This design comes from an exercise in tuning for small area, a short achievable clock period and few clock cycles per item on the open sky130 flow, not from production work. Where RTL was checked, it was by simulation tests only, not by an equivalence proof against the original. The series may have gaps, and a smaller design here may also do less where the tests do not look. Only the layout flow was run in runs 2, 3 and 7; the RTL was not checked for function there.

$ cat constraint.sdc
create_clock -name core_clock -period 16.0 [get_ports {clk}]
set_input_delay 3.2000 -clock core_clock [delete_from_list [all_inputs] [get_ports {clk}]]
set_output_delay 3.2000 -clock core_clock [all_outputs]
set_load 0.01 [all_outputs]
$ cat config.mk
export PLATFORM = sky130hd
export DESIGN_NAME = rasterizer
export DESIGN_NICKNAME = rasterizer
export VERILOG_FILES = /design/flow/design.v
export SDC_FILE = /design/flow/constraint.sdc
export NUM_CORES = 8
export LEC_CHECK = 0
export CAP_MARGIN = 20
export CORE_MARGIN = 2
export CORE_UTILIZATION = 40
export SLEW_MARGIN = 20
$ cat design.v
module edge_function (
    input  wire signed [10:0] v0_x,   
    input  wire signed [10:0] v0_y,   
    input  wire signed [10:0] v1_x,   
    input  wire signed [10:0] v1_y,   
    input  wire signed [10:0] px,     
    input  wire signed [10:0] py,     
    output reg signed [21:0]  result  
);
wire signed [10:0] dy = v0_y - v1_y;   
wire signed [10:0] dx = v1_x - v0_x;   
wire signed [21:0] term1 = dy * px;            
wire signed [21:0] term2 = dx * py;            
wire signed [21:0] term3 = v0_x * v1_y;        
wire signed [21:0] term4 = v1_x * v0_y;        
always @(*) begin
    result = term1 + term2 + term3 - term4;
end
endmodule
module rasterizer (
    input  wire        clk,
    input  wire        rst_n,
    input  wire [9:0]  v0_x,
    input  wire [9:0]  v0_y,
    input  wire [9:0]  v1_x,
    input  wire [9:0]  v1_y,
    input  wire [9:0]  v2_x,
    input  wire [9:0]  v2_y,
    input  wire [23:0] color,
    input  wire        start,       
    output reg         busy,        
    output reg         done,        
    output reg  [18:0] fb_addr,
    output reg  [23:0] fb_data,
    output reg         fb_write
);
localparam IDLE       = 3'd0;
localparam CALC_BBOX  = 3'd1;
localparam RASTER     = 3'd2;
localparam WRITE_PIX  = 3'd3;
localparam DONE_STATE = 3'd4;
reg [2:0] state;
reg [9:0] min_x, max_x;
reg [9:0] min_y, max_y;
reg [9:0] curr_x, curr_y;
wire signed [21:0] e0, e1, e2;
wire inside_tri;
wire signed [10:0] sv0_x = {1'b0, v0_x};
wire signed [10:0] sv0_y = {1'b0, v0_y};
wire signed [10:0] sv1_x = {1'b0, v1_x};
wire signed [10:0] sv1_y = {1'b0, v1_y};
wire signed [10:0] sv2_x = {1'b0, v2_x};
wire signed [10:0] sv2_y = {1'b0, v2_y};
wire signed [10:0] scurr_x = {1'b0, curr_x};
wire signed [10:0] scurr_y = {1'b0, curr_y};
edge_function edge0 (
    .v0_x(sv0_x), .v0_y(sv0_y),
    .v1_x(sv1_x), .v1_y(sv1_y),
    .px(scurr_x), .py(scurr_y),
    .result(e0)
);
edge_function edge1 (
    .v0_x(sv1_x), .v0_y(sv1_y),
    .v1_x(sv2_x), .v1_y(sv2_y),
    .px(scurr_x), .py(scurr_y),
    .result(e1)
);
edge_function edge2 (
    .v0_x(sv2_x), .v0_y(sv2_y),
    .v1_x(sv0_x), .v1_y(sv0_y),
    .px(scurr_x), .py(scurr_y),
    .result(e2)
);
assign inside_tri = ((e0 >= 0) && (e1 >= 0) && (e2 >= 0)) ||
                ((e0 <= 0) && (e1 <= 0) && (e2 <= 0));
function [9:0] min3;
    input [9:0] a, b, c;
    begin
        min3 = (a < b) ? ((a < c) ? a : c) : ((b < c) ? b : c);
    end
endfunction
function [9:0] max3;
    input [9:0] a, b, c;
    begin
        max3 = (a > b) ? ((a > c) ? a : c) : ((b > c) ? b : c);
    end
endfunction
function [9:0] clamp_x;
    input [9:0] a;
    begin
        clamp_x = (a > 10'd639) ? 10'd639 : a;
    end
endfunction
function [9:0] clamp_y;
    input [9:0] a;
    begin
        clamp_y = (a > 10'd479) ? 10'd479 : a;
    end
endfunction
always @(posedge clk or negedge rst_n) begin
    if (!rst_n) begin
        state    <= IDLE;
        busy     <= 1'b0;
        done     <= 1'b0;
        fb_write <= 1'b0;
        curr_x   <= 10'd0;
        curr_y   <= 10'd0;
        min_x    <= 10'd0;
        max_x    <= 10'd0;
        min_y    <= 10'd0;
        max_y    <= 10'd0;
        fb_addr  <= 19'd0;
        fb_data  <= 24'd0;
    end else begin
        case (state)
            IDLE: begin
                done <= 1'b0;
                fb_write <= 1'b0;
                if (start) begin
                    busy <= 1'b1;
                    state <= CALC_BBOX;
                end
            end
            CALC_BBOX: begin
                min_x <= clamp_x(min3(v0_x, v1_x, v2_x));
                max_x <= clamp_x(max3(v0_x, v1_x, v2_x));
                min_y <= clamp_y(min3(v0_y, v1_y, v2_y));
                max_y <= clamp_y(max3(v0_y, v1_y, v2_y));
                curr_x <= clamp_x(min3(v0_x, v1_x, v2_x));
                curr_y <= clamp_y(min3(v0_y, v1_y, v2_y));
                state <= RASTER;
            end
            RASTER: begin
                if (inside_tri) begin
                    fb_addr <= curr_y * 10'd640 + curr_x;
                    fb_data <= color;
                    state <= WRITE_PIX;
                end else begin
                    if (curr_x >= max_x) begin
                        curr_x <= min_x;
                        if (curr_y >= max_y) begin
                            state <= DONE_STATE;
                        end else begin
                            curr_y <= curr_y + 10'd1;
                        end
                    end else begin
                        curr_x <= curr_x + 10'd1;
                    end
                end
            end
            WRITE_PIX: begin
                fb_write <= 1'b1;
                if (curr_x >= max_x) begin
                    curr_x <= min_x;
                    if (curr_y >= max_y) begin
                        state <= DONE_STATE;
                    end else begin
                        curr_y <= curr_y + 10'd1;
                        state <= RASTER;
                    end
                end else begin
                    curr_x <= curr_x + 10'd1;
                    state <= RASTER;
                end
            end
            DONE_STATE: begin
                fb_write <= 1'b0;
                busy <= 1'b0;
                done <= 1'b1;
                state <= IDLE;
            end
            default: state <= IDLE;
        endcase
    end
end
endmodule
$ cat run.sh
#!/bin/bash
# synth_recipe.tcl (not shown) runs the flow's synth.tcl, then flattens the netlist and writes it again
# the make line also repeats each setting of config.mk as NAME=value (left out here)
make -C /OpenROAD-flow-scripts/flow DESIGN_CONFIG=/design/flow/config.mk WORK_HOME=/design/flow/orfs CLKGATE_MAP_FILE= SYNTH_SCRIPT=/design/flow/synth_recipe.tcl finish
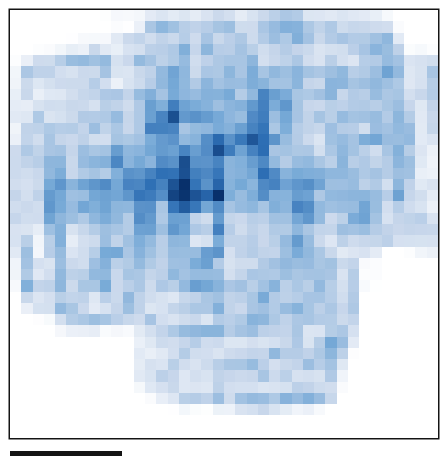
run_1/wire_density.png
Bar = 100 um. The die is cut into 38 by 38 equal tiles; white is low, dark blue is high, scaled to the fullest tile. Values are wire area over tile area, all layers added.
fullest tile: 0.82
tiles over half the peak: 10%
emptiest ninth of the die: bottom left
mean over tiles: 0.21
wire length per cell after detailed routing: 22.0 um
total wire length after detailed routing: 191000 um
overall via count from detail_route: 45600
Total Routing Usage GR: 0.265

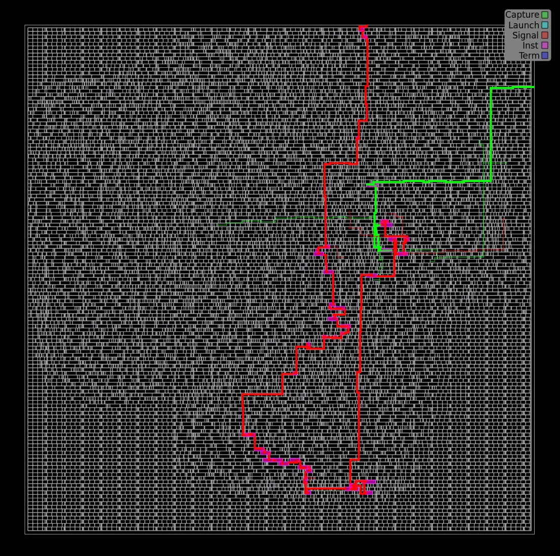
run_1/final_worst_path.png
final core utilization: 0.454
total negative slack for setup checks: 0 ns

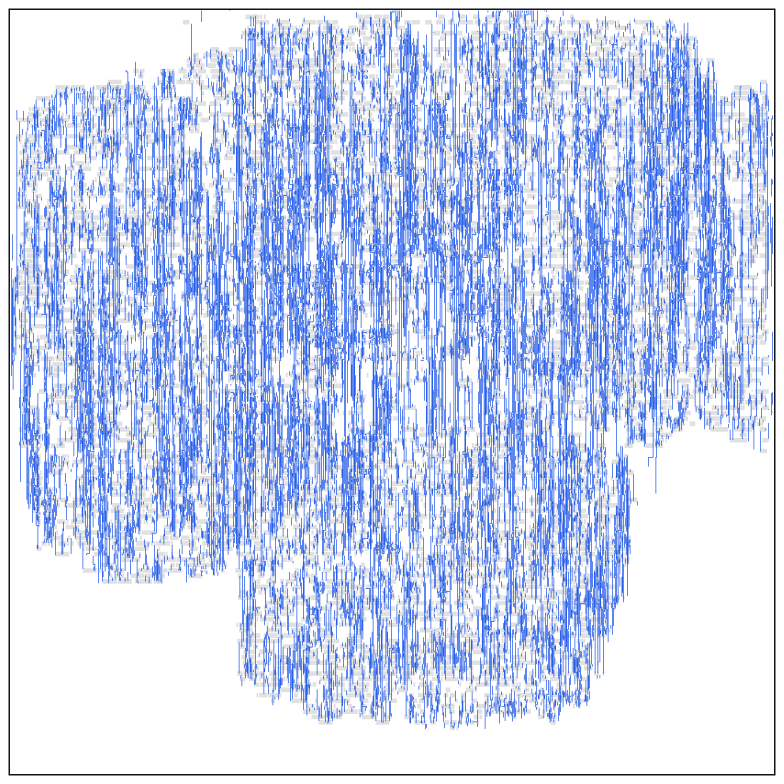
run_1/met2.png
Cells faint in the background.
share of all routed wire: 47%
wire length on this layer: 89.1 mm
nets with wire on the layer: 7550
main direction: vertical
longest straight run: 132 um
met2 track utilization from global routing: 0.434

==> metrics list, run 1 <==
- Post-synthesis share of cell area spent on xor and xnor gates: 0.0348
- Yosys printed 2 warnings.
- For met1 alone, demand over resource in global routing was 0.360.
- Placement Setup Slack: -0.514 ns
- Combinational family with the most area after synthesis: adder cells
- The worst path in the final design needs a cycle of 15.60 ns, including I/O delays and setup.
* Number of nets produced by synthesis: between 8000 and 9000
- Ys flop type: sky130_fd_sc_hd__dfrtp_1
- Number of rows in the core area: between 100 and 150
- Once detail routing completed, the nets flagged for antenna violations numbered 0.
- Growth of design area from synthesis to finish: 13.0%
- The fraction of the mapped netlist area in compound gates was 0.0728.
* Simple-gate share of the synthesized area: 0.151
- Highest achievable clock rate: around 64 MHz
- Starting Density: 0.402
* Worst min-delay path category: flop to flop
- In this run the vertical extent of the chip is ~380 um.
* Final instance count without filler cells: around 8700
* Hold_buf cts: 0
- # port buffers: around 130
- For this run, global-route usage on met3 was measured as 0.0370.
* Final setup violation count: 0
- Biggest fanout along the worst timing path: 7
- The first detailed-routing pass took 6 iterations.
* H-tree depth: 3
* Number of buffers added by the clock tree synthesis step: 9
- DPL Wire Length: 164000 um
- The number of antenna violations at the first check in global routing was 10.
* Full die area: between 100000 and 150000 um2
- TritonCTS built the clock tree.
* Result of the run: timing/DRC/antenna clean
- Fraction of layout instances using a drive strength above 1: 0.0929
* Placer congestion estimate: 0.982
- In this run the clock root is driven by a sky130_fd_sc_hd__clkbuf_16.
- The layer flagged by global routing as most heavily used is met2.
- After clock tree synthesis, the setup repair step added 4 buffers.
- Clock latency on the worst-skew pair, taken at its later pin, is ~0.40 ns.
- In the finished design, the share of the clock period the worst path needs comes to 0.975.
- The number of global-route vias before repair is between 40000 and 50000.
- Share of synthesized registers carrying an async set or reset: 1.00
* Total overflow reported by the global router: 0
- For the worst setup path, the data arrival time is roughly 16 ns.
- Number of buffers on the longest clock path: 2
* Final number of hold-violating endpoints: 0
- Number of unique standard cell types used by synthesis: 74
- After detailed routing, the met3 layer carries around 13000 um of wire.
- Sequential element share of the synthesized area: 0.0431
- The portion of synthesized area spent on multiplexers is 0.0106.
* Post-cts gate resize count: 14
- The slowest stage of the critical path is the sky130_fd_sc_hd__fa_1 cell.
- The mapped netlist covers about 57000 um2.
- Syn Inst Count: 6344
- Stage delay of the slowest cell on the critical path: around 0.57 ns
- Signal routing reaches up to met5.
- After clock tree synthesis, the clock-pin slew on the worst setup and hold paths is around 0.09 ns.
* Worst clock skew: about 0.030 ns
- Cell mode on critical path: sky130_fd_sc_hd__fa_1
* Count of unresolved DRC violations after routing: 0
- Summed over all nets, wire length on met2 after detailed routing comes to 89100 um.
- Number of storage elements in the synthesis netlist: just under 100
- The net count of the finished layout is a little under 9000.
- Avg Inst Size Synth: 9.05 um2
* Area of the core: between 100000 and 150000 um2
- The library cell used most frequently in the layout, excluding fill and tap cells, is sky130_fd_sc_hd__inv_1.
- First-pass GRT wire length: roughly 290000 um
* Boundary pin count: roughly 130
- At the pin with the least slew margin, the transition time is 1.24 ns.
- Most frequent cells in the layout: 1357 x sky130_fd_sc_hd__inv_1, 1229 x sky130_fd_sc_hd__fa_1, 696 x sky130_fd_sc_hd__ha_1
- Combined buffer and inverter count along the critical path: 12
- Overall die width: around 380 um
- In the post-route analysis, the smallest setup slack over all paths is roughly 0.4 ns.
- Area share of fa/ha/maj cells after synthesis: 0.583
- Placed Instances: around 8700
* Largest net degree at the start of global routing: 55
* Via-per-instance ratio: 5.25
- Start-to-end type of the worst setup path: input pin to flop
* Required time at the worst-slack endpoint: about 16 ns
- Count of flip-flops with a built-in enable after synthesis: 0
- Category of cells accounting for the largest share of critical-path delay: adder cells
* Violation count after the first detailed-route iteration: 2996
- Counting every sink on the clock net gives 99.
- Headroom to the max-slew limit came out at 0.170.
- Kind of end point of the critical path: flop
* Number of max-slew violations in the final report: 0
- STA classifies the critical path startpoint as an input pin.
- Met1 Wirelength: just over 80000 um
- Max-cap violations in this run came to 0.
Testbench counts for the RTL of run 1, summed over its fixed seeds: cycles 1,918,835, triangles 2,400.
==> run 1: final timing paths <==
kind	start	end	slack, ns	cells past startpoint
max	v0_x[3]	curr_x[9]$_DFFE_PN0P_	0.40	46
min	max_x[7]$_DFFE_PN0P_	max_x[7]$_DFFE_PN0P_	0.49	2
max reg2reg	curr_x[2]$_DFFE_PN0P_	curr_x[9]$_DFFE_PN0P_	6.25	27
min reg2reg	max_x[7]$_DFFE_PN0P_	max_x[7]$_DFFE_PN0P_	0.49	2
max in group asynchronous	rst_n	curr_x[1]$_DFFE_PN0P_	11.89	2
min in group asynchronous	rst_n	fb_data[0]$_DFFE_PN0P_	2.79	1
==> run 1: flip-flops by register name (all words and copies together), names as in the netlist <==
name	cells
curr_y	10
min_x	10
max_y	10
fb_write	1
fb_data	24
max_x	10
curr_x	10
state	3
busy	1
done	1
fb_addr	19
==> run 1: metrics by stage <==
| step | cell area (um2) | hold slack (ns) | util |
|---|---|---|---|
| CTS | 64600 | 0.487 | 0.452 |
| global placement | 64200 | 0.460 | 0.449 |
| detailed placement | 64200 | 0.467 | 0.449 |
| floorplan | 57400 | 0.441 | - |
| global route | 64900 | 0.500 | 0.454 |
| finish | 64900 | 0.485 | 0.454 |
==> run 1: synth_stat cells, drive strengths merged, types with 15 or more instances <==
cell type	number	share of area
buf	37	0.0027
o211ai	31	0.0041
o21a	26	0.0034
clkbuf	178	0.012
a31oi	36	0.0039
nand4	15	0.0016
nor2b	75	0.0082
dfrtp	99	0.043
and2	496	0.054
nand2b	40	0.0044
inv	1363	0.089
nor3	46	0.0042
o21ai	133	0.012
o22ai	18	0.0020
nand3	33	0.0029
ha	698	0.15
a21oi	168	0.015
o21bai	26	0.0034
clkinv	23	0.0015
nand2	362	0.024
mux2	46	0.0090
a211oi	16	0.0021
nor2	627	0.041
xor2	73	0.011
a21o	53	0.0069
a21boi	17	0.0022
fa	1235	0.43
xnor2	155	0.024
or3	17	0.0019
==> run 1: layout make-up <==
cell class,instances,area [um2]
clock buffer,9,225
timing repair buffer,633,5380
multi-input combinational,4645,49100
antenna,3,7.51
tap,1903,2380
sequential,99,2480
fill,14000,78100
clock inverter,7,88.8
inverter,1386,5210
==> run 2: a larger rewrite; changed files in full <==
==> design.v <==
module edge_function (
    input  wire signed [21:0] s,       
    input  wire        [1:0]  op1sel,  
    input  wire signed [10:0] x,       
    input  wire               inv,     
    input  wire               cin,     
    output wire signed [21:0] sum
);
    wire [21:0] a = (op1sel == 2'd0) ? s : (op1sel == 2'd1) ? {s[20:0], 1'b0} : 22'd0;
    wire [21:0] xe = {{11{x[10]}}, x};
    wire [21:0] b = inv ? ~xe : xe;
    wire [22:0] t = {a, 1'b1} + {b, cin};
    assign sum = t[22:1];
endmodule
module rasterizer (
    input  wire        clk,
    input  wire        rst_n,
    input  wire [9:0]  v0_x,
    input  wire [9:0]  v0_y,
    input  wire [9:0]  v1_x,
    input  wire [9:0]  v1_y,
    input  wire [9:0]  v2_x,
    input  wire [9:0]  v2_y,
    input  wire [23:0] color,
    input  wire        start,
    output reg         busy,
    output reg         done,
    output reg  [18:0] fb_addr,
    output reg  [23:0] fb_data,
    output reg         fb_write
);
localparam [3:0] P_IDLE  = 4'd0,
                 P_S1    = 4'd1,
                 P_HORN  = 4'd2,
                 P_BIAS  = 4'd3,
                 P_WALKL = 4'd4,
                 P_WALKU = 4'd5,
                 P_EVAL  = 4'd6,
                 P_SWEEP = 4'd7,
                 P_DOWN  = 4'd8,
                 P_SEEK  = 4'd9;
reg [3:0] phase;
reg signed [10:0] A0, A1, A2, B0, B1, Bn2;
reg signed [21:0] S0, S1, S2;
reg [9:0] x, y, X1, Y1;
reg [3:0] k;
reg       first;
reg [2:0] tsel;      
reg       o;         
reg       d;         
reg       out;       
reg       nomove;    
always @(posedge clk) begin
    fb_data <= color;
    A0  <= {1'b0, v0_y} - {1'b0, v1_y};
    A1  <= {1'b0, v1_y} - {1'b0, v2_y};
    A2  <= {1'b0, v2_y} - {1'b0, v0_y};
    B0  <= {1'b0, v1_x} - {1'b0, v0_x};
    B1  <= {1'b0, v2_x} - {1'b0, v1_x};
    Bn2 <= {1'b0, v2_x} - {1'b0, v0_x};
end
wire zA0 = (A0 == 11'd0);
wire zA1 = (A1 == 11'd0);
wire zA2 = (A2 == 11'd0);
wire lt01 = A0[10] | (zA0 & ~B0[10]);      
wire lt12 = A1[10] | (zA1 & ~B1[10]);      
wire lt20 = A2[10] | (zA2 & Bn2[10]);      
wire t0 = lt01 & ~lt20;
wire t1 = lt12 & ~lt01;
wire t2 = lt20 & ~lt12;
wire mx01 = ~B0[10];                        
wire [9:0] maxx = mx01 ? (B1[10] ? v1_x : v2_x) : (Bn2[10] ? v0_x : v2_x);
wire my01 = A0[10];                         
wire [9:0] maxy = my01 ? (A1[10] ? v2_y : v1_y) : (A2[10] ? v0_y : v2_y);
wire [9:0] maxx_c = (maxx[9] & (maxx[8] | maxx[7])) ? 10'd639 : maxx;
wire [9:0] maxy_c = (maxy[9] | (maxy[8] & maxy[7] & maxy[6] & maxy[5])) ? 10'd479 : maxy;
wire [9:0] xt = ({10{t0}} & v0_x) | ({10{t1}} & v1_x) | ({10{t2}} & v2_x);
wire [9:0] yt = ({10{t0}} & v0_y) | ({10{t1}} & v1_y) | ({10{t2}} & v2_y);
wire [9:0] hb = (B0[9:0] ^ {10{B0[10]}}) | (Bn2[9:0] ^ {10{Bn2[10]}});
reg  [3:0] k0;
always @(*) begin
    k0 = 4'd0;
    if (hb[0]) k0 = 4'd1;
    if (hb[1]) k0 = 4'd2;
    if (hb[2]) k0 = 4'd3;
    if (hb[3]) k0 = 4'd4;
    if (hb[4]) k0 = 4'd5;
    if (hb[5]) k0 = 4'd6;
    if (hb[6]) k0 = 4'd7;
    if (hb[7]) k0 = 4'd8;
    if (hb[8]) k0 = 4'd9;
    if (hb[9]) k0 = 4'd10;
end
wire hb1 = B0[k];
wire hb2 = Bn2[k];
wire [10:0] hm = (hb1 & ~hb2) ? A2 : (~hb1 & hb2) ? A0 : (hb1 & hb2) ? A1 : 11'd0;
wire hneg = (hb1 & hb2) ^ first;
wire op_horn  = (phase == P_HORN);
wire op_bias  = (phase == P_BIAS);
wire op_down  = (phase == P_DOWN);
wire op_up    = (phase == P_WALKU);
wire op_hold  = (phase == P_EVAL);
wire op_left  = (phase == P_WALKL) | (((phase == P_SWEEP) | (phase == P_SEEK)) & ~d);
wire op_right = ((phase == P_SWEEP) | (phase == P_SEEK)) & d;
wire op_a     = op_left | op_right;
wire op_b     = op_down | op_up;
wire [1:0] op1sel = op_horn ? (first ? 2'd2 : 2'd1) : 2'd0;
wire bias_o = S0[21] | S1[21] | S2[21];
wire signed [21:0] T0, T1, T2;
edge_function ef0 (
    .s(S0), .op1sel(op1sel),
    .x(op_a ? A0 : op_b ? B0 : (op_horn & t2) ? hm : 11'd0),
    .inv(op_left | op_up | (op_horn & t2 & hneg) | (op_bias & bias_o)),
    .cin(op_left | op_up | (op_horn & t2 & hneg)),
    .sum(T0));
edge_function ef1 (
    .s(S1), .op1sel(op1sel),
    .x(op_a ? A1 : op_b ? B1 : (op_horn & t0) ? hm : 11'd0),
    .inv(op_left | op_up | (op_horn & t0 & hneg) | (op_bias & bias_o)),
    .cin(op_left | op_up | (op_horn & t0 & hneg)),
    .sum(T1));
edge_function ef2 (
    .s(S2), .op1sel(op1sel),
    .x(op_a ? A2 : op_b ? Bn2 : (op_horn & t1) ? hm : 11'd0),
    .inv(op_left | op_down | (op_horn & t1 & hneg) | (op_bias & bias_o)),
    .cin(op_left | op_down | (op_horn & t1 & hneg)),
    .sum(T2));
wire v0 = T0[21] ^ o;
wire v1 = T1[21] ^ o;
wire v2 = T2[21] ^ o;
wire insT = ~(v0 | v1 | v2);
wire wr0 = A0[10] == o, wr1 = A1[10] == o, wr2 = A2[10] == o;    
wire rT = (v0 & ~zA0 & wr0) | (v1 & ~zA1 & wr1) | (v2 & ~zA2 & wr2);
wire lT = (v0 & ~zA0 & ~wr0) | (v1 & ~zA1 & ~wr1) | (v2 & ~zA2 & ~wr2);
wire zT = (v0 & zA0) | (v1 & zA1) | (v2 & zA2);
wire insS = ((S0[21] ^ o) | (S1[21] ^ o) | (S2[21] ^ o)) == 1'b0;
wire atX1 = (x == X1);
wire atY1 = (y == Y1);
reg en;            
reg [3:0] phase_n;
reg d_n, out_n, fin;
always @(*) begin
    en = 1'b0;
    phase_n = phase;
    d_n = d;
    out_n = out;
    fin = 1'b0;
    case (phase)
        P_IDLE:  if (start) phase_n = P_S1;
        P_S1:    phase_n = P_HORN;
        P_HORN:  begin en = 1'b1; if (k == 4'd0) phase_n = P_BIAS; end
        P_BIAS:  begin
            en = 1'b1; d_n = 1'b1; out_n = 1'b0;
            if (x[9] & (x[8] | x[7])) phase_n = P_WALKL;
            else if (y[9] | (y[8] & y[7] & y[6] & y[5])) phase_n = P_WALKU;
            else phase_n = P_SWEEP;
        end
        P_WALKL: begin
            en = 1'b1;
            if (x == 10'd640) phase_n = (y[9] | (y[8] & y[7] & y[6] & y[5])) ? P_WALKU : P_EVAL;
        end
        P_WALKU: begin
            en = 1'b1;
            if (y == 10'd480) phase_n = P_EVAL;
        end
        P_SWEEP: begin
            if (insT & ~nomove & ~(d & atX1)) en = 1'b1;
            else if (out) begin d_n = ~d; out_n = 1'b0; end
            else if (atY1) fin = 1'b1;
            else phase_n = P_DOWN;
        end
        P_DOWN: begin
            if (atY1) fin = 1'b1;
            else begin
                en = 1'b1;
                if (insT) begin phase_n = P_SWEEP; out_n = 1'b1; end
                else if ((rT & lT) | zT) phase_n = P_DOWN;
                else begin phase_n = P_SEEK; d_n = rT; end
            end
        end
        P_EVAL: begin
            if (insT) phase_n = P_SWEEP;
            else if ((rT & lT) | zT | nomove) phase_n = P_DOWN;
            else begin phase_n = P_SEEK; d_n = rT; end
        end
        P_SEEK: begin
            if (nomove | (d & atX1)) phase_n = P_DOWN;
            else begin
                en = 1'b1;
                if (insT) begin phase_n = P_SWEEP; out_n = 1'b0; end
                else if (zT | (d ? lT : rT)) phase_n = P_DOWN;
            end
        end
        default: phase_n = P_IDLE;
    endcase
    if (fin) phase_n = P_IDLE;
end
wire trav = (phase == P_SWEEP) | (phase == P_DOWN) | (phase == P_SEEK) | (phase == P_EVAL);
always @(posedge clk or negedge rst_n) begin
    if (!rst_n) begin
        phase    <= P_IDLE;
        busy     <= 1'b0;
        done     <= 1'b0;
        fb_write <= 1'b0;
    end else begin
        phase    <= phase_n;
        done     <= fin;
        busy     <= (phase == P_IDLE) ? start : ~fin;
        fb_write <= trav & insS;
    end
end
always @(posedge clk) begin
    fb_addr <= {y, 9'd0} + {2'd0, y, 7'd0} + {9'd0, x};
    d   <= d_n;
    out <= out_n;
    if (en) begin
        S0 <= T0;
        S1 <= T1;
        S2 <= T2;
    end
    case (phase)
        P_S1: begin
            tsel  <= {t2, t1, t0};
            k     <= k0;
            first <= 1'b1;
            x     <= xt;
            y     <= yt;
            X1    <= maxx_c;
            Y1    <= maxy_c;
            nomove <= 1'b0;
        end
        P_HORN: begin
            k <= k - 4'd1;
            first <= 1'b0;
        end
        P_BIAS: begin
            o <= bias_o;
        end
        P_WALKL: x <= x - 10'd1;
        P_WALKU: begin y <= y - 10'd1; nomove <= 1'b1; end
        P_DOWN: if (!atY1) y <= y + 10'd1;
        P_SWEEP, P_SEEK: if (en) x <= d ? x + 10'd1 : x - 10'd1;
        default: ;
    endcase
end
endmodule
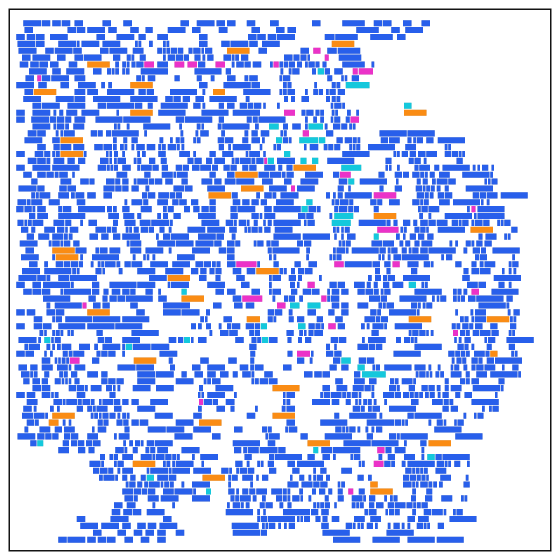
run_2/drive_strength.png
legend:
  drive 2:
    color: magenta
    cells: 36
    share: 1.8%
    most_used: clkinv_2
  drive 3 to 4:
    color: cyan
    cells: 37
    share: 1.8%
    most_used: buf_4
  drive 1 or less:
    color: blue
    cells: 1939
    share: 95%
    most_used: nand2_1
  drive 6 and up:
    color: orange
    cells: 38
    share: 1.9%
    most_used: clkbuf_16
post-route standard cell area excluding fillers: 20400 um2
growth of design area from synthesis to finish: 16.3%

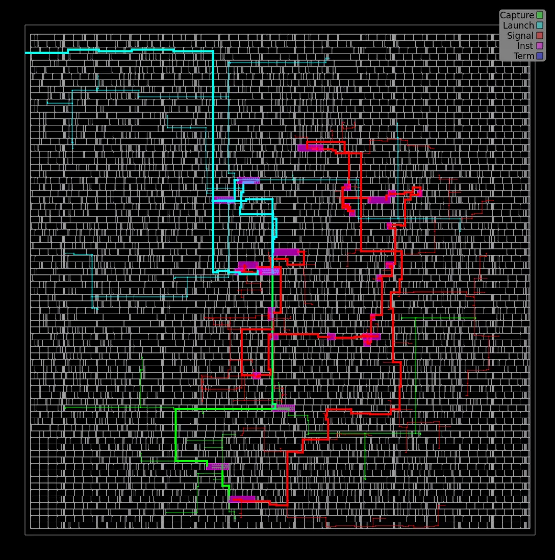
run_2/final_worst_path.png
final instance count without filler cells: 2635
final core utilization: 0.472

==> metrics list, run 2 <==
- Broken down by cell family, the worst path's largest delay share belongs to compound AO/OA/AOI/OAI gates.
- Setup violations remaining at the end of the flow were counted as 0.
- Global routing finished with a remaining overflow of 0.
* Final critical delay including setup and external delays: 7.87 ns
- Overall die width: between 200 and 250 um
- In this run the worst setup path begins at k[0]$_DFFE_PP_.
- Entering global routing, the biggest net connects between 70 and 80 pins.
- The HPWL after detailed placement is 38800 um.
* Setup repair bufs after CTS: 0
- The later pin in the worst-skew pair is clocked with a latency of ~0.60 ns.
- TritonCTS built the clock tree.
* Worst clock skew: roughly 0.041 ns
- The detailed router put a total of roughly 23000 um of wire on met1.
- Required time at the worst-slack endpoint: between 15 and 20 ns
- Final number of hold-violating endpoints: 0
* Netlist Area Pre-Place: around 18000 um2
* Violation count after the first detailed-route iteration: about 1300
- Post-cts gate resize count: 0
* Final period utilization: 0.492
- Highest achievable clock rate: roughly 130 MHz
- Avg Inst Size Synth: between 9 and 10 um2
- Data arrives at the worst endpoint at approximately 8 ns.
- The number of nets handed over by synthesis was about 2200.
* Origin of the critical flop-to-flop path: k[0]$_DFFE_PP_
* Highest metal used: met4
- The tree is rooted in a sky130_fd_sc_hd__clkbuf_16.
* Ys flop type: sky130_fd_sc_hd__edfxtp_1
* Crit path launch type: flop
* H-tree depth: 1
- Clock tree synthesis inserted a total of 28 buffers.
- Stage delay of the slowest cell on the critical path: between 0.7 and 0.8 ns
- Number of storage elements in the synthesis netlist: 231
* Clock sinks: between 200 and 250
- Count of flip-flops with a built-in enable after synthesis: 115
- Number of max-slew violations in the final report: 0
- Sequential element share of the synthesized area: 0.332
- The number of hold buffers added after CTS was 0.
* Area of the core: 43200 um2
* Critical path's slowest cell: sky130_fd_sc_hd__edfxtp_1
- Number of cell instances on the worst register-to-register path: 22
- The worst setup path is of the flop to flop kind.
* Most frequent standard cell in the layout excluding fill and tap cells: sky130_fd_sc_hd__nand2_1
- Total negative slack for setup checks: 0 ns
* Number of rows in the core area: 76
- Placer congestion estimate: 0.920
- The first global-routing pass estimated between 80000 and 90000 um of wire.
- Share of synthesized registers carrying an async set or reset: 0.0303
- The startpoint identified for the worst hold timing path is x[4]$_DFFE_PP_.
- Main area contributors after synthesis: sky130_fd_sc_hd__edfxtp_1 20%, sky130_fd_sc_hd__dfxtp_1 12%, sky130_fd_sc_hd__ha_1 11%
- Yosys instantiated no cell more often than sky130_fd_sc_hd__nand2_1.
- Once routing completed, OpenROAD measured the worst setup slack at between 8 and 9 ns.
* Count of unresolved DRC violations after routing: 0
- Ranked by instance count, the synthesized netlist is headed by 233 x sky130_fd_sc_hd__nand2_1, 154 x sky130_fd_sc_hd__ha_1, 115 x sky130_fd_sc_hd__edfxtp_1.
- Number of maximum-capacitance violations: 0
- Nets@finish: 2281
* Post-route ant nets: 0
- The run finished with no timing, DRC or antenna violations.
- In this run the tool buffered the top-level ports with roughly 130 buffer cells.
- Kind of end point of the critical path: flop
* Worst min-delay path category: flop to flop
* Boundary pin count: about 130
- Fraction of layout instances using a drive strength above 1: 0.0541
* WP depth: 22
- Die H: between 200 and 250 um
* Antenna violations before repair: 0
- Tightest Pin Transition: about 1.0 ns
* Biggest fanout along the worst timing path: 66
- Worst slack on hold paths: 0.576 ns
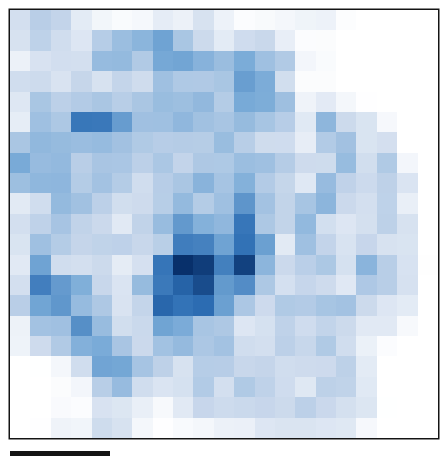
run_2/wire_density.png
Bar = 50 um. The die is cut into 21 by 21 equal tiles; white is low, dark blue is high, scaled to the fullest tile. Values are wire area over tile area, all layers added.
tiles over half the peak: 8.8%
mean over tiles: 0.18
emptiest ninth of the die: top right
fullest tile: 0.72
densest ninth of the die: middle
wire length per cell after detailed routing: 19.6 um
total wire length after detailed routing: 51700 um
overall via count from detail_route: 14800
Total Routing Usage GR: 0.227

==> run 2: kinds of logic (layout without fill, tap and decap cells) <==
logic type               Yosys count  after routing  synth area share
flip-flops                       231            231             0.332
other                              1              1          0.000214
AND/OR/NAND/NOR                  586            586             0.169
adder cells (fa/ha/maj)          166            166             0.124
AO/OA/AOI/OAI                    512            512             0.203
multiplexers                      47             47            0.0296
buffers and inverters            196            311            0.0433
XOR/XNOR                         196            196            0.0998
==> run 2: how the worst min path moves through the flow <==
| stage | end | slack (ns) | depth (start not counted) |
|---|---|---|---|
| final | fb_addr[4]$_DFF_P_ | 0.58 | 0 |
| after detailed placement | fb_addr[1]$_DFF_P_ | 0.58 | 0 |
| after global routing | fb_addr[4]$_DFF_P_ | 0.61 | 0 |
| after global placement | fb_addr[4]$_DFF_P_ | 0.57 | 0 |
| after CTS | fb_addr[4]$_DFF_P_ | 0.58 | 0 |
| after floorplan | fb_addr[2]$_DFF_P_ | 0.35 | 0 |
==> run 2: routing by layer <==
layer,track usage,vias to the layer above
met2,0.378,465
met4,0.0781,0
met1,0.298,7013
met3,0.0365,90
met5,0,-
li1,-,7254
==> run 2: through the flow <==
stage / area, um2
5_1_grt: 20400
3_5_place_dp: 19400
4_1_cts: 20300
6_report: 20400
2_1_floorplan: 17500
3_3_place_gp: 19400
==> run 2: cell type report <==
cell class | count | area (um2) | area share
Timing Repair Buffer | 149 | 1460 | 0.0715
Clock buffer | 34 | 818 | 0.0402
Inverter | 110 | 413 | 0.0203
Sequential cell | 231 | 5810 | 0.285
Tap cell | 585 | 732 | 0.0359
Clock inverter | 18 | 149 | 0.00731
Multi-Input combinational cell | 1508 | 11000 | 0.540
==> run 3: a larger rewrite; changed files in full <==
==> design.v <==
module edge_function (
    input  wire signed [21:0] s,       
    input  wire        [1:0]  op1sel,  
    input  wire signed [11:0] x,       
    input  wire               inv,     
    input  wire               cin,     
    output wire signed [21:0] sum
);
    wire [21:0] a = (op1sel == 2'd0) ? s : (op1sel == 2'd1) ? {s[20:0], 1'b0} : 22'd0;
    wire [21:0] xe = {{10{x[11]}}, x};
    wire [21:0] b = inv ? ~xe : xe;
    wire [22:0] t = {a, 1'b1} + {b, cin};
    assign sum = t[22:1];
endmodule
module rasterizer (
    input  wire        clk,
    input  wire        rst_n,
    input  wire [9:0]  v0_x,
    input  wire [9:0]  v0_y,
    input  wire [9:0]  v1_x,
    input  wire [9:0]  v1_y,
    input  wire [9:0]  v2_x,
    input  wire [9:0]  v2_y,
    input  wire [23:0] color,
    input  wire        start,
    output reg         busy,
    output reg         done,
    output reg  [18:0] fb_addr,
    output reg  [23:0] fb_data,
    output reg         fb_write
);
localparam [2:0] P_IDLE  = 3'd0,
                 P_S1    = 3'd1,
                 P_HORN  = 3'd2,
                 P_BIAS  = 3'd3,
                 P_WALKL = 3'd4,
                 P_WALKU = 3'd5,
                 P_TRAV  = 3'd6;
localparam [2:0] K_SWEEP = 3'd0,    
                 K_OUT   = 3'd1,    
                 K_END   = 3'd2,    
                 K_REV   = 3'd3,    
                 K_SEEK  = 3'd4,    
                 K_DOWN  = 3'd5;    
reg [2:0] phase, kind;
reg signed [10:0] A0, A1, A2, B0, B1, Bn2;
reg signed [21:0] S0, S1, S2;       
reg [9:0] x, y, X1, Y1;
reg [3:0] k;
reg       hb1, hb2, first;          
reg [2:0] tsel;                     
reg       o;                        
reg       d;                        
reg       nomove;                   
reg       atX1, prevX1;
always @(posedge clk) begin
    fb_data <= color;
    A0  <= {1'b0, v0_y} - {1'b0, v1_y};
    A1  <= {1'b0, v1_y} - {1'b0, v2_y};
    A2  <= {1'b0, v2_y} - {1'b0, v0_y};
    B0  <= {1'b0, v1_x} - {1'b0, v0_x};
    B1  <= {1'b0, v2_x} - {1'b0, v1_x};
    Bn2 <= {1'b0, v2_x} - {1'b0, v0_x};
end
wire zA0 = (A0 == 11'd0);
wire zA1 = (A1 == 11'd0);
wire zA2 = (A2 == 11'd0);
wire lt01 = A0[10] | (zA0 & ~B0[10]);      
wire lt12 = A1[10] | (zA1 & ~B1[10]);      
wire lt20 = A2[10] | (zA2 & Bn2[10]);      
wire t0 = lt01 & ~lt20;
wire t1 = lt12 & ~lt01;
wire t2 = lt20 & ~lt12;
wire mx01 = ~B0[10];
wire [9:0] maxx = mx01 ? (B1[10] ? v1_x : v2_x) : (Bn2[10] ? v0_x : v2_x);
wire my01 = A0[10];
wire [9:0] maxy = my01 ? (A1[10] ? v2_y : v1_y) : (A2[10] ? v0_y : v2_y);
wire [9:0] maxx_c = (maxx[9] & (maxx[8] | maxx[7])) ? 10'd639 : maxx;
wire [9:0] maxy_c = (maxy[9] | (maxy[8] & maxy[7] & maxy[6] & maxy[5])) ? 10'd479 : maxy;
wire [9:0] xt = ({10{t0}} & v0_x) | ({10{t1}} & v1_x) | ({10{t2}} & v2_x);
wire [9:0] yt = ({10{t0}} & v0_y) | ({10{t1}} & v1_y) | ({10{t2}} & v2_y);
wire [9:0] hb = (B0[9:0] ^ {10{B0[10]}}) | (Bn2[9:0] ^ {10{Bn2[10]}});
reg  [3:0] k0;
always @(*) begin
    k0 = 4'd0;
    if (hb[0]) k0 = 4'd1;
    if (hb[1]) k0 = 4'd2;
    if (hb[2]) k0 = 4'd3;
    if (hb[3]) k0 = 4'd4;
    if (hb[4]) k0 = 4'd5;
    if (hb[5]) k0 = 4'd6;
    if (hb[6]) k0 = 4'd7;
    if (hb[7]) k0 = 4'd8;
    if (hb[8]) k0 = 4'd9;
    if (hb[9]) k0 = 4'd10;
end
wire [3:0] kn = (phase == P_S1) ? k0 : k - 4'd1;
wire [10:0] hm = (hb1 & ~hb2) ? A2 : (~hb1 & hb2) ? A0 : (hb1 & hb2) ? A1 : 11'd0;
wire hneg = (hb1 & hb2) ^ first;
wire [9:0] xp1 = x + 10'd1;
wire is_trav = (phase == P_TRAV);
wire k_inside = (kind == K_SWEEP) | (kind == K_OUT);
wire blocked  = nomove | (d & atX1);
wire st_fwd  = is_trav & ((k_inside & ~blocked) | ((kind == K_SEEK) & ~blocked));
wire st_rev1 = is_trav & (kind == K_OUT) & blocked & ~nomove;            
wire st_rev2 = is_trav & (kind == K_REV);                                  
wire st_down = is_trav & (((kind == K_SWEEP) & blocked) | (kind == K_END) |
                          (kind == K_DOWN) | ((kind == K_SEEK) & blocked) |
                          ((kind == K_OUT) & nomove));
wire rev_two = ~(~d & prevX1);
wire op_a  = st_fwd | st_rev1 | st_rev2 | (phase == P_WALKL);
wire a_neg = (st_fwd & ~d) | (st_rev1 & d) | (st_rev2 & d) | (phase == P_WALKL);
wire a_two = st_rev2 & rev_two;
wire op_b  = st_down | (phase == P_WALKU);
wire b_neg = (phase == P_WALKU);
wire op_horn = (phase == P_HORN);
wire op_bias = (phase == P_BIAS);
wire [1:0] op1sel = op_horn ? (first ? 2'd2 : 2'd1) : 2'd0;
wire bias_o = S0[21] | S1[21] | S2[21];
function [11:0] opnd;
    input [10:0] a, b, m;
    input opa, two, opb, opm;
    begin
        opnd = opa ? (two ? {a, 1'b0} : {a[10], a}) :
               opb ? {b[10], b} :
               opm ? {m[10], m} : 12'd0;
    end
endfunction
wire [11:0] X0 = opnd(A0, B0,  hm, op_a, a_two, op_b, op_horn & tsel[2]);
wire [11:0] X1v = opnd(A1, B1,  hm, op_a, a_two, op_b, op_horn & tsel[0]);
wire [11:0] X2 = opnd(A2, Bn2, hm, op_a, a_two, op_b, op_horn & tsel[1]);
wire n0 = (op_a & a_neg) | (op_b & b_neg) | (op_horn & tsel[2] & hneg);
wire n1 = (op_a & a_neg) | (op_b & b_neg) | (op_horn & tsel[0] & hneg);
wire n2 = (op_a & a_neg) | (op_b & ~b_neg) | (op_horn & tsel[1] & hneg);
wire bi = op_bias & bias_o;
wire signed [21:0] T0, T1, T2;
edge_function ef0 (.s(S0), .op1sel(op1sel), .x(X0),  .inv(n0 | bi), .cin(n0), .sum(T0));
edge_function ef1 (.s(S1), .op1sel(op1sel), .x(X1v), .inv(n1 | bi), .cin(n1), .sum(T1));
edge_function ef2 (.s(S2), .op1sel(op1sel), .x(X2),  .inv(n2 | bi), .cin(n2), .sum(T2));
wire v0 = T0[21] ^ o;
wire v1 = T1[21] ^ o;
wire v2 = T2[21] ^ o;
wire insT = ~(v0 | v1 | v2);
wire wr0 = A0[10] == o, wr1 = A1[10] == o, wr2 = A2[10] == o;    
wire rT = (v0 & ~zA0 & wr0) | (v1 & ~zA1 & wr1) | (v2 & ~zA2 & wr2);
wire lT = (v0 & ~zA0 & ~wr0) | (v1 & ~zA1 & ~wr1) | (v2 & ~zA2 & ~wr2);
wire zT = (v0 & zA0) | (v1 & zA1) | (v2 & zA2);
wire atY1 = (y == Y1);
wire insS = ((S0[21] ^ o) | (S1[21] ^ o) | (S2[21] ^ o)) == 1'b0;
reg [2:0] phase_n, kind_n;
reg d_n, fin;
always @(*) begin
    phase_n = phase;
    kind_n = kind;
    d_n = d;
    fin = 1'b0;
    case (phase)
        P_IDLE:  if (start) phase_n = P_S1;
        P_S1:    phase_n = P_HORN;
        P_HORN:  if (k == 4'd0) phase_n = P_BIAS;
        P_BIAS:  begin
            d_n = 1'b1;
            kind_n = K_SWEEP;
            if (x[9] & (x[8] | x[7])) phase_n = P_WALKL;
            else if (y[9] | (y[8] & y[7] & y[6] & y[5])) phase_n = P_WALKU;
            else phase_n = P_TRAV;
        end
        P_WALKL, P_WALKU: begin
            if ((phase == P_WALKL) ? (x == 10'd640 && !(y[9] | (y[8] & y[7] & y[6] & y[5])))
                                   : (y == 10'd480)) begin
                phase_n = P_TRAV;
                if (insT) kind_n = K_SWEEP;
                else if ((rT & lT) | zT | nomove | (phase == P_WALKU)) kind_n = K_DOWN;
                else begin kind_n = K_SEEK; d_n = rT; end
            end else if (phase == P_WALKL && x == 10'd640) phase_n = P_WALKU;
        end
        P_TRAV: begin
            if (st_down) begin
                if (atY1) fin = 1'b1;
                else if (insT) kind_n = K_OUT;
                else if ((rT & lT) | zT) kind_n = K_DOWN;
                else begin kind_n = K_SEEK; d_n = rT; end
            end else if (st_rev1 | st_rev2) begin
                d_n = ~d;
                if (insT) kind_n = K_SWEEP;
                else if (atY1) fin = 1'b1;
                else kind_n = K_END;
            end else if (kind == K_SEEK) begin
                if (insT) kind_n = K_SWEEP;
                else if (zT | (d ? lT : rT)) begin
                    if (atY1) fin = 1'b1; else kind_n = K_DOWN;
                end
            end else begin  
                if (!insT) begin
                    if (kind == K_OUT) kind_n = K_REV;
                    else if (atY1) fin = 1'b1;
                    else kind_n = K_END;
                end
            end
        end
        default: phase_n = P_IDLE;
    endcase
    if (fin) phase_n = P_IDLE;
end
wire [9:0] x_n = op_a ? (a_neg ? (a_two ? x - 10'd2 : x - 10'd1) : (a_two ? x + 10'd2 : xp1)) : x;
always @(posedge clk or negedge rst_n) begin
    if (!rst_n) begin
        phase    <= P_IDLE;
        busy     <= 1'b0;
        done     <= 1'b0;
        fb_write <= 1'b0;
    end else begin
        phase    <= phase_n;
        done     <= fin;
        busy     <= (phase == P_IDLE) ? start : ~fin;
        fb_write <= is_trav & insS;
    end
end
always @(posedge clk) begin
    fb_addr <= {y, 9'd0} + {2'd0, y, 7'd0} + {9'd0, x};
    kind <= kind_n;
    d    <= d_n;
    S0 <= T0;
    S1 <= T1;
    S2 <= T2;
    x <= x_n;
    atX1 <= (x_n == X1);
    prevX1 <= atX1;
    X1 <= maxx_c;
    Y1 <= maxy_c;
    tsel <= {t2, t1, t0};
    hb1 <= B0[kn];
    hb2 <= Bn2[kn];
    case (phase)
        P_S1: begin
            k     <= k0;
            first <= 1'b1;
            x     <= xt;
            atX1  <= 1'b0;
            y     <= yt;
            nomove <= 1'b0;
        end
        P_HORN: begin
            k <= k - 4'd1;
            first <= 1'b0;
        end
        P_BIAS: o <= bias_o;
        P_WALKU: begin y <= y - 10'd1; nomove <= 1'b1; end
        P_TRAV: if (st_down) y <= y + 10'd1;
        default: ;
    endcase
end
endmodule
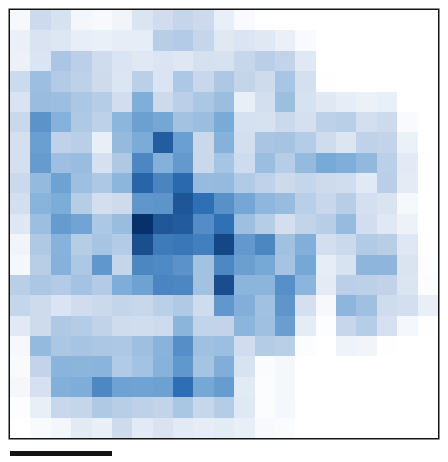
run_3/wire_density.png
Bar = 50 um. The die is cut into 21 by 21 equal tiles; white is low, dark blue is high, scaled to the fullest tile. Values are wire area over tile area, all layers added.
fullest tile: 0.67
nearly empty tiles: 17%
emptiest ninth of the die: bottom right
mean over tiles: 0.18
densest ninth of the die: middle
tiles over half the peak: 13%
Total Routing Usage GR: 0.214
total wire length after detailed routing: 47700 um
overall via count from detail_route: 14600

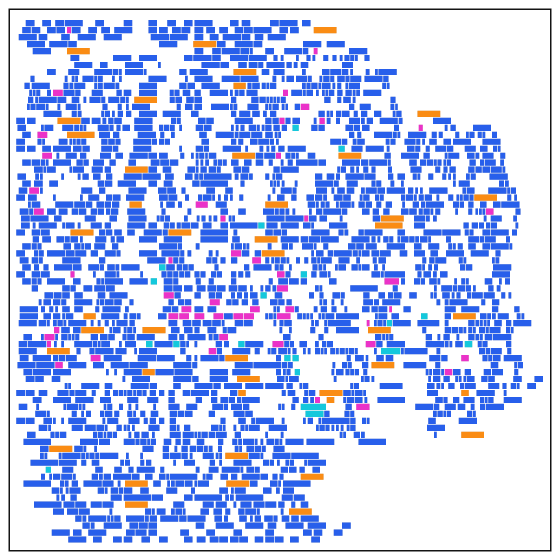
run_3/drive_strength.png
legend:
  drive 3 to 4:
    color: cyan
    cells: 20
    share: 0.94%
    most_used: buf_4
  drive 1 or less:
    color: blue
    cells: 2004
    share: 95%
    most_used: dfxtp_1
  drive 6 and up:
    color: orange
    cells: 43
    share: 2.0%
    most_used: clkbuf_16
  drive 2:
    color: magenta
    cells: 51
    share: 2.4%
    most_used: mux2_2
Signal buffers: 144
growth of design area from synthesis to finish: 16.7%
least setup slack across all paths after layout: 9.01 ns
post-route standard cell area excluding fillers: 19900 um2

==> metrics list, run 3 <==
* Largest area contributor in the synthesized netlist: sky130_fd_sc_hd__dfxtp_1
- 133 I/O pins were placed.
- Synthesis handed over a netlist of 1998 instances.
- Placed Area: around 19000 um2
- Global Route met3 Usage: 0.0319
- Hold_buf cts: 0
- Final core utilization: 0.473
- Max_slew headroom: 0.202
* Worst clock skew: 0.0119 ns
- Measured on the final layout, buffering overhead outside the clock network stands at 0.0709.
- Via-per-instance ratio: roughly 5.5
- Total iterations of the first detailed-routing run: 8
* Placer congestion estimate: 0.932
- Clock-pin slew was measured on the worst setup and hold paths at around 0.060 ns.
- The count of final hold-check violations was 0.
* Required time at the worst-slack endpoint: between 15 and 20 ns
- Seq. cell area: approximately 5000 um2
- Of the total standard cell area in the layout, the sequential portion is 0.253.
* Starting Density: 0.406
- The multi-input combinational cells in the finished layout cover a total of around 11000 um2.
* Area of the core: 42000 um2
* Number of buffers added by the clock tree synthesis step: 29
* Total negative slack for setup checks: 0 ns
- Total overflow reported by the global router: 0
* Hold Path Depth: 0
- Of the cells placed in the final design, the portion with a size suffix greater than 1 is 0.0538.
* Clock sinks: 239
* Number of nets produced by synthesis: roughly 2300
* Final setup violation count: 0
* Via count of the first global-routing pass: 14400
- Warning count from the yosys run: 1
- The max-slew violation count is 0.
- The register with the most flip-flops in the layout has 24 of them.
* Met2 track utilization from global routing: 0.347
- Crit path launch type: flop
- A synthesized cell averages roughly 8.5 um2.
- The path with the worst hold slack has its endpoint at fb_addr[6]$_DFF_P_.
- Number of storage elements in the synthesis netlist: 239
* Ys flop type: sky130_fd_sc_hd__dfxtp_1
* Global Route met1 Usage: 0.290
- The library cells used most frequently in the layout, excluding fill and tap cells, are 212 x sky130_fd_sc_hd__dfxtp_1, 167 x sky130_fd_sc_hd__nand2_1, 156 x sky130_fd_sc_hd__ha_1.
- Of all flip-flops after synthesis, the portion carrying an async set or reset was 0.0251.
* Highest achievable clock rate: 143 MHz
- CTS tree: yes
- Portion of the layout cell area used by clock cells: 0.0527
* Antenna diode count: 0
* Number of clock-tree buffers in the layout: 39
- In this run the number of H-tree levels came out at 1.
- Antenna violations before repair: 0
- For the pin with the worst max-slew slack, the measured transition is ~1.2 ns.
- Non-clock inverters: approximately 110
- Hold path startpoint: x[6]$_DFF_P_
- In this run the horizontal extent of the chip is ~210 um.
- Worst slack on hold paths: between 0.4 and 0.5 ns
- GR peak layer: met2
- Ranked by total area, the top cell class in this layout is multi-input gates.
- Detailed placement ended at an HPWL of 37100 um.
* Setup repair bufs after CTS: 0
- The startpoint identified for the worst register-to-register timing path is phase[2]$_DFFE_PN0P_.
- The worst path needs 6.99 ns of the cycle, external delays included.
* # port buffers: approximately 130
- Number of rows in the core area: between 70 and 80
- In the post-synthesis netlist, the biggest area contributors are sky130_fd_sc_hd__dfxtp_1 25%, sky130_fd_sc_hd__ha_1 11%, sky130_fd_sc_hd__xnor2_1 6.0%.
* Most used standard cell by instance count after synthesis: sky130_fd_sc_hd__dfxtp_1
* Violation count after the first detailed-route iteration: 949
* First-pass GRT wire length: ~76000 um
- Worst min-delay path category: flop to flop
- Biggest fanout along the worst timing path: 33
- In the synthesized netlist, the cells that appear most often are 212 x sky130_fd_sc_hd__dfxtp_1, 167 x sky130_fd_sc_hd__nand2_1, 156 x sky130_fd_sc_hd__ha_1.
* Flip-flop and latch count: about 240
- For this run, combinational gates with multiple inputs come to 1571.
- Full die area: between 40000 and 50000 um2
- In this run the critical register-to-register path is captured at kind[0]$_DFFE_PP_.
- STA classifies the critical path endpoint as a flop.
- In this run, distinct cell masters in the synthesized netlist total slightly above 80.
- After detailed placement, the design holds a cell count of ~2600.
- In the finished design, the share of the clock period the worst path needs comes to 0.437.
- For this run, design rule violations remaining after detail routing come to 0.
- Result of the run: timing/DRC/antenna clean
- Latest clock arrival within the worst-skew pair: ~0.58 ns
- Start-to-end type of the worst setup path: flop to flop
* Register with the most flip-flops: fb_data
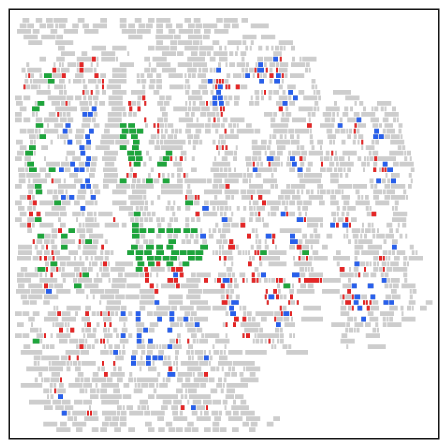
run_3/gate_families.png
legend:
  multiplexers:
    color: green
    cells: 87
    most_used: mux2i_1
  AND-OR and OR-AND gates:
    color: blue
    cells: 117
    most_used: a21o_1
  NOR gates:
    color: red
    cells: 209
    most_used: nor2_1
share of cell area taken by multi-input logic gates: 0.569
final instance count without filler cells: 2657
most frequent standard cell in the layout excluding fill and tap cells: sky130_fd_sc_hd__dfxtp_1

-- run 3: logic make-up after synthesis --
logic type / Yosys count / share of synthesized area
buffers and inverters: 188 / 0.0428
adder cells (fa/ha/maj): 168 / 0.129
AO/OA/AOI/OAI: 565 / 0.214
AND/OR/NAND/NOR: 541 / 0.157
XOR/XNOR: 209 / 0.110
other: 1 / 0.000220
multiplexers: 87 / 0.0524
flip-flops: 239 / 0.295
-- run 3: per-layer routing --
| metal | share of wire | vias to the layer above |
|---|---|---|
| met2 | 0.45 | 458 |
| li1 | - | 7302 |
| met4 | 0.034 | 0 |
| met1 | 0.45 | 6727 |
| met5 | 0 | - |
| met3 | 0.068 | 101 |
-- run 3: worst max-delay path, cell delays in order, from the launching register on --
cell and delay [ns]:
sky130_fd_sc_hd__dfrtp_1 0.78, sky130_fd_sc_hd__or3b_1 0.47, sky130_fd_sc_hd__o211ai_2 0.12, sky130_fd_sc_hd__nand2_1 0.62
sky130_fd_sc_hd__a31o_2 0.48, sky130_fd_sc_hd__xnor2_1 0.80, sky130_fd_sc_hd__ha_1 0.36, sky130_fd_sc_hd__nand4_1 0.21
sky130_fd_sc_hd__or4b_2 0.73, sky130_fd_sc_hd__a21boi_0 0.18, sky130_fd_sc_hd__a211oi_1 0.08, sky130_fd_sc_hd__xor2_1 0.42
sky130_fd_sc_hd__inv_2 0.15, sky130_fd_sc_hd__and4_1 0.28, sky130_fd_sc_hd__or2_1 0.25, sky130_fd_sc_hd__a211o_1 0.29
sky130_fd_sc_hd__a41oi_1 0.37
-- run 3: how the worst max path moves through the flow --
stage                          from           endpoint  slack, ns
6_report       phase[2]$_DFFE_PN0P_  kind[0]$_DFFE_PP_       9.01
2_1_floorplan     kind[1]$_DFFE_PP_  kind[0]$_DFFE_PP_      10.61
4_1_cts        phase[2]$_DFFE_PN0P_  kind[0]$_DFFE_PP_       8.94
3_5_place_dp   phase[2]$_DFFE_PN0P_  kind[1]$_DFFE_PP_       8.99
3_3_place_gp   phase[2]$_DFFE_PN0P_  kind[0]$_DFFE_PP_       9.13
5_1_grt        phase[2]$_DFFE_PN0P_  kind[0]$_DFFE_PP_       8.47
--- run 4 (changed files replaced; the others as in run 3) ---
==> design.v <==
module edge_function (
    input  wire        [21:0] s,       
    input  wire               dbl,     
    input  wire               clr,     
    input  wire        [11:0] x,       
    input  wire               inv,     
    input  wire               cin,     
    output wire        [21:0] sum
);
    wire [21:0] a = clr ? 22'd0 : dbl ? {s[20:0], 1'b0} : s;
    wire [11:0] b = inv ? ~x : x;
    wire [12:0] lo = {1'b0, a[11:0]} + {1'b0, b} + {12'd0, cin};
    wire c  = lo[12];
    wire bs = b[11];
    wire [9:0] ahi = a[21:12];
    wire [9:0] hi = (c & ~bs) ? ahi + 10'd1 : (~c & bs) ? ahi - 10'd1 : ahi;
    assign sum = {hi, lo[11:0]};
endmodule
module rasterizer (
    input  wire        clk,
    input  wire        rst_n,
    input  wire [9:0]  v0_x,
    input  wire [9:0]  v0_y,
    input  wire [9:0]  v1_x,
    input  wire [9:0]  v1_y,
    input  wire [9:0]  v2_x,
    input  wire [9:0]  v2_y,
    input  wire [23:0] color,
    input  wire        start,
    output reg         busy,
    output reg         done,
    output reg  [18:0] fb_addr,
    output reg  [23:0] fb_data,
    output reg         fb_write
);
localparam [2:0] P_IDLE  = 3'd0,
                 P_S0    = 3'd1,
                 P_S1    = 3'd2,
                 P_HORN  = 3'd3,
                 P_BIAS  = 3'd4,
                 P_WALKL = 3'd5,
                 P_WALKU = 3'd6,
                 P_TRAV  = 3'd7;
localparam [2:0] K_SWEEP = 3'd0,    
                 K_OUT   = 3'd1,    
                 K_END   = 3'd2,    
                 K_REV   = 3'd3,    
                 K_SEEK  = 3'd4,    
                 K_DOWN  = 3'd5;    
reg [2:0] phase, kind;
reg [10:0] A0, A1, A2, B0, B1, Bn2;
reg [5:0]  cA, cB;      
function [6:0] sublo;    
    input [9:0] a, b;
    sublo = {1'b0, a[5:0]} + {1'b0, ~b[5:0]} + 7'd1;
endfunction
function [4:0] subhi;    
    input [9:0] a, b;
    input c;
    subhi = {1'b0, a[9:6]} + {1'b1, ~b[9:6]} + {4'd0, c};
endfunction
wire [6:0] lA0 = sublo(v0_y, v1_y), lA1 = sublo(v1_y, v2_y), lA2 = sublo(v2_y, v0_y);
wire [6:0] lB0 = sublo(v1_x, v0_x), lB1 = sublo(v2_x, v1_x), lB2 = sublo(v2_x, v0_x);
always @(posedge clk) begin
    fb_data <= color;
    A0[5:0] <= lA0[5:0];  cA[0] <= lA0[6];  A0[10:6] <= subhi(v0_y, v1_y, cA[0]);
    A1[5:0] <= lA1[5:0];  cA[1] <= lA1[6];  A1[10:6] <= subhi(v1_y, v2_y, cA[1]);
    A2[5:0] <= lA2[5:0];  cA[2] <= lA2[6];  A2[10:6] <= subhi(v2_y, v0_y, cA[2]);
    B0[5:0] <= lB0[5:0];  cB[0] <= lB0[6];  B0[10:6] <= subhi(v1_x, v0_x, cB[0]);
    B1[5:0] <= lB1[5:0];  cB[1] <= lB1[6];  B1[10:6] <= subhi(v2_x, v1_x, cB[1]);
    Bn2[5:0] <= lB2[5:0]; cB[2] <= lB2[6];  Bn2[10:6] <= subhi(v2_x, v0_x, cB[2]);
end
reg [21:0] S0, S1, S2;              
reg [9:0] x, y, X1, Y1;
reg [3:0] k;
reg       hb1, hb2, first;          
reg [2:0] tsel;                     
reg       o;                        
reg       d;                        
reg       nomove;                   
reg       atX1, prevX1;
reg       op_a, a_neg, a_two, op_b, b_neg, op_horn, op_bias;
wire zA0 = (A0 == 11'd0);
wire zA1 = (A1 == 11'd0);
wire zA2 = (A2 == 11'd0);
wire lt01 = A0[10] | (zA0 & ~B0[10]);      
wire lt12 = A1[10] | (zA1 & ~B1[10]);      
wire lt20 = A2[10] | (zA2 & Bn2[10]);      
wire t0 = lt01 & ~lt20;
wire t1 = lt12 & ~lt01;
wire t2 = lt20 & ~lt12;
wire mx01 = ~B0[10];
wire [9:0] maxx = mx01 ? (B1[10] ? v1_x : v2_x) : (Bn2[10] ? v0_x : v2_x);
wire my01 = A0[10];
wire [9:0] maxy = my01 ? (A1[10] ? v2_y : v1_y) : (A2[10] ? v0_y : v2_y);
wire [9:0] maxx_c = (maxx[9] & (maxx[8] | maxx[7])) ? 10'd639 : maxx;
wire [9:0] maxy_c = (maxy[9] | (maxy[8] & maxy[7] & maxy[6] & maxy[5])) ? 10'd479 : maxy;
wire [9:0] xt = ({10{t0}} & v0_x) | ({10{t1}} & v1_x) | ({10{t2}} & v2_x);
wire [9:0] yt = ({10{t0}} & v0_y) | ({10{t1}} & v1_y) | ({10{t2}} & v2_y);
wire [9:0] hb = (B0[9:0] ^ {10{B0[10]}}) | (Bn2[9:0] ^ {10{Bn2[10]}});
reg  [3:0] k0;
always @(*) begin
    k0 = 4'd0;
    if (hb[0]) k0 = 4'd1;
    if (hb[1]) k0 = 4'd2;
    if (hb[2]) k0 = 4'd3;
    if (hb[3]) k0 = 4'd4;
    if (hb[4]) k0 = 4'd5;
    if (hb[5]) k0 = 4'd6;
    if (hb[6]) k0 = 4'd7;
    if (hb[7]) k0 = 4'd8;
    if (hb[8]) k0 = 4'd9;
    if (hb[9]) k0 = 4'd10;
end
wire [3:0] kn = (phase == P_S1) ? k0 : k - 4'd1;
wire [10:0] hm = (hb1 & ~hb2) ? A2 : (~hb1 & hb2) ? A0 : (hb1 & hb2) ? A1 : 11'd0;
wire hneg = (hb1 & hb2) ^ first;
wire bias_o = S0[21] | S1[21] | S2[21];
function [11:0] opnd;
    input [10:0] a, b, m;
    input opa, two, opb, opm;
    begin
        opnd = opa ? (two ? {a, 1'b0} : {a[10], a}) :
               opb ? {b[10], b} :
               opm ? {m[10], m} : 12'd0;
    end
endfunction
wire hm0 = op_horn & tsel[2], hm1 = op_horn & tsel[0], hm2 = op_horn & tsel[1];
wire [11:0] X0 = opnd(A0, B0,  hm, op_a, a_two, op_b, hm0);
wire [11:0] X1v = opnd(A1, B1,  hm, op_a, a_two, op_b, hm1);
wire [11:0] X2 = opnd(A2, Bn2, hm, op_a, a_two, op_b, hm2);
wire n0 = (op_a & a_neg) | (op_b & b_neg) | (hm0 & hneg);
wire n1 = (op_a & a_neg) | (op_b & b_neg) | (hm1 & hneg);
wire n2 = (op_a & a_neg) | (op_b & ~b_neg) | (hm2 & hneg);
wire bi = op_bias & bias_o;
wire dbl = op_horn & ~first;
wire clr = op_horn & first;
wire [21:0] T0, T1, T2;
edge_function ef0 (.s(S0), .dbl(dbl), .clr(clr), .x(X0),  .inv(n0 | bi), .cin(n0), .sum(T0));
edge_function ef1 (.s(S1), .dbl(dbl), .clr(clr), .x(X1v), .inv(n1 | bi), .cin(n1), .sum(T1));
edge_function ef2 (.s(S2), .dbl(dbl), .clr(clr), .x(X2),  .inv(n2 | bi), .cin(n2), .sum(T2));
wire v0 = T0[21] ^ o;
wire v1 = T1[21] ^ o;
wire v2 = T2[21] ^ o;
wire insT = ~(v0 | v1 | v2);
wire wr0 = A0[10] == o, wr1 = A1[10] == o, wr2 = A2[10] == o;    
wire rT = (v0 & ~zA0 & wr0) | (v1 & ~zA1 & wr1) | (v2 & ~zA2 & wr2);
wire lT = (v0 & ~zA0 & ~wr0) | (v1 & ~zA1 & ~wr1) | (v2 & ~zA2 & ~wr2);
wire zT = (v0 & zA0) | (v1 & zA1) | (v2 & zA2);
wire atY1 = (y == Y1);
wire insS = ((S0[21] ^ o) | (S1[21] ^ o) | (S2[21] ^ o)) == 1'b0;
wire is_trav  = (phase == P_TRAV);
wire k_inside = (kind == K_SWEEP) | (kind == K_OUT);
wire blocked  = nomove | (d & atX1);
wire st_rev2  = is_trav & (kind == K_REV);
wire st_rev1  = is_trav & (kind == K_OUT) & blocked & ~nomove;
wire st_down  = is_trav & (((kind == K_SWEEP) & blocked) | (kind == K_END) |
                           (kind == K_DOWN) | ((kind == K_SEEK) & blocked) |
                           ((kind == K_OUT) & nomove));
wire [9:0] x_n = op_a ? (a_neg ? (a_two ? x - 10'd2 : x - 10'd1) : (a_two ? x + 10'd2 : x + 10'd1)) : x;
wire atX1_n = (x_n == X1);
reg [2:0] phase_n, kind_n;
reg d_n, fin;
always @(*) begin
    phase_n = phase;
    kind_n = kind;
    d_n = d;
    fin = 1'b0;
    case (phase)
        P_IDLE:  if (start) phase_n = P_S0;
        P_S0:    phase_n = P_S1;
        P_S1:    phase_n = P_HORN;
        P_HORN:  if (k == 4'd0) phase_n = P_BIAS;
        P_BIAS:  begin
            d_n = 1'b1;
            kind_n = K_SWEEP;
            if (x[9] & (x[8] | x[7])) phase_n = P_WALKL;
            else if (y[9] | (y[8] & y[7] & y[6] & y[5])) phase_n = P_WALKU;
            else phase_n = P_TRAV;
        end
        P_WALKL, P_WALKU: begin
            if ((phase == P_WALKL) ? (x == 10'd640 && !(y[9] | (y[8] & y[7] & y[6] & y[5])))
                                   : (y == 10'd480)) begin
                phase_n = P_TRAV;
                if (insT) kind_n = K_SWEEP;
                else if ((rT & lT) | zT | nomove | (phase == P_WALKU)) kind_n = K_DOWN;
                else begin kind_n = K_SEEK; d_n = rT; end
            end else if (phase == P_WALKL && x == 10'd640) phase_n = P_WALKU;
        end
        P_TRAV: begin
            if (st_down) begin
                if (atY1) fin = 1'b1;
                else if (insT) kind_n = K_OUT;
                else if ((rT & lT) | zT) kind_n = K_DOWN;
                else begin kind_n = K_SEEK; d_n = rT; end
            end else if (st_rev1 | st_rev2) begin
                d_n = ~d;
                if (insT) kind_n = K_SWEEP;
                else if (atY1) fin = 1'b1;
                else kind_n = K_END;
            end else if (kind == K_SEEK) begin
                if (insT) kind_n = K_SWEEP;
                else if (zT | (d ? lT : rT)) begin
                    if (atY1) fin = 1'b1; else kind_n = K_DOWN;
                end
            end else begin  
                if (!insT) begin
                    if (kind == K_OUT) kind_n = K_REV;
                    else if (atY1) fin = 1'b1;
                    else kind_n = K_END;
                end
            end
        end
        default: phase_n = P_IDLE;
    endcase
    if (fin) phase_n = P_IDLE;
end
wire nomove_n = (phase == P_WALKU) | (nomove & (phase != P_S1));
wire blocked_n = nomove_n | (d_n & atX1_n);
wire kin_n = (kind_n == K_SWEEP) | (kind_n == K_OUT);
wire trav_n = (phase_n == P_TRAV);
wire fwd_n  = trav_n & (((kin_n | (kind_n == K_SEEK)) & ~blocked_n));
wire rev1_n = trav_n & (kind_n == K_OUT) & blocked_n & ~nomove_n;
wire rev2_n = trav_n & (kind_n == K_REV);
wire down_n = trav_n & (((kind_n == K_SWEEP) & blocked_n) | (kind_n == K_END) |
                        (kind_n == K_DOWN) | ((kind_n == K_SEEK) & blocked_n) |
                        ((kind_n == K_OUT) & nomove_n));
always @(posedge clk or negedge rst_n) begin
    if (!rst_n) begin
        phase    <= P_IDLE;
        busy     <= 1'b0;
        done     <= 1'b0;
        fb_write <= 1'b0;
        op_a     <= 1'b0;
        op_b     <= 1'b0;
        op_horn  <= 1'b0;
        op_bias  <= 1'b0;
    end else begin
        phase    <= phase_n;
        done     <= fin;
        busy     <= (phase == P_IDLE) ? start : ~fin;
        fb_write <= is_trav & insS;
        op_a     <= fwd_n | rev1_n | rev2_n | (phase_n == P_WALKL);
        op_b     <= down_n | (phase_n == P_WALKU);
        op_horn  <= (phase_n == P_HORN);
        op_bias  <= (phase_n == P_BIAS);
    end
end
always @(posedge clk) begin
    a_neg <= (fwd_n & ~d_n) | (rev1_n & d_n) | (rev2_n & d_n) | (phase_n == P_WALKL);
    a_two <= rev2_n & ~(~d_n & atX1);
    b_neg <= (phase_n == P_WALKU);
    fb_addr <= {y, 9'd0} + {2'd0, y, 7'd0} + {9'd0, x};
    kind <= kind_n;
    d    <= d_n;
    S0 <= T0;
    S1 <= T1;
    S2 <= T2;
    x <= x_n;
    atX1 <= atX1_n;
    X1 <= maxx_c;
    Y1 <= maxy_c;
    tsel <= {t2, t1, t0};
    hb1 <= B0[kn];
    hb2 <= Bn2[kn];
    nomove <= nomove_n;
    case (phase)
        P_S1: begin
            k     <= k0;
            first <= 1'b1;
            x     <= xt;
            atX1  <= 1'b0;
            y     <= yt;
        end
        P_HORN: begin
            k <= k - 4'd1;
            first <= 1'b0;
        end
        P_BIAS: o <= bias_o;
        P_WALKU: y <= y - 10'd1;
        P_TRAV: if (op_b) y <= y + 10'd1;
        default: ;
    endcase
end
endmodule
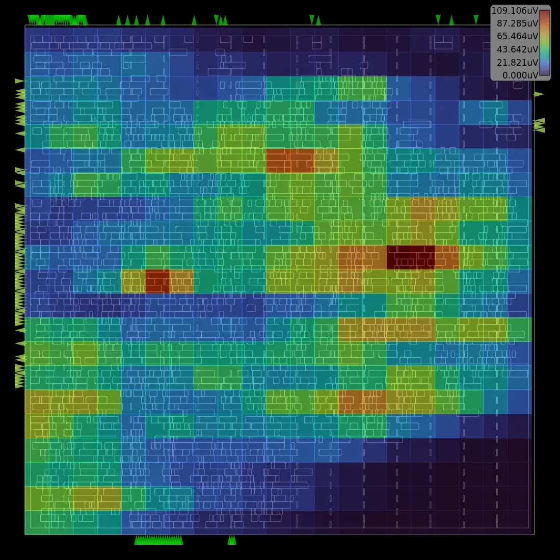
run_4/final_ir_drop.png

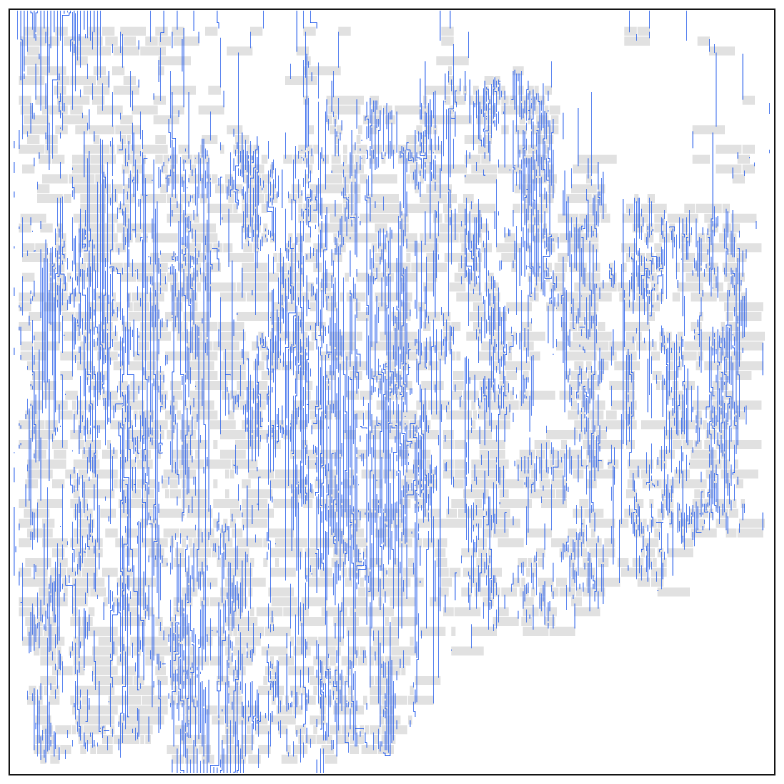
run_4/met2.png
Cells faint in the background.
main direction: vertical
nets with wire on the layer: 1872
longest straight run: 97.7 um
share of all routed wire: 46%
wire length on this layer: 22.7 mm
met2 track utilization from global routing: 0.360
overall via count from detail_route: 14500
total wire length after detailed routing: 49100 um

==> metrics list, run 4 <==
* Number of nets produced by synthesis: 2175
- Measured against its own limit, the worst slew margin works out to 0.318.
- Required time at the worst-slack endpoint: between 15 and 20 ns
- Count of unresolved DRC violations after routing: 0
- The most used flip-flop cell after synthesis is sky130_fd_sc_hd__dfxtp_1.
- Total negative slack for setup checks: 0 ns
- A synthesized cell averages about 9 um2.
* Boundary pin count: ~130
- The core region is approximately 42000 um2.
- Netlist Area Pre-Place: between 15000 and 20000 um2
* Worst min-delay path category: flop to flop
- During placement, the flow inserted port buffers numbering 132.
- In the final layout, the share of cells above drive strength 1 is 0.0613.
- In the post-synthesis netlist, the biggest area contributors are sky130_fd_sc_hd__dfxtp_1 26%, sky130_fd_sc_hd__ha_1 9.2%, sky130_fd_sc_hd__xnor2_1 6.0%.
- Commonest cells in the synthesized netlist: 225 x sky130_fd_sc_hd__dfxtp_1, 172 x sky130_fd_sc_hd__a21oi_1, 156 x sky130_fd_sc_hd__inv_1
- Most frequent cells in the layout: 224 x sky130_fd_sc_hd__dfxtp_1, 172 x sky130_fd_sc_hd__a21oi_1, 156 x sky130_fd_sc_hd__inv_1
- Final period utilization: 0.399
- Setup repair after global routing left no endpoint under its margin.
- Share of synthesized registers carrying an async set or reset: 0.0398
- Largest net degree at the start of global routing: just over 70
- Number of maximum-capacitance violations: 0
- Number of max-slew violations in the final report: 0
- Number of buffers on the longest clock path: 3
* Total iterations of the first detailed-routing run: 7
* Full die area: 44600 um2
- The worst setup path is launched from a flop.
* Largest area contributor in the synthesized netlist: sky130_fd_sc_hd__dfxtp_1
- Worst clock skew: ~0.022 ns
- The smallest clock period supported by the final layout is computed as about 6.4 ns.
* Most frequent standard cell in the layout excluding fill and tap cells: sky130_fd_sc_hd__dfxtp_1
- Highest achievable clock rate: 157 MHz
* Setup repair bufs after CTS: 0
- Yosys mapped a number of flops with a built-in enable equal to 16.
* Via count of the first global-routing pass: approximately 14000
- Post-cts gate resize count: 0
* First-pass GRT wire length: around 77000 um
- H-tree depth: 1
- Start-to-end type of the worst setup path: flop to flop
- Of all nets on the critical path, the largest fanout is 70.
* Via-per-instance ratio: about 5.6
- The tree is rooted in a sky130_fd_sc_hd__clkbuf_16.
- For the worst-skew pair, the clock arrives at the later sink with an insertion delay of 0.59 ns.
* Cell breakdown of the critical path: buf_4, clkinv_1, nor2_1, nand2_1, o21ai_0, xor2_1, fa_1, fa_1, a211oi_1, nor2_1, o211ai_1, a211oi_1, mux2_4, xnor2_2, or4_4, nand2_1, nor4b_1, o32ai_1, nand2_1, nand4_1, o211ai_1
- In this run the remaining antenna-violating nets after routing total 0.
* DPL Wire Length: roughly 38000 um
- Largest register FFs: 24
- The flow ran to the end and the layout has no timing, DRC or antenna violations.
- Counting every instance in the synthesized netlist gives just under 2000.
* Stage delay of the slowest cell on the critical path: between 0.6 and 0.7 ns
* Overall die width: 211 um
- In this design, the critical path's most frequently occurring cell is sky130_fd_sc_hd__nand2_1.
- Clock tree synthesis inserted a total of 30 buffers.
* Placer congestion estimate: around 0.95
- At the worst endpoint, the arrival time is about 6.8 ns.
* Die H: 211 um
- Simple-gate share of the synthesized area: 0.135
* Filler Cell Count: ~4000
* Growth of design area from synthesis to finish: 16.3%
* Violation count after the first detailed-route iteration: approximately 1400
- The portion of synthesized area spent on multiplexers is 0.0469.
- The initial utilization of the core area, before any placement, comes to 0.408.
* Final number of hold-violating endpoints: 0
- Setup violations remaining at the end of the flow were counted as 0.
* CTS tree: yes
- The tree built by TritonCTS fans out to ~250 sinks.
- Hold_buf cts: 0
- After synthesis, the largest family of logic cells by area is compound AO/OA/AOI/OAI gates.
* Tightest Pin Transition: 1.02 ns
- After clock tree synthesis, the clock-pin slew on the worst setup and hold paths is 0.06 ns.
- Number of unique standard cell types used by synthesis: 102
- Antenna violations before repair: 0
- Sequential element share of the synthesized area: 0.305
* Nets@finish: 2272
- fb_data holds more flip-flops than any other register.
- STA classifies the critical path endpoint as a flop.
* Total overflow reported by the global router: 0
* Area share of fa/ha/maj cells after synthesis: 0.124
- Of the total synthesized cell area, the portion taken by XOR and XNOR cells is 0.108.
- Number of rows in the core area: between 70 and 80
- Number of storage elements in the synthesis netlist: about 250
- Warning count from the yosys run: 1
- Most used standard cell by instance count after synthesis: sky130_fd_sc_hd__dfxtp_1
- The slowest stage of the critical path is the sky130_fd_sc_hd__o32ai_1 cell.
* Compound-Gate Fraction of Synth Area: 0.222
- Final core utilization: 0.474
- Of the post-synthesis cell area, the dominant cell type holds 0.262.
Testbench counts for the RTL of run 4, summed over its fixed seeds: cycles 550,682, triangles 2,400.
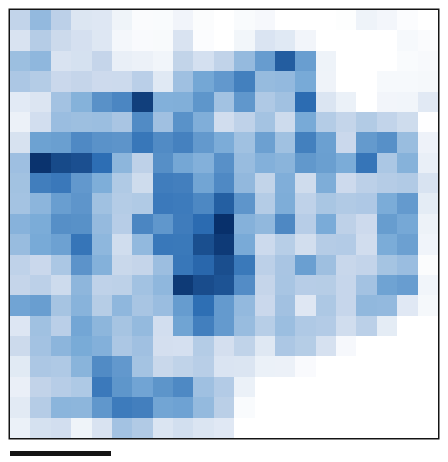
run_4/wire_density.png
Bar = 50 um. The die is cut into 21 by 21 equal tiles; white is low, dark blue is high, scaled to the fullest tile. Values are wire area over tile area, all layers added.
mean over tiles: 0.18
emptiest ninth of the die: bottom right
densest ninth of the die: middle
nearly empty tiles: 14%
fullest tile: 0.54
tiles over half the peak: 24%
Total Routing Usage GR: 0.218
wire length per cell after detailed routing: 18.9 um

[run 4: path summary, 6_finish.rpt]
check,from,end,slack [ns],cells past startpoint
max,op_a$_DFF_PN0_,op_a$_DFF_PN0_,9.62,21
min,x[0]$_DFF_P_,fb_addr[0]$_DFF_P_,0.40,0
max reg2reg,op_a$_DFF_PN0_,op_a$_DFF_PN0_,9.62,21
min reg2reg,x[0]$_DFF_P_,fb_addr[0]$_DFF_P_,0.40,0
max in group asynchronous,rst_n,op_a$_DFF_PN0_,12.65,1
min in group asynchronous,rst_n,op_horn$_DFF_PN0_,2.96,1
[run 4: logic make-up (layout without fill, tap and decap cells)]
kind of cell | after synthesis | after routing
compound gates | 557 | 557
simple gates | 445 | 445
flops | 251 | 251
buf+inv | 247 | 368
xor+xnor | 202 | 202
fa+ha+maj | 155 | 155
mux | 77 | 77
other cells | 1 | 2
[run 4: metal layers]
metal,vias up,track usage,share of wire
met4,0,0.0600,0.026
met5,-,0,0
met3,77,0.0311,0.059
met1,6864,0.295,0.45
met2,437,0.360,0.46
li1,7137,-,-
[run 4: metrics by stage]
step	hold slack, ns	setup WS, ns	area (um2)	instances
floorplan	0.326	10.58	17200	1935
global placement	0.394	9.90	18900	2539
detailed placement	0.396	9.72	18900	2539
CTS	0.403	9.69	20000	2595
global route	0.431	9.26	20000	2595
finish	0.401	9.62	20000	2596
[run 4: worst max-delay path: cells and delay by family (launching register included)]
kind	cells	cell delay (ns)
flops	1	0.35
mux	1	0.31
simple gates	8	1.79
xor+xnor	2	0.31
compound gates	6	1.47
fa+ha+maj	2	0.89
buf+inv	2	1.09
[run 4: area by class of cell]
class	count	area (um2)	area share
diodes	1	2.50	0.000125
inverters	160	606	0.0303
clock inverters	13	156	0.00783
well taps	539	674	0.0338
clock buffers	43	891	0.0446
repair buffers	152	1470	0.0737
multi-input cells	1437	10900	0.548
flip-flops and latches	251	5240	0.262
==> run 5: a larger rewrite; changed files in full <==
==> design.v <==
module edge_function (
    input  wire [21:0] s,
    input  wire [10:0] a,
    input  wire [10:0] b,
    input  wire [10:0] m,
    input  wire        sa,      
    input  wire        sa2,     
    input  wire        sb,      
    input  wire        sm,      
    input  wire        inv,     
    input  wire        cin,     
    input  wire        o,       
    output wire [21:0] sum,
    output wire        c,       
    output wire        vc1,     
    output wire        vc0      
);
    wire [11:0] x = ({12{sa}} & {a[10], a}) | ({12{sa2}} & {a, 1'b0}) |
                    ({12{sb}} & {b[10], b}) | ({12{sm}} & {m[10], m});
    wire [11:0] q = {12{inv}} ^ x;
    wire [12:0] lo = {1'b0, s[11:0]} + {1'b0, q} + {12'd0, cin};
    wire qs = q[11];
    wire [9:0] sh = s[21:12];
    wire lc = lo[12];
    wire [9:0] hi = (lc & ~qs) ? sh + 10'd1 : (~lc & qs) ? sh - 10'd1 : sh;
    assign sum = {hi, lo[11:0]};
    wire [11:0] g = s[11:0] & q;
    wire [11:0] p = s[11:0] | q;
    wire [5:0] g1, p1;
    genvar i;
    generate for (i = 0; i < 6; i = i + 1) begin : l1
        assign g1[i] = g[2*i+1] | (p[2*i+1] & g[2*i]);
        assign p1[i] = p[2*i+1] & p[2*i];
    end endgenerate
    wire [2:0] g2, p2;
    generate for (i = 0; i < 3; i = i + 1) begin : l2
        assign g2[i] = g1[2*i+1] | (p1[2*i+1] & g1[2*i]);
        assign p2[i] = p1[2*i+1] & p1[2*i];
    end endgenerate
    wire g3 = g2[2] | (p2[2] & g2[1]) | (p2[2] & p2[1] & g2[0]);
    wire p3 = p2[2] & p2[1] & p2[0];
    assign c = g3 | (p3 & cin);
    wire one = &sh;
    wire zer = ~|sh;
    assign vc1 = o ^ (qs ? sh[9] : (sh[9] & ~one));
    assign vc0 = o ^ (qs ? (sh[9] | zer) : sh[9]);
endmodule
module late_sel #(parameter N = 1) (
    input  wire [2:0]   c,
    input  wire [2:0]   vc1,
    input  wire [2:0]   vc0,
    input  wire [2:0]   wR,       
    input  wire [2:0]   wL,       
    input  wire [2:0]   zA,       
    input  wire         d,
    input  wire         sdl,      
    input  wire         ssk,      
    input  wire [N-1:0] f_in,
    input  wire [N-1:0] f_c,
    input  wire [N-1:0] f_r,
    input  wire [N-1:0] f_l,
    output wire [N-1:0] f
);
    wire [2:0] v = (c & vc1) | (~c & vc0);
    wire ins = ~|v;
    wire r = |(v & wR);
    wire l = |(v & wL);
    wire z = |(v & zA);
    wire cf = (sdl & ((r & l) | z)) | (ssk & (z | (d ? l : r)));
    assign f = ins ? f_in : cf ? f_c : r ? f_r : f_l;
endmodule
module rasterizer (
    input  wire        clk,
    input  wire        rst_n,
    input  wire [9:0]  v0_x,
    input  wire [9:0]  v0_y,
    input  wire [9:0]  v1_x,
    input  wire [9:0]  v1_y,
    input  wire [9:0]  v2_x,
    input  wire [9:0]  v2_y,
    input  wire [23:0] color,
    input  wire        start,
    output reg         busy,
    output reg         done,
    output reg  [18:0] fb_addr,
    output reg  [23:0] fb_data,
    output reg         fb_write
);
reg [10:0] A0, A1, A2, B0, B1, Bn2;
reg [5:0]  cA, cB;      
function [6:0] sublo;    
    input [9:0] a, b;
    sublo = {1'b0, a[5:0]} + {1'b0, ~b[5:0]} + 7'd1;
endfunction
function [4:0] subhi;    
    input [9:0] a, b;
    input c;
    subhi = {1'b0, a[9:6]} + {1'b1, ~b[9:6]} + {4'd0, c};
endfunction
wire [6:0] lA0 = sublo(v0_y, v1_y), lA1 = sublo(v1_y, v2_y), lA2 = sublo(v2_y, v0_y);
wire [6:0] lB0 = sublo(v1_x, v0_x), lB1 = sublo(v2_x, v1_x), lB2 = sublo(v2_x, v0_x);
always @(posedge clk) begin
    fb_data <= color;
    A0[5:0] <= lA0[5:0];  cA[0] <= lA0[6];  A0[10:6] <= subhi(v0_y, v1_y, cA[0]);
    A1[5:0] <= lA1[5:0];  cA[1] <= lA1[6];  A1[10:6] <= subhi(v1_y, v2_y, cA[1]);
    A2[5:0] <= lA2[5:0];  cA[2] <= lA2[6];  A2[10:6] <= subhi(v2_y, v0_y, cA[2]);
    B0[5:0] <= lB0[5:0];  cB[0] <= lB0[6];  B0[10:6] <= subhi(v1_x, v0_x, cB[0]);
    B1[5:0] <= lB1[5:0];  cB[1] <= lB1[6];  B1[10:6] <= subhi(v2_x, v1_x, cB[1]);
    Bn2[5:0] <= lB2[5:0]; cB[2] <= lB2[6];  Bn2[10:6] <= subhi(v2_x, v0_x, cB[2]);
end
reg ph_s0, ph_s1, ph_horn, ph_bias, ph_walkl, ph_walku, ph_trav;
reg k_sweep;    
reg k_out;      
reg k_end;      
reg k_rev;      
reg k_seek;     
reg k_down;     
reg s_fwd, s_seek, s_rev, s_down;
reg o_sa, o_sa2, o_sb, o_neg01, o_neg2;
reg [2:0] o_sm;
reg [21:0] S0, S1, S2;              
reg [9:0] x, y, X1, Y1;
reg [3:0] k;
reg [10:0] hm;                      
reg       o;                        
reg       d;                        
reg       nomove;                   
reg       atX1;
reg [2:0] wR, wL, zA;               
wire zA0 = (A0 == 11'd0);
wire zA1 = (A1 == 11'd0);
wire zA2 = (A2 == 11'd0);
wire lt01 = A0[10] | (zA0 & ~B0[10]);      
wire lt12 = A1[10] | (zA1 & ~B1[10]);      
wire lt20 = A2[10] | (zA2 & Bn2[10]);      
wire t0 = lt01 & ~lt20;
wire t1 = lt12 & ~lt01;
wire t2 = lt20 & ~lt12;
wire mx01 = ~B0[10];
wire [9:0] maxx = mx01 ? (B1[10] ? v1_x : v2_x) : (Bn2[10] ? v0_x : v2_x);
wire my01 = A0[10];
wire [9:0] maxy = my01 ? (A1[10] ? v2_y : v1_y) : (A2[10] ? v0_y : v2_y);
wire [9:0] maxx_c = (maxx[9] & (maxx[8] | maxx[7])) ? 10'd639 : maxx;
wire [9:0] maxy_c = (maxy[9] | (maxy[8] & maxy[7] & maxy[6] & maxy[5])) ? 10'd479 : maxy;
wire [9:0] xt = ({10{t0}} & v0_x) | ({10{t1}} & v1_x) | ({10{t2}} & v2_x);
wire [9:0] yt = ({10{t0}} & v0_y) | ({10{t1}} & v1_y) | ({10{t2}} & v2_y);
wire [9:0] hb = (B0[9:0] ^ {10{B0[10]}}) | (Bn2[9:0] ^ {10{Bn2[10]}});
reg  [3:0] k0;
always @(*) begin
    k0 = 4'd0;
    if (hb[0]) k0 = 4'd1;
    if (hb[1]) k0 = 4'd2;
    if (hb[2]) k0 = 4'd3;
    if (hb[3]) k0 = 4'd4;
    if (hb[4]) k0 = 4'd5;
    if (hb[5]) k0 = 4'd6;
    if (hb[6]) k0 = 4'd7;
    if (hb[7]) k0 = 4'd8;
    if (hb[8]) k0 = 4'd9;
    if (hb[9]) k0 = 4'd10;
end
wire [3:0] kn = ph_s1 ? k0 : k - 4'd1;
wire nb1 = B0[kn], nb2 = Bn2[kn];
wire nhneg = (nb1 & nb2) ^ ph_s1;
wire [10:0] nhm = ({11{nb1 & ~nb2}} & A2) | ({11{~nb1 & nb2}} & A0) | ({11{nb1 & nb2}} & A1);
wire bias_o = S0[21] | S1[21] | S2[21];
wire cb = ~bias_o;
wire c01 = ph_bias ? cb : o_neg01;
wire c2  = ph_bias ? cb : o_neg2;
wire [21:0] T0, T1, T2;
wire [2:0] cc, vc1, vc0;
edge_function ef0 (.s(S0), .a(A0), .b(B0), .m(hm), .sa(o_sa), .sa2(o_sa2), .sb(o_sb), .sm(o_sm[0]),
    .inv(o_neg01), .cin(c01), .o(o), .sum(T0), .c(cc[0]), .vc1(vc1[0]), .vc0(vc0[0]));
edge_function ef1 (.s(S1), .a(A1), .b(B1), .m(hm), .sa(o_sa), .sa2(o_sa2), .sb(o_sb), .sm(o_sm[1]),
    .inv(o_neg01), .cin(c01), .o(o), .sum(T1), .c(cc[1]), .vc1(vc1[1]), .vc0(vc0[1]));
edge_function ef2 (.s(S2), .a(A2), .b(Bn2), .m(hm), .sa(o_sa), .sa2(o_sa2), .sb(o_sb), .sm(o_sm[2]),
    .inv(o_neg2), .cin(c2), .o(o), .sum(T2), .c(cc[2]), .vc1(vc1[2]), .vc0(vc0[2]));
wire insS = ((S0[21] ^ o) | (S1[21] ^ o) | (S2[21] ^ o)) == 1'b0;
wire atY1 = (y == Y1);
wire s_a = o_sa | o_sa2;
wire [9:0] x_n = s_a ? (o_neg01 ? (o_sa2 ? x - 10'd2 : x - 10'd1) : (o_sa2 ? x + 10'd2 : x + 10'd1)) : x;
wire atX1_n = (x_n == X1);
wire ylim = y[9] | (y[8] & y[7] & y[6] & y[5]);
wire walkl_last = ph_walkl & (x == 10'd640);
wire walku_last = ph_walku & (y == 10'd480);
wire walk_done = (walkl_last & ~ylim) | walku_last;
wire bias_wl   = x[9] & (x[8] | x[7]);
wire nph_s0    = ~busy & start;
wire nph_horn  = ph_s1 | (ph_horn & (k != 4'd0));
wire nph_bias  = ph_horn & (k == 4'd0);
wire nph_walkl = (ph_bias & bias_wl) | (ph_walkl & ~(x == 10'd640));
wire nph_walku = (ph_bias & ~bias_wl & ylim) | (walkl_last & ylim) | (ph_walku & ~walku_last);
wire nomove_n  = ph_walku | (nomove & ~ph_s1);
localparam NF = 18;
wire hn = nph_horn & nhneg;
function [NF-1:0] nxt;
    input hin, hcf, hr;
    reg nk_sweep, nk_out, nk_end, nk_rev, nk_seek, nk_down, d_n, fin, ntrav;
    reg blocked_n, ns_fwdi, ns_seek, ns_rev1, ns_rev2, ns_down, ns_aneg, ns_two;
    begin
        nk_sweep = 1'b0; nk_out = 1'b0; nk_end = 1'b0; nk_rev = 1'b0; nk_seek = 1'b0; nk_down = 1'b0;
        d_n = d;
        fin = 1'b0;
        if (ph_bias) begin
            d_n = 1'b1;
            nk_sweep = 1'b1;
        end else if (walk_done) begin
            if (hin) nk_sweep = 1'b1;
            else if (hcf | nomove | ph_walku) nk_down = 1'b1;
            else begin nk_seek = 1'b1; d_n = hr; end
        end else if (ph_trav) begin
            if (s_down) begin
                if (atY1) fin = 1'b1;
                else if (hin) nk_out = 1'b1;
                else if (hcf) nk_down = 1'b1;
                else begin nk_seek = 1'b1; d_n = hr; end
            end else if (s_rev) begin
                d_n = ~d;
                if (hin) nk_sweep = 1'b1;
                else if (atY1) fin = 1'b1;
                else nk_end = 1'b1;
            end else if (s_seek) begin
                if (hin) nk_sweep = 1'b1;
                else if (hcf) begin
                    if (atY1) fin = 1'b1; else nk_down = 1'b1;
                end else nk_seek = 1'b1;
            end else begin
                if (hin) begin nk_sweep = k_sweep; nk_out = k_out; end
                else if (k_out) nk_rev = 1'b1;
                else if (atY1) fin = 1'b1;
                else nk_end = 1'b1;
            end
        end
        ntrav = ((ph_bias & ~bias_wl & ~ylim) | walk_done | ph_trav) & ~fin;
        blocked_n = nomove_n | (d_n & atX1_n);
        ns_fwdi = ntrav & (nk_sweep | nk_out) & ~blocked_n;
        ns_seek = ntrav & nk_seek & ~blocked_n;
        ns_rev1 = ntrav & nk_out & blocked_n & ~nomove_n;
        ns_rev2 = ntrav & nk_rev;
        ns_down = ntrav & ((nk_sweep & blocked_n) | nk_end | nk_down | (nk_seek & blocked_n) |
                           (nk_out & nomove_n));
        ns_aneg = ((ns_fwdi | ns_seek) & ~d_n) | ((ns_rev1 | ns_rev2) & d_n) | nph_walkl;
        ns_two  = ns_rev2 & ~(~d_n & atX1);
        nxt = {ns_aneg | nph_walku | hn | nph_bias,
               ns_aneg | ns_down | hn | nph_bias,
               ntrav, fin, d_n,
               nk_down, nk_seek, nk_rev, nk_end, nk_out, nk_sweep,
               ns_fwdi, ns_seek, ns_rev1 | ns_rev2, ns_down,
               (ns_fwdi | ns_seek | ns_rev1 | ns_rev2 | nph_walkl) & ~ns_two,
               ns_two,
               ns_down | nph_walku};
    end
endfunction
wire [NF-1:0] f;
late_sel #(.N(NF)) ls (.c(cc), .vc1(vc1), .vc0(vc0), .wR(wR), .wL(wL), .zA(zA), .d(d),
    .sdl(s_down | walk_done), .ssk(s_seek & ph_trav),
    .f_in(nxt(1'b1, 1'b0, 1'b0)), .f_c(nxt(1'b0, 1'b1, 1'b0)),
    .f_r(nxt(1'b0, 1'b0, 1'b1)), .f_l(nxt(1'b0, 1'b0, 1'b0)), .f(f));
wire n_trav = f[15], fin = f[14], d_n = f[13];
always @(posedge clk or negedge rst_n) begin
    if (!rst_n) begin
        busy     <= 1'b0;
        done     <= 1'b0;
        fb_write <= 1'b0;
        ph_s0 <= 1'b0; ph_s1 <= 1'b0; ph_horn <= 1'b0; ph_bias <= 1'b0;
        ph_walkl <= 1'b0; ph_walku <= 1'b0; ph_trav <= 1'b0;
    end else begin
        done     <= fin;
        busy     <= busy ? ~fin : start;
        fb_write <= ph_trav & insS;
        ph_s0 <= nph_s0; ph_s1 <= ph_s0; ph_horn <= nph_horn; ph_bias <= nph_bias;
        ph_walkl <= nph_walkl; ph_walku <= nph_walku; ph_trav <= n_trav;
    end
end
always @(posedge clk) begin
    {k_down, k_seek, k_rev, k_end, k_out, k_sweep} <= f[12:7];
    {s_fwd, s_seek, s_rev, s_down} <= f[6:3];
    o_sa  <= f[2];
    o_sa2 <= f[1];
    o_sb  <= f[0];
    o_neg01 <= f[17];
    o_neg2  <= f[16];
    o_sm  <= {3{nph_horn & (nb1 | nb2)}} & {t1, t0, t2};
    d     <= d_n;
    fb_addr <= {y, 9'd0} + {2'd0, y, 7'd0} + {9'd0, x};
    if (ph_s1) begin
        S0 <= 22'd0; S1 <= 22'd0; S2 <= 22'd0;
    end else if (ph_horn & (k != 4'd0)) begin
        S0 <= {T0[20:0], 1'b0}; S1 <= {T1[20:0], 1'b0}; S2 <= {T2[20:0], 1'b0};
    end else begin
        S0 <= T0; S1 <= T1; S2 <= T2;
    end
    x <= x_n;
    atX1 <= atX1_n;
    X1 <= maxx_c;
    Y1 <= maxy_c;
    nomove <= nomove_n;
    hm <= nhm;
    if (ph_bias) begin
        o  <= bias_o;
        wR <= {~zA2 & (A2[10] == bias_o), ~zA1 & (A1[10] == bias_o), ~zA0 & (A0[10] == bias_o)};
        wL <= {~zA2 & (A2[10] != bias_o), ~zA1 & (A1[10] != bias_o), ~zA0 & (A0[10] != bias_o)};
        zA <= {zA2, zA1, zA0};
    end
    if (ph_s1) begin
        k     <= k0;
        x     <= xt;
        atX1  <= 1'b0;
        y     <= yt;
    end
    if (ph_horn) k <= k - 4'd1;
    if (ph_walku) y <= y - 10'd1;
    if (s_down) y <= y + 10'd1;
end
endmodule
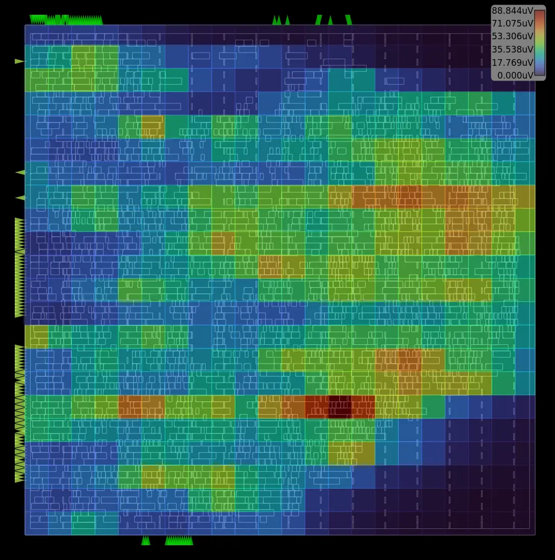
run_5/final_ir_drop.png

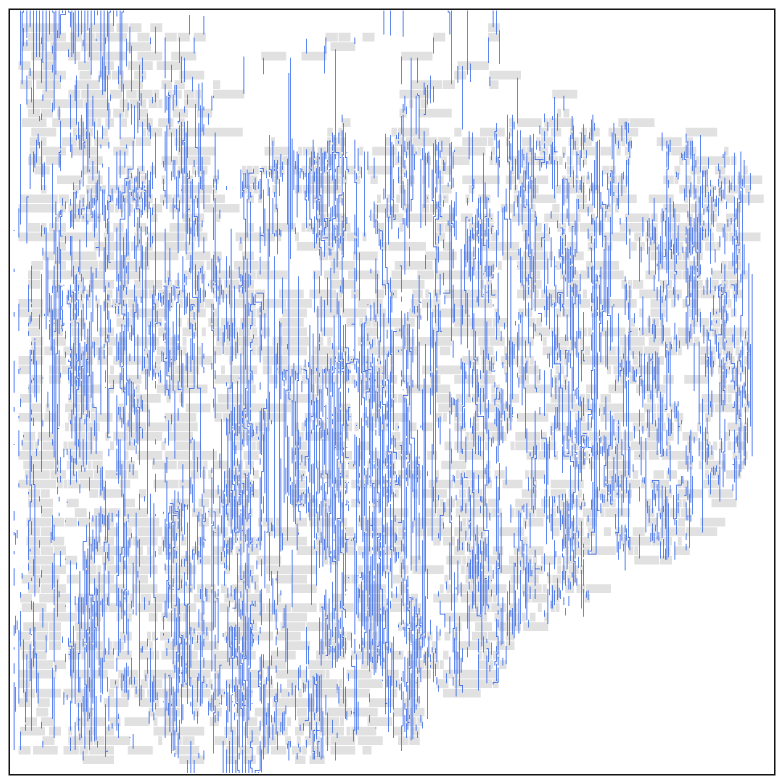
run_5/met2.png
Cells faint in the background.
wire length on this layer: 25.1 mm
longest straight run: 90.6 um
met2 track utilization from global routing: 0.381
total wire length after detailed routing: 55500 um
overall via count from detail_route: 16100

==> metrics list, run 5 <==
* Avg Inst Size Synth: 8.36 um2
- Counting both buffers and inverters, the worst setup path holds a total of 3.
- Leaving out fill and tap cells, the most frequent cells in the layout are 237 x sky130_fd_sc_hd__dfxtp_1, 229 x sky130_fd_sc_hd__inv_1, 214 x sky130_fd_sc_hd__nand2_1.
- Of all cell types, the one taking the most synthesized area is sky130_fd_sc_hd__dfxtp_1.
* DPL Wire Length: ~42000 um
* Critical path capture point: o_neg2$_DFF_P_
- Category of cells accounting for the largest share of critical-path delay: simple AND/OR/NAND/NOR gates
* Number of rows in the core area: slightly below 80
* Total overflow reported by the global router: 0
- Counting flops with a built-in enable in the synthesized netlist gives 24.
- On the final layout, the worst hold slack is roughly 0.36 ns.
- Layout non-clock buf frac: 0.0670
* Most frequent standard cell in the layout excluding fill and tap cells: sky130_fd_sc_hd__dfxtp_1
* Hold Path Depth: 0
- Antenna violations before repair: 1
* Unrepaired setup endpoints after global routing: no
* Fraction of layout instances using a drive strength above 1: 0.0514
- Buffers inserted during clock tree synthesis total 34.
- Fill cells in the final layout number 4400.
* Number of nets produced by synthesis: around 2500
- The clock passes through at most 3 buffers.
- In this run the horizontal extent of the chip is about 220 um.
* Least setup slack across all paths after layout: 10.08 ns
- Largest register FFs: 24
* Count of unresolved DRC violations after routing: 0
- 1603 cells are multi-input combinational gates.
- In the synthesized netlist the dominant register cell turns out to be sky130_fd_sc_hd__dfxtp_1.
* Hold_buf cts: 0
* Boundary pin count: about 130
- Total iterations of the first detailed-routing run: 7
* Sequential cell area share: 0.268
- The most critical setup path has its startpoint at o_neg01$_DFF_P_.
* R2R Setup Slk: slightly above 10 ns
- Worst clock skew: between 0.02 and 0.025 ns
- The design received a total of 600 well taps at floorplan.
- Dividing the final minimum period by the clock period gives 0.370.
- Number of max-slew violations in the final report: 0
* Share of cell area taken by multi-input logic gates: 0.535
* Violation count after the first detailed-route iteration: ~1300
- Traced cell by cell, the critical path runs through inv_2, xnor2_2, inv_1, ha_1, or4_1, nand2b_1, a311oi_1, a2111oi_0, nor4_2, nor2_1, and3_1, a21oi_1, inv_1, a311oi_1, o311ai_1, or2_1.
- Full die area: between 40000 and 50000 um2
- Origin of the critical flop-to-flop path: o_neg01$_DFF_P_
- The worst path in the final design needs a cycle of 5.92 ns, including I/O delays and setup.
* Via count of the first global-routing pass: 16300
* Crit path launch type: flop
* Register with the most flip-flops: fb_data
- Max_slew headroom: 0.307
* Commonest cells in the synthesized netlist: 238 x sky130_fd_sc_hd__dfxtp_1, 229 x sky130_fd_sc_hd__inv_1, 215 x sky130_fd_sc_hd__nand2_1
- Area of the core: approximately 45000 um2
- Non-clock inverters in the final layout number 232.
* Flip-flop and latch count: 272
* Final instance count without filler cells: between 2000 and 3000
- Post-cts gate resize count: 0
- Along the worst path, the maximum fanout reaches 23.
* Share of the synthesized area in the top cell type: 0.259
- Based on the critical path, the design can be clocked at up to 169 MHz.
- The setup path with the least slack is of type flop to flop.
* Growth of design area from synthesis to finish: 16.2%
- The finished cells cover between 20000 and 25000 um2.
- Starting Density: 0.406
* Total negative slack for setup checks: 0 ns
- The share of the Yosys chip area taken by registers is 0.311.
* Share of synthesized registers carrying an async set or reset: 0.0368
* Signal buffers: roughly 150
- The tightest min-delay check is of the flop to flop type.
- Main area contributors after synthesis: sky130_fd_sc_hd__dfxtp_1 26%, sky130_fd_sc_hd__ha_1 11%, sky130_fd_sc_hd__xnor2_1 5.8%
- Measured on the finished design, the core utilization comes to 0.472.
- The clock buffers instantiated in the layout total 41.
* Final number of hold-violating endpoints: 0
* Warning count from the yosys run: 1
- Synthesis produced a netlist whose cell count is ~2200.
* Setup repair bufs after CTS: 0
* Placed Area: slightly above 20000 um2
- The startpoint identified for the worst hold timing path is ph_s0$_DFF_PN0_.
- Largest net degree at the start of global routing: 60
* Netlist Area Pre-Place: ~18000 um2
- In the post-synthesis netlist, the cell with the most instances is sky130_fd_sc_hd__dfxtp_1.
- Kind of end point of the critical path: flop
* Via-per-instance ratio: about 5.5
- Final setup violation count: 0
- The H-tree was split into 2 levels.
- The critical path crosses 16 cells after its start point.
- Clock-pin slew on the worst setup and hold paths: roughly 0.06 ns
* Post-route ant nets: 0
- Counting flops and latches in the post-synthesis netlist gives 272.
- In the final design, more cell area goes to multi-input gates than to any other class.
- The endpoint identified for the worst register-to-register timing path is o_neg2$_DFF_P_.
* Required time at the worst-slack endpoint: 16.43 ns
- Antenna diode count: 0
* Worst min-delay path endpoint: ph_s1$_DFF_PN0_
* CTS tree: yes
* Area of the multi-input gates: between 10000 and 15000 um2
* Root buffer selected by CTS: sky130_fd_sc_hd__clkbuf_16
- The clock net in this run drives a total of about 270 sinks.
- Number of cell instances on the worst register-to-register path: 16
* Seq. cell area: between 5000 and 6000 um2
* Result of the run: timing/DRC/antenna clean
- The clock reaches the later pin of the worst-skew pair after approximately 0.55 ns.
- Including well taps, the total number of placed cells is between 2000 and 3000.
- At the placement stage, the worst setup path has a slack of between 10 and 15 ns.
- # port buffers: approximately 130
* Number of maximum-capacitance violations: 0
* Placer congestion estimate: roughly 0.94
Testbench counts for the RTL of run 5, summed over its fixed seeds: cycles 550,682, triangles 2,400.
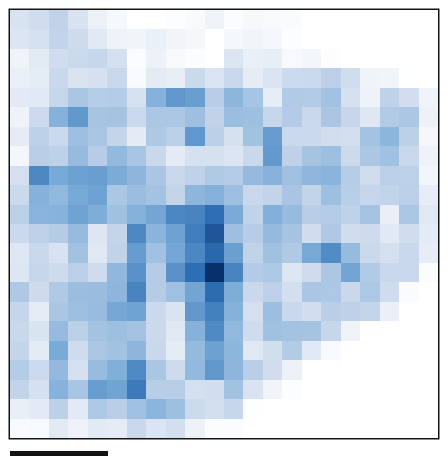
run_5/wire_density.png
Bar = 50 um. The die is cut into 22 by 22 equal tiles; white is low, dark blue is high, scaled to the fullest tile. Values are wire area over tile area, all layers added.
mean over tiles: 0.19
densest ninth of the die: middle
emptiest ninth of the die: bottom right
nearly empty tiles: 16%
tiles over half the peak: 9.7%
fullest tile: 0.76
wire length per cell after detailed routing: 19.1 um
Total Routing Usage GR: 0.234

run 5: cell types whose count changed after synthesis, sizes merged, moves of 15 or more:
cell and change:
inv +74, nand2 +103, nor2 +41, a211oi -16, nand3 +25, a22o -41
a221oi -26, a22oi +47, ha +33, a21oi -33, xor2 -15
run 5: worst register-to-register path, stage by stage, from the launching register on:
cell                        delay [ns]
sky130_fd_sc_hd__dfxtp_1          0.86
sky130_fd_sc_hd__inv_2            0.54
sky130_fd_sc_hd__xnor2_2          0.58
sky130_fd_sc_hd__inv_1            0.19
sky130_fd_sc_hd__ha_1             0.24
sky130_fd_sc_hd__or4_1            0.44
sky130_fd_sc_hd__nand2b_1         0.17
sky130_fd_sc_hd__a311oi_1         0.26
sky130_fd_sc_hd__a2111oi_0        0.15
sky130_fd_sc_hd__nor4_2           0.51
sky130_fd_sc_hd__nor2_1           0.16
sky130_fd_sc_hd__and3_1           0.22
sky130_fd_sc_hd__a21oi_1          0.51
sky130_fd_sc_hd__inv_1            0.30
sky130_fd_sc_hd__a311oi_1         0.31
sky130_fd_sc_hd__o311ai_1         0.15
sky130_fd_sc_hd__or2_1            0.23
run 5: logic make-up (layout without fill, tap and decap cells):
kind of cell / after synthesis / after routing / share of synthesized area
AND/OR/NAND/NOR: 644 / 644 / 0.169
AO/OA/AOI/OAI: 524 / 524 / 0.188
buffers and inverters: 328 / 438 / 0.0678
flip-flops: 272 / 272 / 0.311
XOR/XNOR: 188 / 188 / 0.0908
adder cells (fa/ha/maj): 186 / 186 / 0.137
multiplexers: 60 / 60 / 0.0361
other: 1 / 1 / 0.000204
run 5: routing by layer:
| layer | vias to the layer above | global-route usage | wire length [um] | share of wire |
|---|---|---|---|---|
| met5 | - | 0 | 0 | 0 |
| met4 | 0 | 0.108 | 2250 | 0.041 |
| met3 | 129 | 0.0330 | 3350 | 0.060 |
| met2 | 559 | 0.381 | 25100 | 0.45 |
| met1 | 7596 | 0.307 | 24800 | 0.45 |
| li1 | 7817 | - | - | - |
==> run 5 -> run 6 <==
--- a/config.mk
+++ b/config.mk
@@ -8,4 +8,4 @@
 export CAP_MARGIN = 20
 export CORE_MARGIN = 2
 export CORE_UTILIZATION = 40
-export SLEW_MARGIN = 20
+export SLEW_MARGIN = 70
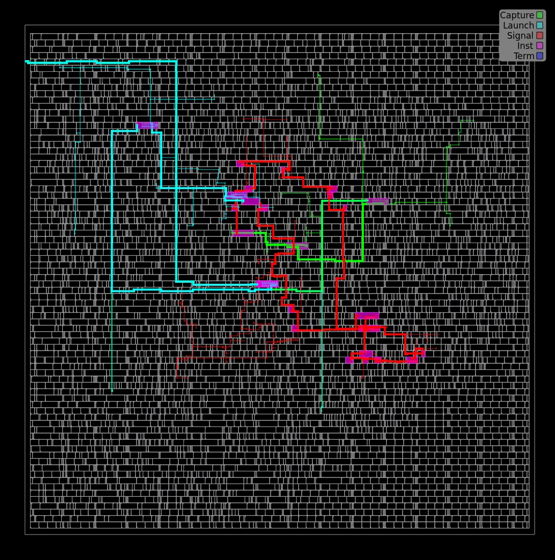
run_6/final_worst_path.png
least setup slack across all paths after layout: 10.74 ns
final critical delay including setup and external delays: 5.26 ns
final core utilization: 0.478
final instance count without filler cells: 2934

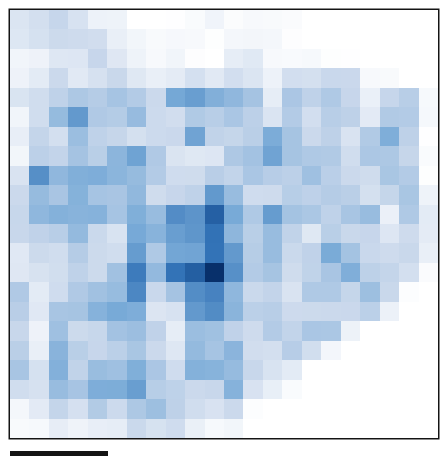
run_6/wire_density.png
Bar = 50 um. The die is cut into 22 by 22 equal tiles; white is low, dark blue is high, scaled to the fullest tile. Values are wire area over tile area, all layers added.
nearly empty tiles: 16%
emptiest ninth of the die: bottom right
fullest tile: 0.80
densest ninth of the die: middle
tiles over half the peak: 6.8%
mean over tiles: 0.19
Total Routing Usage GR: 0.236
overall via count from detail_route: 16200
wire length per cell after detailed routing: 19.0 um
total wire length after detailed routing: 55800 um

==> metrics list, run 6 <==
* Nets@finish: 2581
* Netlist Area Pre-Place: between 15000 and 20000 um2
- The signal on the critical path passes through buf_6, or2_1, a21o_1, xnor2_4, inv_1, ha_1, or4_1, nand2b_1, a311oi_1, a2111oi_2, buf_1, nor4_4, nor2_1, and3_1, a21oi_2, inv_1, a311oi_1, o311ai_1, or2_1.
- The max-slew violation count is 0.
- Row generation in the floorplan step produced 78 rows.
- H-tree depth: 2
- STA puts the critical path data required time at 16.43 ns.
- Via-per-instance ratio: 5.54
- Warning count from the yosys run: 1
- Violation count after the first detailed-route iteration: between 1000 and 1500
- Count of unresolved DRC violations after routing: 0
- Number of storage elements in the synthesis netlist: approximately 270
* Ys flop type: sky130_fd_sc_hd__dfxtp_1
* Critical path's slowest cell: sky130_fd_sc_hd__or4_1
- Hold_buf cts: 0
- In this run, post-CTS repair resized a total of 0 instances.
- STA classifies the critical path startpoint as a flop.
- The count of final hold-check violations is 0.
- Of the cells placed in the final design, the portion with a size suffix greater than 1 is 0.0750.
- STA puts the critical path data arrival time at about 5.7 ns.
* Unrepaired setup endpoints after global routing: no
- Share of the synthesized area in the top cell type: 0.259
- Counting every net in the synthesized netlist gives ~2500.
- Placement Setup Slack: approximately 11 ns
- The register with the most flip-flops in the layout has 24 of them.
* Total overflow reported by the global router: 0
- The min-delay analysis places its worst path in the category flop to flop.
- During placement, the flow inserted port buffers numbering roughly 130.
- The pre-antenna-repair detailed-routing pass consisted of 7 iterations.
- Category of cells accounting for the largest share of critical-path delay: simple AND/OR/NAND/NOR gates
* Seq. cell area: between 5000 and 6000 um2
- Summed over all failing endpoints, the final setup total negative slack is 0 ns.
- Global Route met1 Usage: 0.310
* Clock sinks: between 200 and 300
* Kind of end point of the critical path: flop
* Starting Density: 0.406
- Main area contributors after synthesis: sky130_fd_sc_hd__dfxtp_1 26%, sky130_fd_sc_hd__ha_1 11%, sky130_fd_sc_hd__xnor2_1 5.8%
* Most frequent cells in the layout: 229 x sky130_fd_sc_hd__inv_1, 220 x sky130_fd_sc_hd__dfxtp_1, 210 x sky130_fd_sc_hd__nand2_1
- In this design, the stage delay of the slowest critical-path cell is ~0.43 ns.
* Sequential element share of the synthesized area: 0.311
- Post-route ant nets: 0
- Highest achievable clock rate: roughly 190 MHz
- Along the worst path, the maximum fanout reaches 42.
- The flow ran to the end and the layout has no timing, DRC or antenna violations.
- Count of flip-flops with a built-in enable after synthesis: 24
- Number of maximum-capacitance violations: 0
* Overall die width: roughly 220 um
- Boundary pin count: approximately 130
* Growth of design area from synthesis to finish: 17.9%
- Full die area: around 48000 um2
- Die H: about 220 um
- Root buffer selected by CTS: sky130_fd_sc_hd__clkbuf_16
- Buffers added to address setup during post-CTS repair amount to 0.
* Final period utilization: 0.329
- The first global-routing pass estimated 88800 um of wire.
- Synthesis produced ~2200 cells.
- Clock-pin slew on the worst setup and hold paths: 0.06 ns
- The multi-input combinational cells in the finished layout cover a total of approximately 12000 um2.
- Counting distinct cell types in the post-synthesis netlist gives a little under 90.
* Antenna violations before repair: 1
- Avg Inst Size Synth: roughly 8.4 um2
* Combined buffer and inverter count along the critical path: 4
- Register with the most flip-flops: fb_data
- Number of buffers added by the clock tree synthesis step: 34
- GR peak layer: met2
* Via count of the first global-routing pass: roughly 16000
* Largest net degree at the start of global routing: 60
- Area of the core: around 45000 um2
* CTS tree: yes
* Number of buffers on the longest clock path: 3
* Commonest cells in the synthesized netlist: 238 x sky130_fd_sc_hd__dfxtp_1, 229 x sky130_fd_sc_hd__inv_1, 215 x sky130_fd_sc_hd__nand2_1
* Share of synthesized registers carrying an async set or reset: 0.0368
* Largest area contributor in the synthesized netlist: sky130_fd_sc_hd__dfxtp_1
* Start-to-end type of the worst setup path: flop to flop
* DPL Wire Length: approximately 42000 um
- Latest clock arrival within the worst-skew pair: around 0.55 ns
* Antenna diode count: 0
- Final setup violation count: 0
- Most used standard cell by instance count after synthesis: sky130_fd_sc_hd__dfxtp_1
- Filler Cell Count: between 4000 and 5000
- Met2 track utilization from global routing: 0.384
- Worst slack on hold paths: around 0.35 ns
- In the global route stage, met3 resource usage came out at 0.0355.
* Worst clock skew: ~0.020 ns
- Placer congestion estimate: between 0.9 and 1
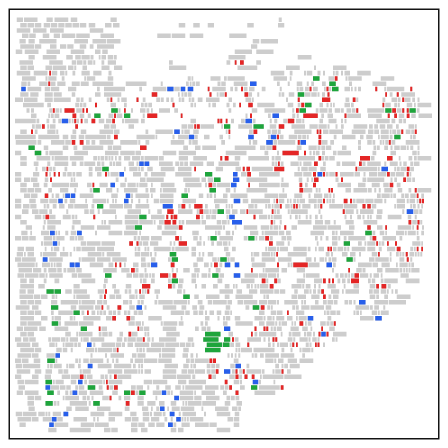
run_6/gate_families.png
legend:
  AND-OR and OR-AND gates:
    color: blue
    cells: 68
    most_used: a21o_1
  NOR gates:
    color: red
    cells: 258
    most_used: nor2_1
  multiplexers:
    color: green
    cells: 60
    most_used: mux2i_1
    where: all over the die
most frequent standard cell in the layout excluding fill and tap cells: sky130_fd_sc_hd__inv_1
share of cell area taken by multi-input logic gates: 0.538

-- run 6: changes by cell type in the layout (fill, tap and decap cells not counted), moves of 6 or more --
cell	previous run	this run
sky130_fd_sc_hd__buf_1	0	9
sky130_fd_sc_hd__buf_4	15	9
sky130_fd_sc_hd__dfxtp_1	237	220
sky130_fd_sc_hd__clkbuf_1	3	10
sky130_fd_sc_hd__nor4_1	22	16
sky130_fd_sc_hd__dfxtp_2	1	15
-- run 6: final cells by class --
type,count,share of cell area
timing repair buffer,166,0.0728
multi-input combinational,1603,0.538
clock buffer,46,0.0427
inverter,232,0.0405
tap,600,0.0346
clock inverter,15,0.00571
sequential,272,0.266
-- run 6: worst paths after layout --
path,startpoint,to,slack [ns],cells past startpoint
worst max-delay path,o_sa$_DFF_P_,o_neg2$_DFF_P_,10.74,19
worst min-delay path,ph_s0$_DFF_PN0_,ph_s1$_DFF_PN0_,0.35,0
worst max register to register,o_sa$_DFF_P_,o_neg2$_DFF_P_,10.74,19
worst min register to register,ph_s0$_DFF_PN0_,ph_s1$_DFF_PN0_,0.35,0
max in group asynchronous,rst_n,ph_s1$_DFF_PN0_,13.14,1
min in group asynchronous,rst_n,ph_walkl$_DFF_PN0_,2.56,1
-- run 6: logic make-up (layout without fill, tap and decap cells) --
family | Yosys count | in the layout | share of synthesized area
other | 1 | 1 | 0.000204
xor gates and xnor gates | 188 | 188 | 0.0908
and+or+nand+nor | 644 | 644 | 0.169
DFF | 272 | 272 | 0.311
AOI/OAI and AO/OA | 524 | 524 | 0.188
muxes | 60 | 60 | 0.0361
buffers and inverters | 328 | 459 | 0.0678
adders and majority gates | 186 | 186 | 0.137
-- run 6: per-layer routing --
metal  part of all wire  vias to the layer above
met5            0.00023                        -
met4              0.039                        2
met3              0.055                      123
met2               0.45                      553
met1               0.45                     7704
li1                   -                     7863
-- run 6: stage by stage --
step	cell area [um2]	util	cells
2_1_floorplan	18400	-	2203
3_3_place_gp	20200	0.446	2854
3_5_place_dp	20600	0.453	2867
4_1_cts	21600	0.476	2928
5_1_grt	21700	0.478	2934
6_report	21700	0.478	2934
==> run 6 -> run 7 <==
--- a/design.v
+++ b/design.v
@@ -49,25 +49,13 @@
     input  wire [2:0]   c,
     input  wire [2:0]   vc1,
     input  wire [2:0]   vc0,
-    input  wire [2:0]   wR,       
-    input  wire [2:0]   wL,       
-    input  wire [2:0]   zA,       
-    input  wire         d,
-    input  wire         sdl,      
-    input  wire         ssk,      
     input  wire [N-1:0] f_in,
-    input  wire [N-1:0] f_c,
-    input  wire [N-1:0] f_r,
-    input  wire [N-1:0] f_l,
+    input  wire [N-1:0] f_out,
     output wire [N-1:0] f
 );
     wire [2:0] v = (c & vc1) | (~c & vc0);
     wire ins = ~|v;
-    wire r = |(v & wR);
-    wire l = |(v & wL);
-    wire z = |(v & zA);
-    wire cf = (sdl & ((r & l) | z)) | (ssk & (z | (d ? l : r)));
-    assign f = ins ? f_in : cf ? f_c : r ? f_r : f_l;
+    assign f = ins ? f_in : f_out;
 endmodule
 module rasterizer (
     input  wire        clk,
@@ -114,10 +102,12 @@
 reg k_end;      
 reg k_rev;      
 reg k_seek;     
+reg k_srev;     
 reg k_down;     
-reg s_fwd, s_seek, s_rev, s_down;
+reg s_fwd, s_seek, s_rev, s_srev, s_down;
 reg o_sa, o_sa2, o_sb, o_neg01, o_neg2;
 reg [2:0] o_sm;
+reg g;
 reg [21:0] S0, S1, S2;              
 reg [9:0] x, y, X1, Y1;
 reg [3:0] k;
@@ -175,7 +165,13 @@
     .inv(o_neg01), .cin(c01), .o(o), .sum(T1), .c(cc[1]), .vc1(vc1[1]), .vc0(vc0[1]));
 edge_function ef2 (.s(S2), .a(A2), .b(Bn2), .m(hm), .sa(o_sa), .sa2(o_sa2), .sb(o_sb), .sm(o_sm[2]),
     .inv(o_neg2), .cin(c2), .o(o), .sum(T2), .c(cc[2]), .vc1(vc1[2]), .vc0(vc0[2]));
-wire insS = ((S0[21] ^ o) | (S1[21] ^ o) | (S2[21] ^ o)) == 1'b0;
+wire [2:0] vS = {S2[21], S1[21], S0[21]} ^ {3{o}};
+wire insS = ~|vS;
+wire rS = |(vS & wR);
+wire lS = |(vS & wL);
+wire zS = |(vS & zA);
+wire cfS = (rS & lS) | zS;           
+wire wdS = d ? lS : rS;              
 wire atY1 = (y == Y1);
 wire s_a = o_sa | o_sa2;
 wire [9:0] x_n = s_a ? (o_neg01 ? (o_sa2 ? x - 10'd2 : x - 10'd1) : (o_sa2 ? x + 10'd2 : x + 10'd1)) : x;
@@ -191,39 +187,48 @@
 wire nph_walkl = (ph_bias & bias_wl) | (ph_walkl & ~(x == 10'd640));
 wire nph_walku = (ph_bias & ~bias_wl & ylim) | (walkl_last & ylim) | (ph_walku & ~walku_last);
 wire nomove_n  = ph_walku | (nomove & ~ph_s1);
-localparam NF = 18;
+localparam NF = 20;
 wire hn = nph_horn & nhneg;
 function [NF-1:0] nxt;
-    input hin, hcf, hr;
-    reg nk_sweep, nk_out, nk_end, nk_rev, nk_seek, nk_down, d_n, fin, ntrav;
-    reg blocked_n, ns_fwdi, ns_seek, ns_rev1, ns_rev2, ns_down, ns_aneg, ns_two;
+    input hin;
+    reg nk_sweep, nk_out, nk_end, nk_rev, nk_seek, nk_srev, nk_down, d_n, g_n, fin, ntrav;
+    reg blocked_n, ns_fwd, ns_seek, ns_rev1, ns_rev2, ns_srev, ns_down, ns_aneg, ns_two;
     begin
-        nk_sweep = 1'b0; nk_out = 1'b0; nk_end = 1'b0; nk_rev = 1'b0; nk_seek = 1'b0; nk_down = 1'b0;
+        nk_sweep = 1'b0; nk_out = 1'b0; nk_end = 1'b0; nk_rev = 1'b0; nk_seek = 1'b0;
+        nk_srev = 1'b0; nk_down = 1'b0;
         d_n = d;
+        g_n = 1'b0;
         fin = 1'b0;
         if (ph_bias) begin
             d_n = 1'b1;
             nk_sweep = 1'b1;
         end else if (walk_done) begin
-            if (hin) nk_sweep = 1'b1;
-            else if (hcf | nomove | ph_walku) nk_down = 1'b1;
-            else begin nk_seek = 1'b1; d_n = hr; end
+            if (hin) begin nk_sweep = 1'b1; d_n = 1'b1; end
+            else begin nk_seek = 1'b1; d_n = 1'b0; g_n = 1'b1; end
         end else if (ph_trav) begin
             if (s_down) begin
                 if (atY1) fin = 1'b1;
                 else if (hin) nk_out = 1'b1;
-                else if (hcf) nk_down = 1'b1;
-                else begin nk_seek = 1'b1; d_n = hr; end
+                else begin
+                    nk_seek = 1'b1;
+                    if (d & (nomove | atX1)) begin d_n = 1'b0; g_n = 1'b0; end
+                    else begin d_n = ~d; g_n = 1'b1; end
+                end
             end else if (s_rev) begin
                 d_n = ~d;
                 if (hin) nk_sweep = 1'b1;
                 else if (atY1) fin = 1'b1;
                 else nk_end = 1'b1;
-            end else if (s_seek) begin
+            end else if (s_srev) begin
+                d_n = ~d;
                 if (hin) nk_sweep = 1'b1;
-                else if (hcf) begin
+                else nk_seek = 1'b1;
+            end else if (s_seek) begin
+                if (cfS | (wdS & ~g)) begin
                     if (atY1) fin = 1'b1; else nk_down = 1'b1;
-                end else nk_seek = 1'b1;
+                end else if (wdS) nk_srev = 1'b1;
+                else if (hin) nk_sweep = 1'b1;
+                else nk_seek = 1'b1;
             end else begin
                 if (hin) begin nk_sweep = k_sweep; nk_out = k_out; end
                 else if (k_out) nk_rev = 1'b1;
@@ -233,30 +238,27 @@
         end
         ntrav = ((ph_bias & ~bias_wl & ~ylim) | walk_done | ph_trav) & ~fin;
         blocked_n = nomove_n | (d_n & atX1_n);
-        ns_fwdi = ntrav & (nk_sweep | nk_out) & ~blocked_n;
+        ns_fwd  = ntrav & (nk_sweep | nk_out) & ~blocked_n;
         ns_seek = ntrav & nk_seek & ~blocked_n;
         ns_rev1 = ntrav & nk_out & blocked_n & ~nomove_n;
         ns_rev2 = ntrav & nk_rev;
+        ns_srev = ntrav & nk_srev & ~(~d_n & atX1);
         ns_down = ntrav & ((nk_sweep & blocked_n) | nk_end | nk_down | (nk_seek & blocked_n) |
-                           (nk_out & nomove_n));
-        ns_aneg = ((ns_fwdi | ns_seek) & ~d_n) | ((ns_rev1 | ns_rev2) & d_n) | nph_walkl;
-        ns_two  = ns_rev2 & ~(~d_n & atX1);
+                           (nk_out & nomove_n) | (nk_srev & ~d_n & atX1));
+        ns_aneg = ((ns_fwd | ns_seek) & ~d_n) | ((ns_rev1 | ns_rev2 | ns_srev) & d_n) | nph_walkl;
+        ns_two  = (ns_rev2 & ~(~d_n & atX1)) | ns_srev;
         nxt = {ns_aneg | nph_walku | hn | nph_bias,
                ns_aneg | ns_down | hn | nph_bias,
-               ntrav, fin, d_n,
-               nk_down, nk_seek, nk_rev, nk_end, nk_out, nk_sweep,
-               ns_fwdi, ns_seek, ns_rev1 | ns_rev2, ns_down,
-               (ns_fwdi | ns_seek | ns_rev1 | ns_rev2 | nph_walkl) & ~ns_two,
-               ns_two,
-               ns_down | nph_walku};
+               ntrav, fin, d_n, g_n,
+               nk_down, nk_srev, nk_seek, nk_rev, nk_end, nk_out, nk_sweep,
+               ns_fwd, ns_seek, ns_rev1 | ns_rev2, ns_srev, ns_down,
+               (ns_fwd | ns_seek | ns_rev1 | ns_rev2 | nph_walkl) & ~ns_two,
+               ns_two};
     end
 endfunction
 wire [NF-1:0] f;
-late_sel #(.N(NF)) ls (.c(cc), .vc1(vc1), .vc0(vc0), .wR(wR), .wL(wL), .zA(zA), .d(d),
-    .sdl(s_down | walk_done), .ssk(s_seek & ph_trav),
-    .f_in(nxt(1'b1, 1'b0, 1'b0)), .f_c(nxt(1'b0, 1'b1, 1'b0)),
-    .f_r(nxt(1'b0, 1'b0, 1'b1)), .f_l(nxt(1'b0, 1'b0, 1'b0)), .f(f));
-wire n_trav = f[15], fin = f[14], d_n = f[13];
+late_sel #(.N(NF)) ls (.c(cc), .vc1(vc1), .vc0(vc0), .f_in(nxt(1'b1)), .f_out(nxt(1'b0)), .f(f));
+wire n_trav = f[17], fin = f[16], d_n = f[15];
 always @(posedge clk or negedge rst_n) begin
     if (!rst_n) begin
         busy     <= 1'b0;
@@ -273,13 +275,14 @@
     end
 end
 always @(posedge clk) begin
-    {k_down, k_seek, k_rev, k_end, k_out, k_sweep} <= f[12:7];
-    {s_fwd, s_seek, s_rev, s_down} <= f[6:3];
-    o_sa  <= f[2];
-    o_sa2 <= f[1];
-    o_sb  <= f[0];
-    o_neg01 <= f[17];
-    o_neg2  <= f[16];
+    g <= f[14];
+    {k_down, k_srev, k_seek, k_rev, k_end, k_out, k_sweep} <= f[13:7];
+    {s_fwd, s_seek, s_rev, s_srev, s_down} <= f[6:2];
+    o_sa  <= f[1];
+    o_sa2 <= f[0];
+    o_sb  <= f[2] | nph_walku;
+    o_neg01 <= f[19];
+    o_neg2  <= f[18];
     o_sm  <= {3{nph_horn & (nb1 | nb2)}} & {t1, t0, t2};
     d     <= d_n;
     fb_addr <= {y, 9'd0} + {2'd0, y, 7'd0} + {9'd0, x};
--- a/config.mk
+++ b/config.mk
@@ -7,5 +7,5 @@
 export LEC_CHECK = 0
 export CAP_MARGIN = 20
 export CORE_MARGIN = 2
-export CORE_UTILIZATION = 40
+export CORE_UTILIZATION = 60
 export SLEW_MARGIN = 70
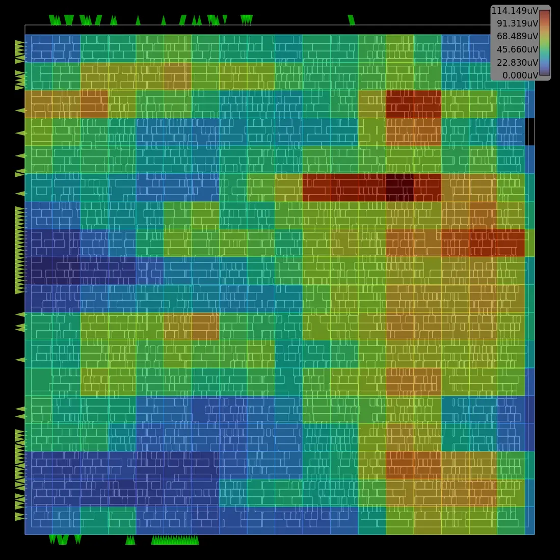
run_7/final_ir_drop.png

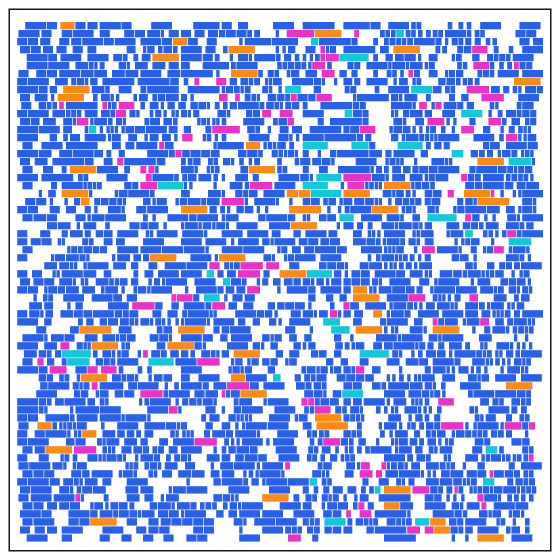
run_7/drive_strength.png
legend:
  drive 6 and up:
    color: orange
    cells: 55
    share: 2.3%
    most_used: clkbuf_16
  drive 3 to 4:
    color: cyan
    cells: 39
    share: 1.6%
    most_used: buf_4
  drive 2:
    color: magenta
    cells: 110
    share: 4.5%
    most_used: or2_2
  drive 1 or less:
    color: blue
    cells: 2218
    share: 92%
    most_used: dfxtp_1
post-route standard cell area excluding fillers: 22500 um2
Signal buffers: 165
growth of design area from synthesis to finish: 16.5%

==> metrics list, run 7 <==
- Non-clock inverters: roughly 230
* Wire length per cell after detailed routing: between 15 and 20 um
- Synthesis instantiated between 100 and 150 different standard cells from the library.
- The register with the most flip-flops in the layout has 24 of them.
- Final critical delay including setup and external delays: a little under 5 ns
- Of the total standard cell area in the layout, the multi-input combinational portion is 0.559.
- The number of setup buffers added after CTS is 0.
* Placed Instances: ~2800
* Seq. cell area: around 5800 um2
* Final core utilization: 0.712
* Root buffer selected by CTS: sky130_fd_sc_hd__clkbuf_16
- RR Endpoint: S1[18]$_SDFF_PP0_
* Post-route ant nets: 0
* Netlist Area Pre-Place: 19300 um2
* Via count of the first global-routing pass: around 17000
* Share of the synthesized area in the top cell type: 0.249
* Portion of the layout cell area used by clock cells: 0.0535
* Placed Area: roughly 21000 um2
- Sequential element share of the synthesized area: 0.299
- Result of the run: timing/DRC/antenna clean
- At the worst endpoint, the arrival time is 5.31 ns.
* Post-cts gate resize count: 0
* Warning count from the yosys run: 1
* Largest area contributor in the synthesized netlist: sky130_fd_sc_hd__dfxtp_1
- Syn Inst Count: 2303
- In this run the worst path has a maximum fanout of 46.
* Register with the most flip-flops: fb_data
- Flip-flop and latch count: roughly 270
- The library cells used most frequently in the layout, excluding fill and tap cells, are 222 x sky130_fd_sc_hd__dfxtp_1, 221 x sky130_fd_sc_hd__inv_1, 168 x sky130_fd_sc_hd__nand2_1.
- Across the run, the number of max-cap violations was 0.
- Entering global routing, the biggest net connects 59 pins.
* Hold_buf cts: 0
* Total Routing Usage GR: 0.329
- Overall die width: approximately 180 um
- Total wire length after detailed routing: ~56000 um
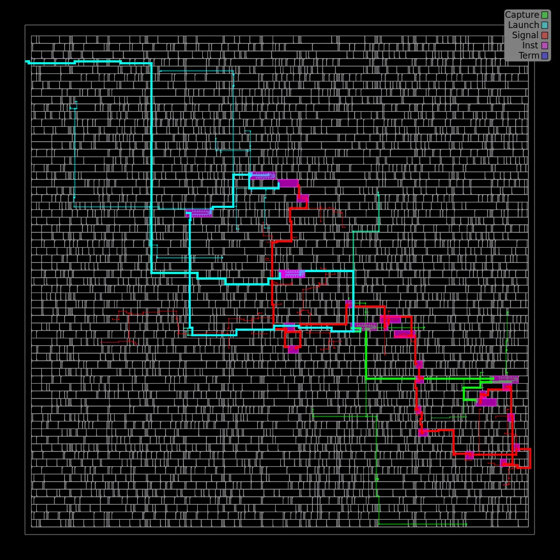
run_7/final_worst_path.png
least setup slack across all paths after layout: 11.08 ns
final instance count without filler cells: 2824

run 7: worst max-delay path by stage:
stage | start | to | slack (ns) | cells past startpoint
global route | o_sa$_DFF_P_ | S1[18]$_SDFF_PP0_ | 10.92 | 17
CTS | busy$_DFF_PN0_ | busy | 11.32 | 1
detailed placement | v0_x[1] | B0[5]$_DFF_P_ | 10.86 | 9
finish | o_sa$_DFF_P_ | S1[18]$_SDFF_PP0_ | 11.08 | 17
global placement | v1_x[1] | B1[5]$_DFF_P_ | 10.87 | 9
floorplan | v1_y[0] | cA[1]$_DFF_P_ | 11.61 | 8
run 7: worst register-to-register path, stage by stage (launching register included):
cell and delay, ns:
sky130_fd_sc_hd__dfxtp_1 0.31, sky130_fd_sc_hd__buf_6 0.20, sky130_fd_sc_hd__a222oi_1 0.38, sky130_fd_sc_hd__clkdlybuf4s50_1 0.59
sky130_fd_sc_hd__xnor2_1 0.18, sky130_fd_sc_hd__inv_1 0.12, sky130_fd_sc_hd__fa_1 0.45, sky130_fd_sc_hd__fa_1 0.42
sky130_fd_sc_hd__nand2b_1 0.16, sky130_fd_sc_hd__a21boi_0 0.32, sky130_fd_sc_hd__o21ai_0 0.17, sky130_fd_sc_hd__a211o_1 0.33
sky130_fd_sc_hd__nand3b_1 0.23, sky130_fd_sc_hd__clkbuf_2 0.23, sky130_fd_sc_hd__nand4_1 0.17, sky130_fd_sc_hd__o22ai_1 0.25
sky130_fd_sc_hd__xnor2_1 0.17, sky130_fd_sc_hd__o22ai_1 0.11
run 7: cells by family after synthesis:
kind of cell | count (synthesis) | synth area share
other cells | 1 | 0.000194
fa+ha+maj | 186 | 0.131
simple gates | 697 | 0.183
mux | 45 | 0.0238
flops | 274 | 0.299
buf+inv | 332 | 0.0677
compound gates | 606 | 0.219
xor+xnor | 162 | 0.0769
run 7: layer usage:
layer | routed length [um] | part of all wire
met1 | 24100 | 0.43
met2 | 26200 | 0.46
met3 | 3650 | 0.065
met4 | 2540 | 0.045
met5 | 0 | 0

## re-timing with driven ports
The results above use ideal ports. As a check the final layouts listed here were re-extracted and re-timed, cells and wires unchanged.
Step 1: set_driving_cell puts a clkbuf_16 on clk and a buf_2 on each other input, an assumption about the parent block.
Step 2 also shifts input and output timing later by t, the mid clock arrival at the registers, as if the neighbouring blocks saw the same clock.
a / b / c = ideal / step 1 / step 2; a / b = the first two.
| run | t (ns) | setup slack, ns | hold WS [ns] | latest minus earliest clock arrival (ns) | slew at the worst register clock pin (ns) |
|---|---|---|---|---|---|
| run 1 | 0.447 | 0.402 / 0.433 / -0.014 | 0.485 / 0.485 / 0.485 | 0.030 / 0.031 | 0.10 / 0.10 |
| run 2 | 0.633 | 8.128 / 8.128 / 8.128 | 0.576 / 0.576 / 0.576 | 0.041 / 0.041 | 0.07 / 0.07 |
| run 3 | 0.622 | 9.009 / 9.009 / 9.009 | 0.426 / 0.426 / 0.426 | 0.012 / 0.012 | 0.07 / 0.07 |
| run 4 | 0.637 | 9.621 / 9.621 / 9.621 | 0.401 / 0.401 / 0.401 | 0.025 / 0.025 | 0.07 / 0.07 |
| run 5 | 0.595 | 10.076 / 10.076 / 10.076 | 0.358 / 0.358 / 0.358 | 0.022 / 0.023 | 0.07 / 0.07 |
| run 6 | 0.595 | 10.738 / 10.738 / 10.690 | 0.351 / 0.351 / 0.351 | 0.021 / 0.021 | 0.06 / 0.06 |
| run 7 | 0.572 | 11.078 / 11.078 / 10.808 | 0.355 / 0.355 / 0.355 | 0.024 / 0.023 | 0.06 / 0.06 |
With both steps, setup timing fails in run 1, where it was met with ideal ports. For run 1, which loses most, drivers alone change the setup slack by +0.031 ns; drivers and shift together by -0.416 ns.
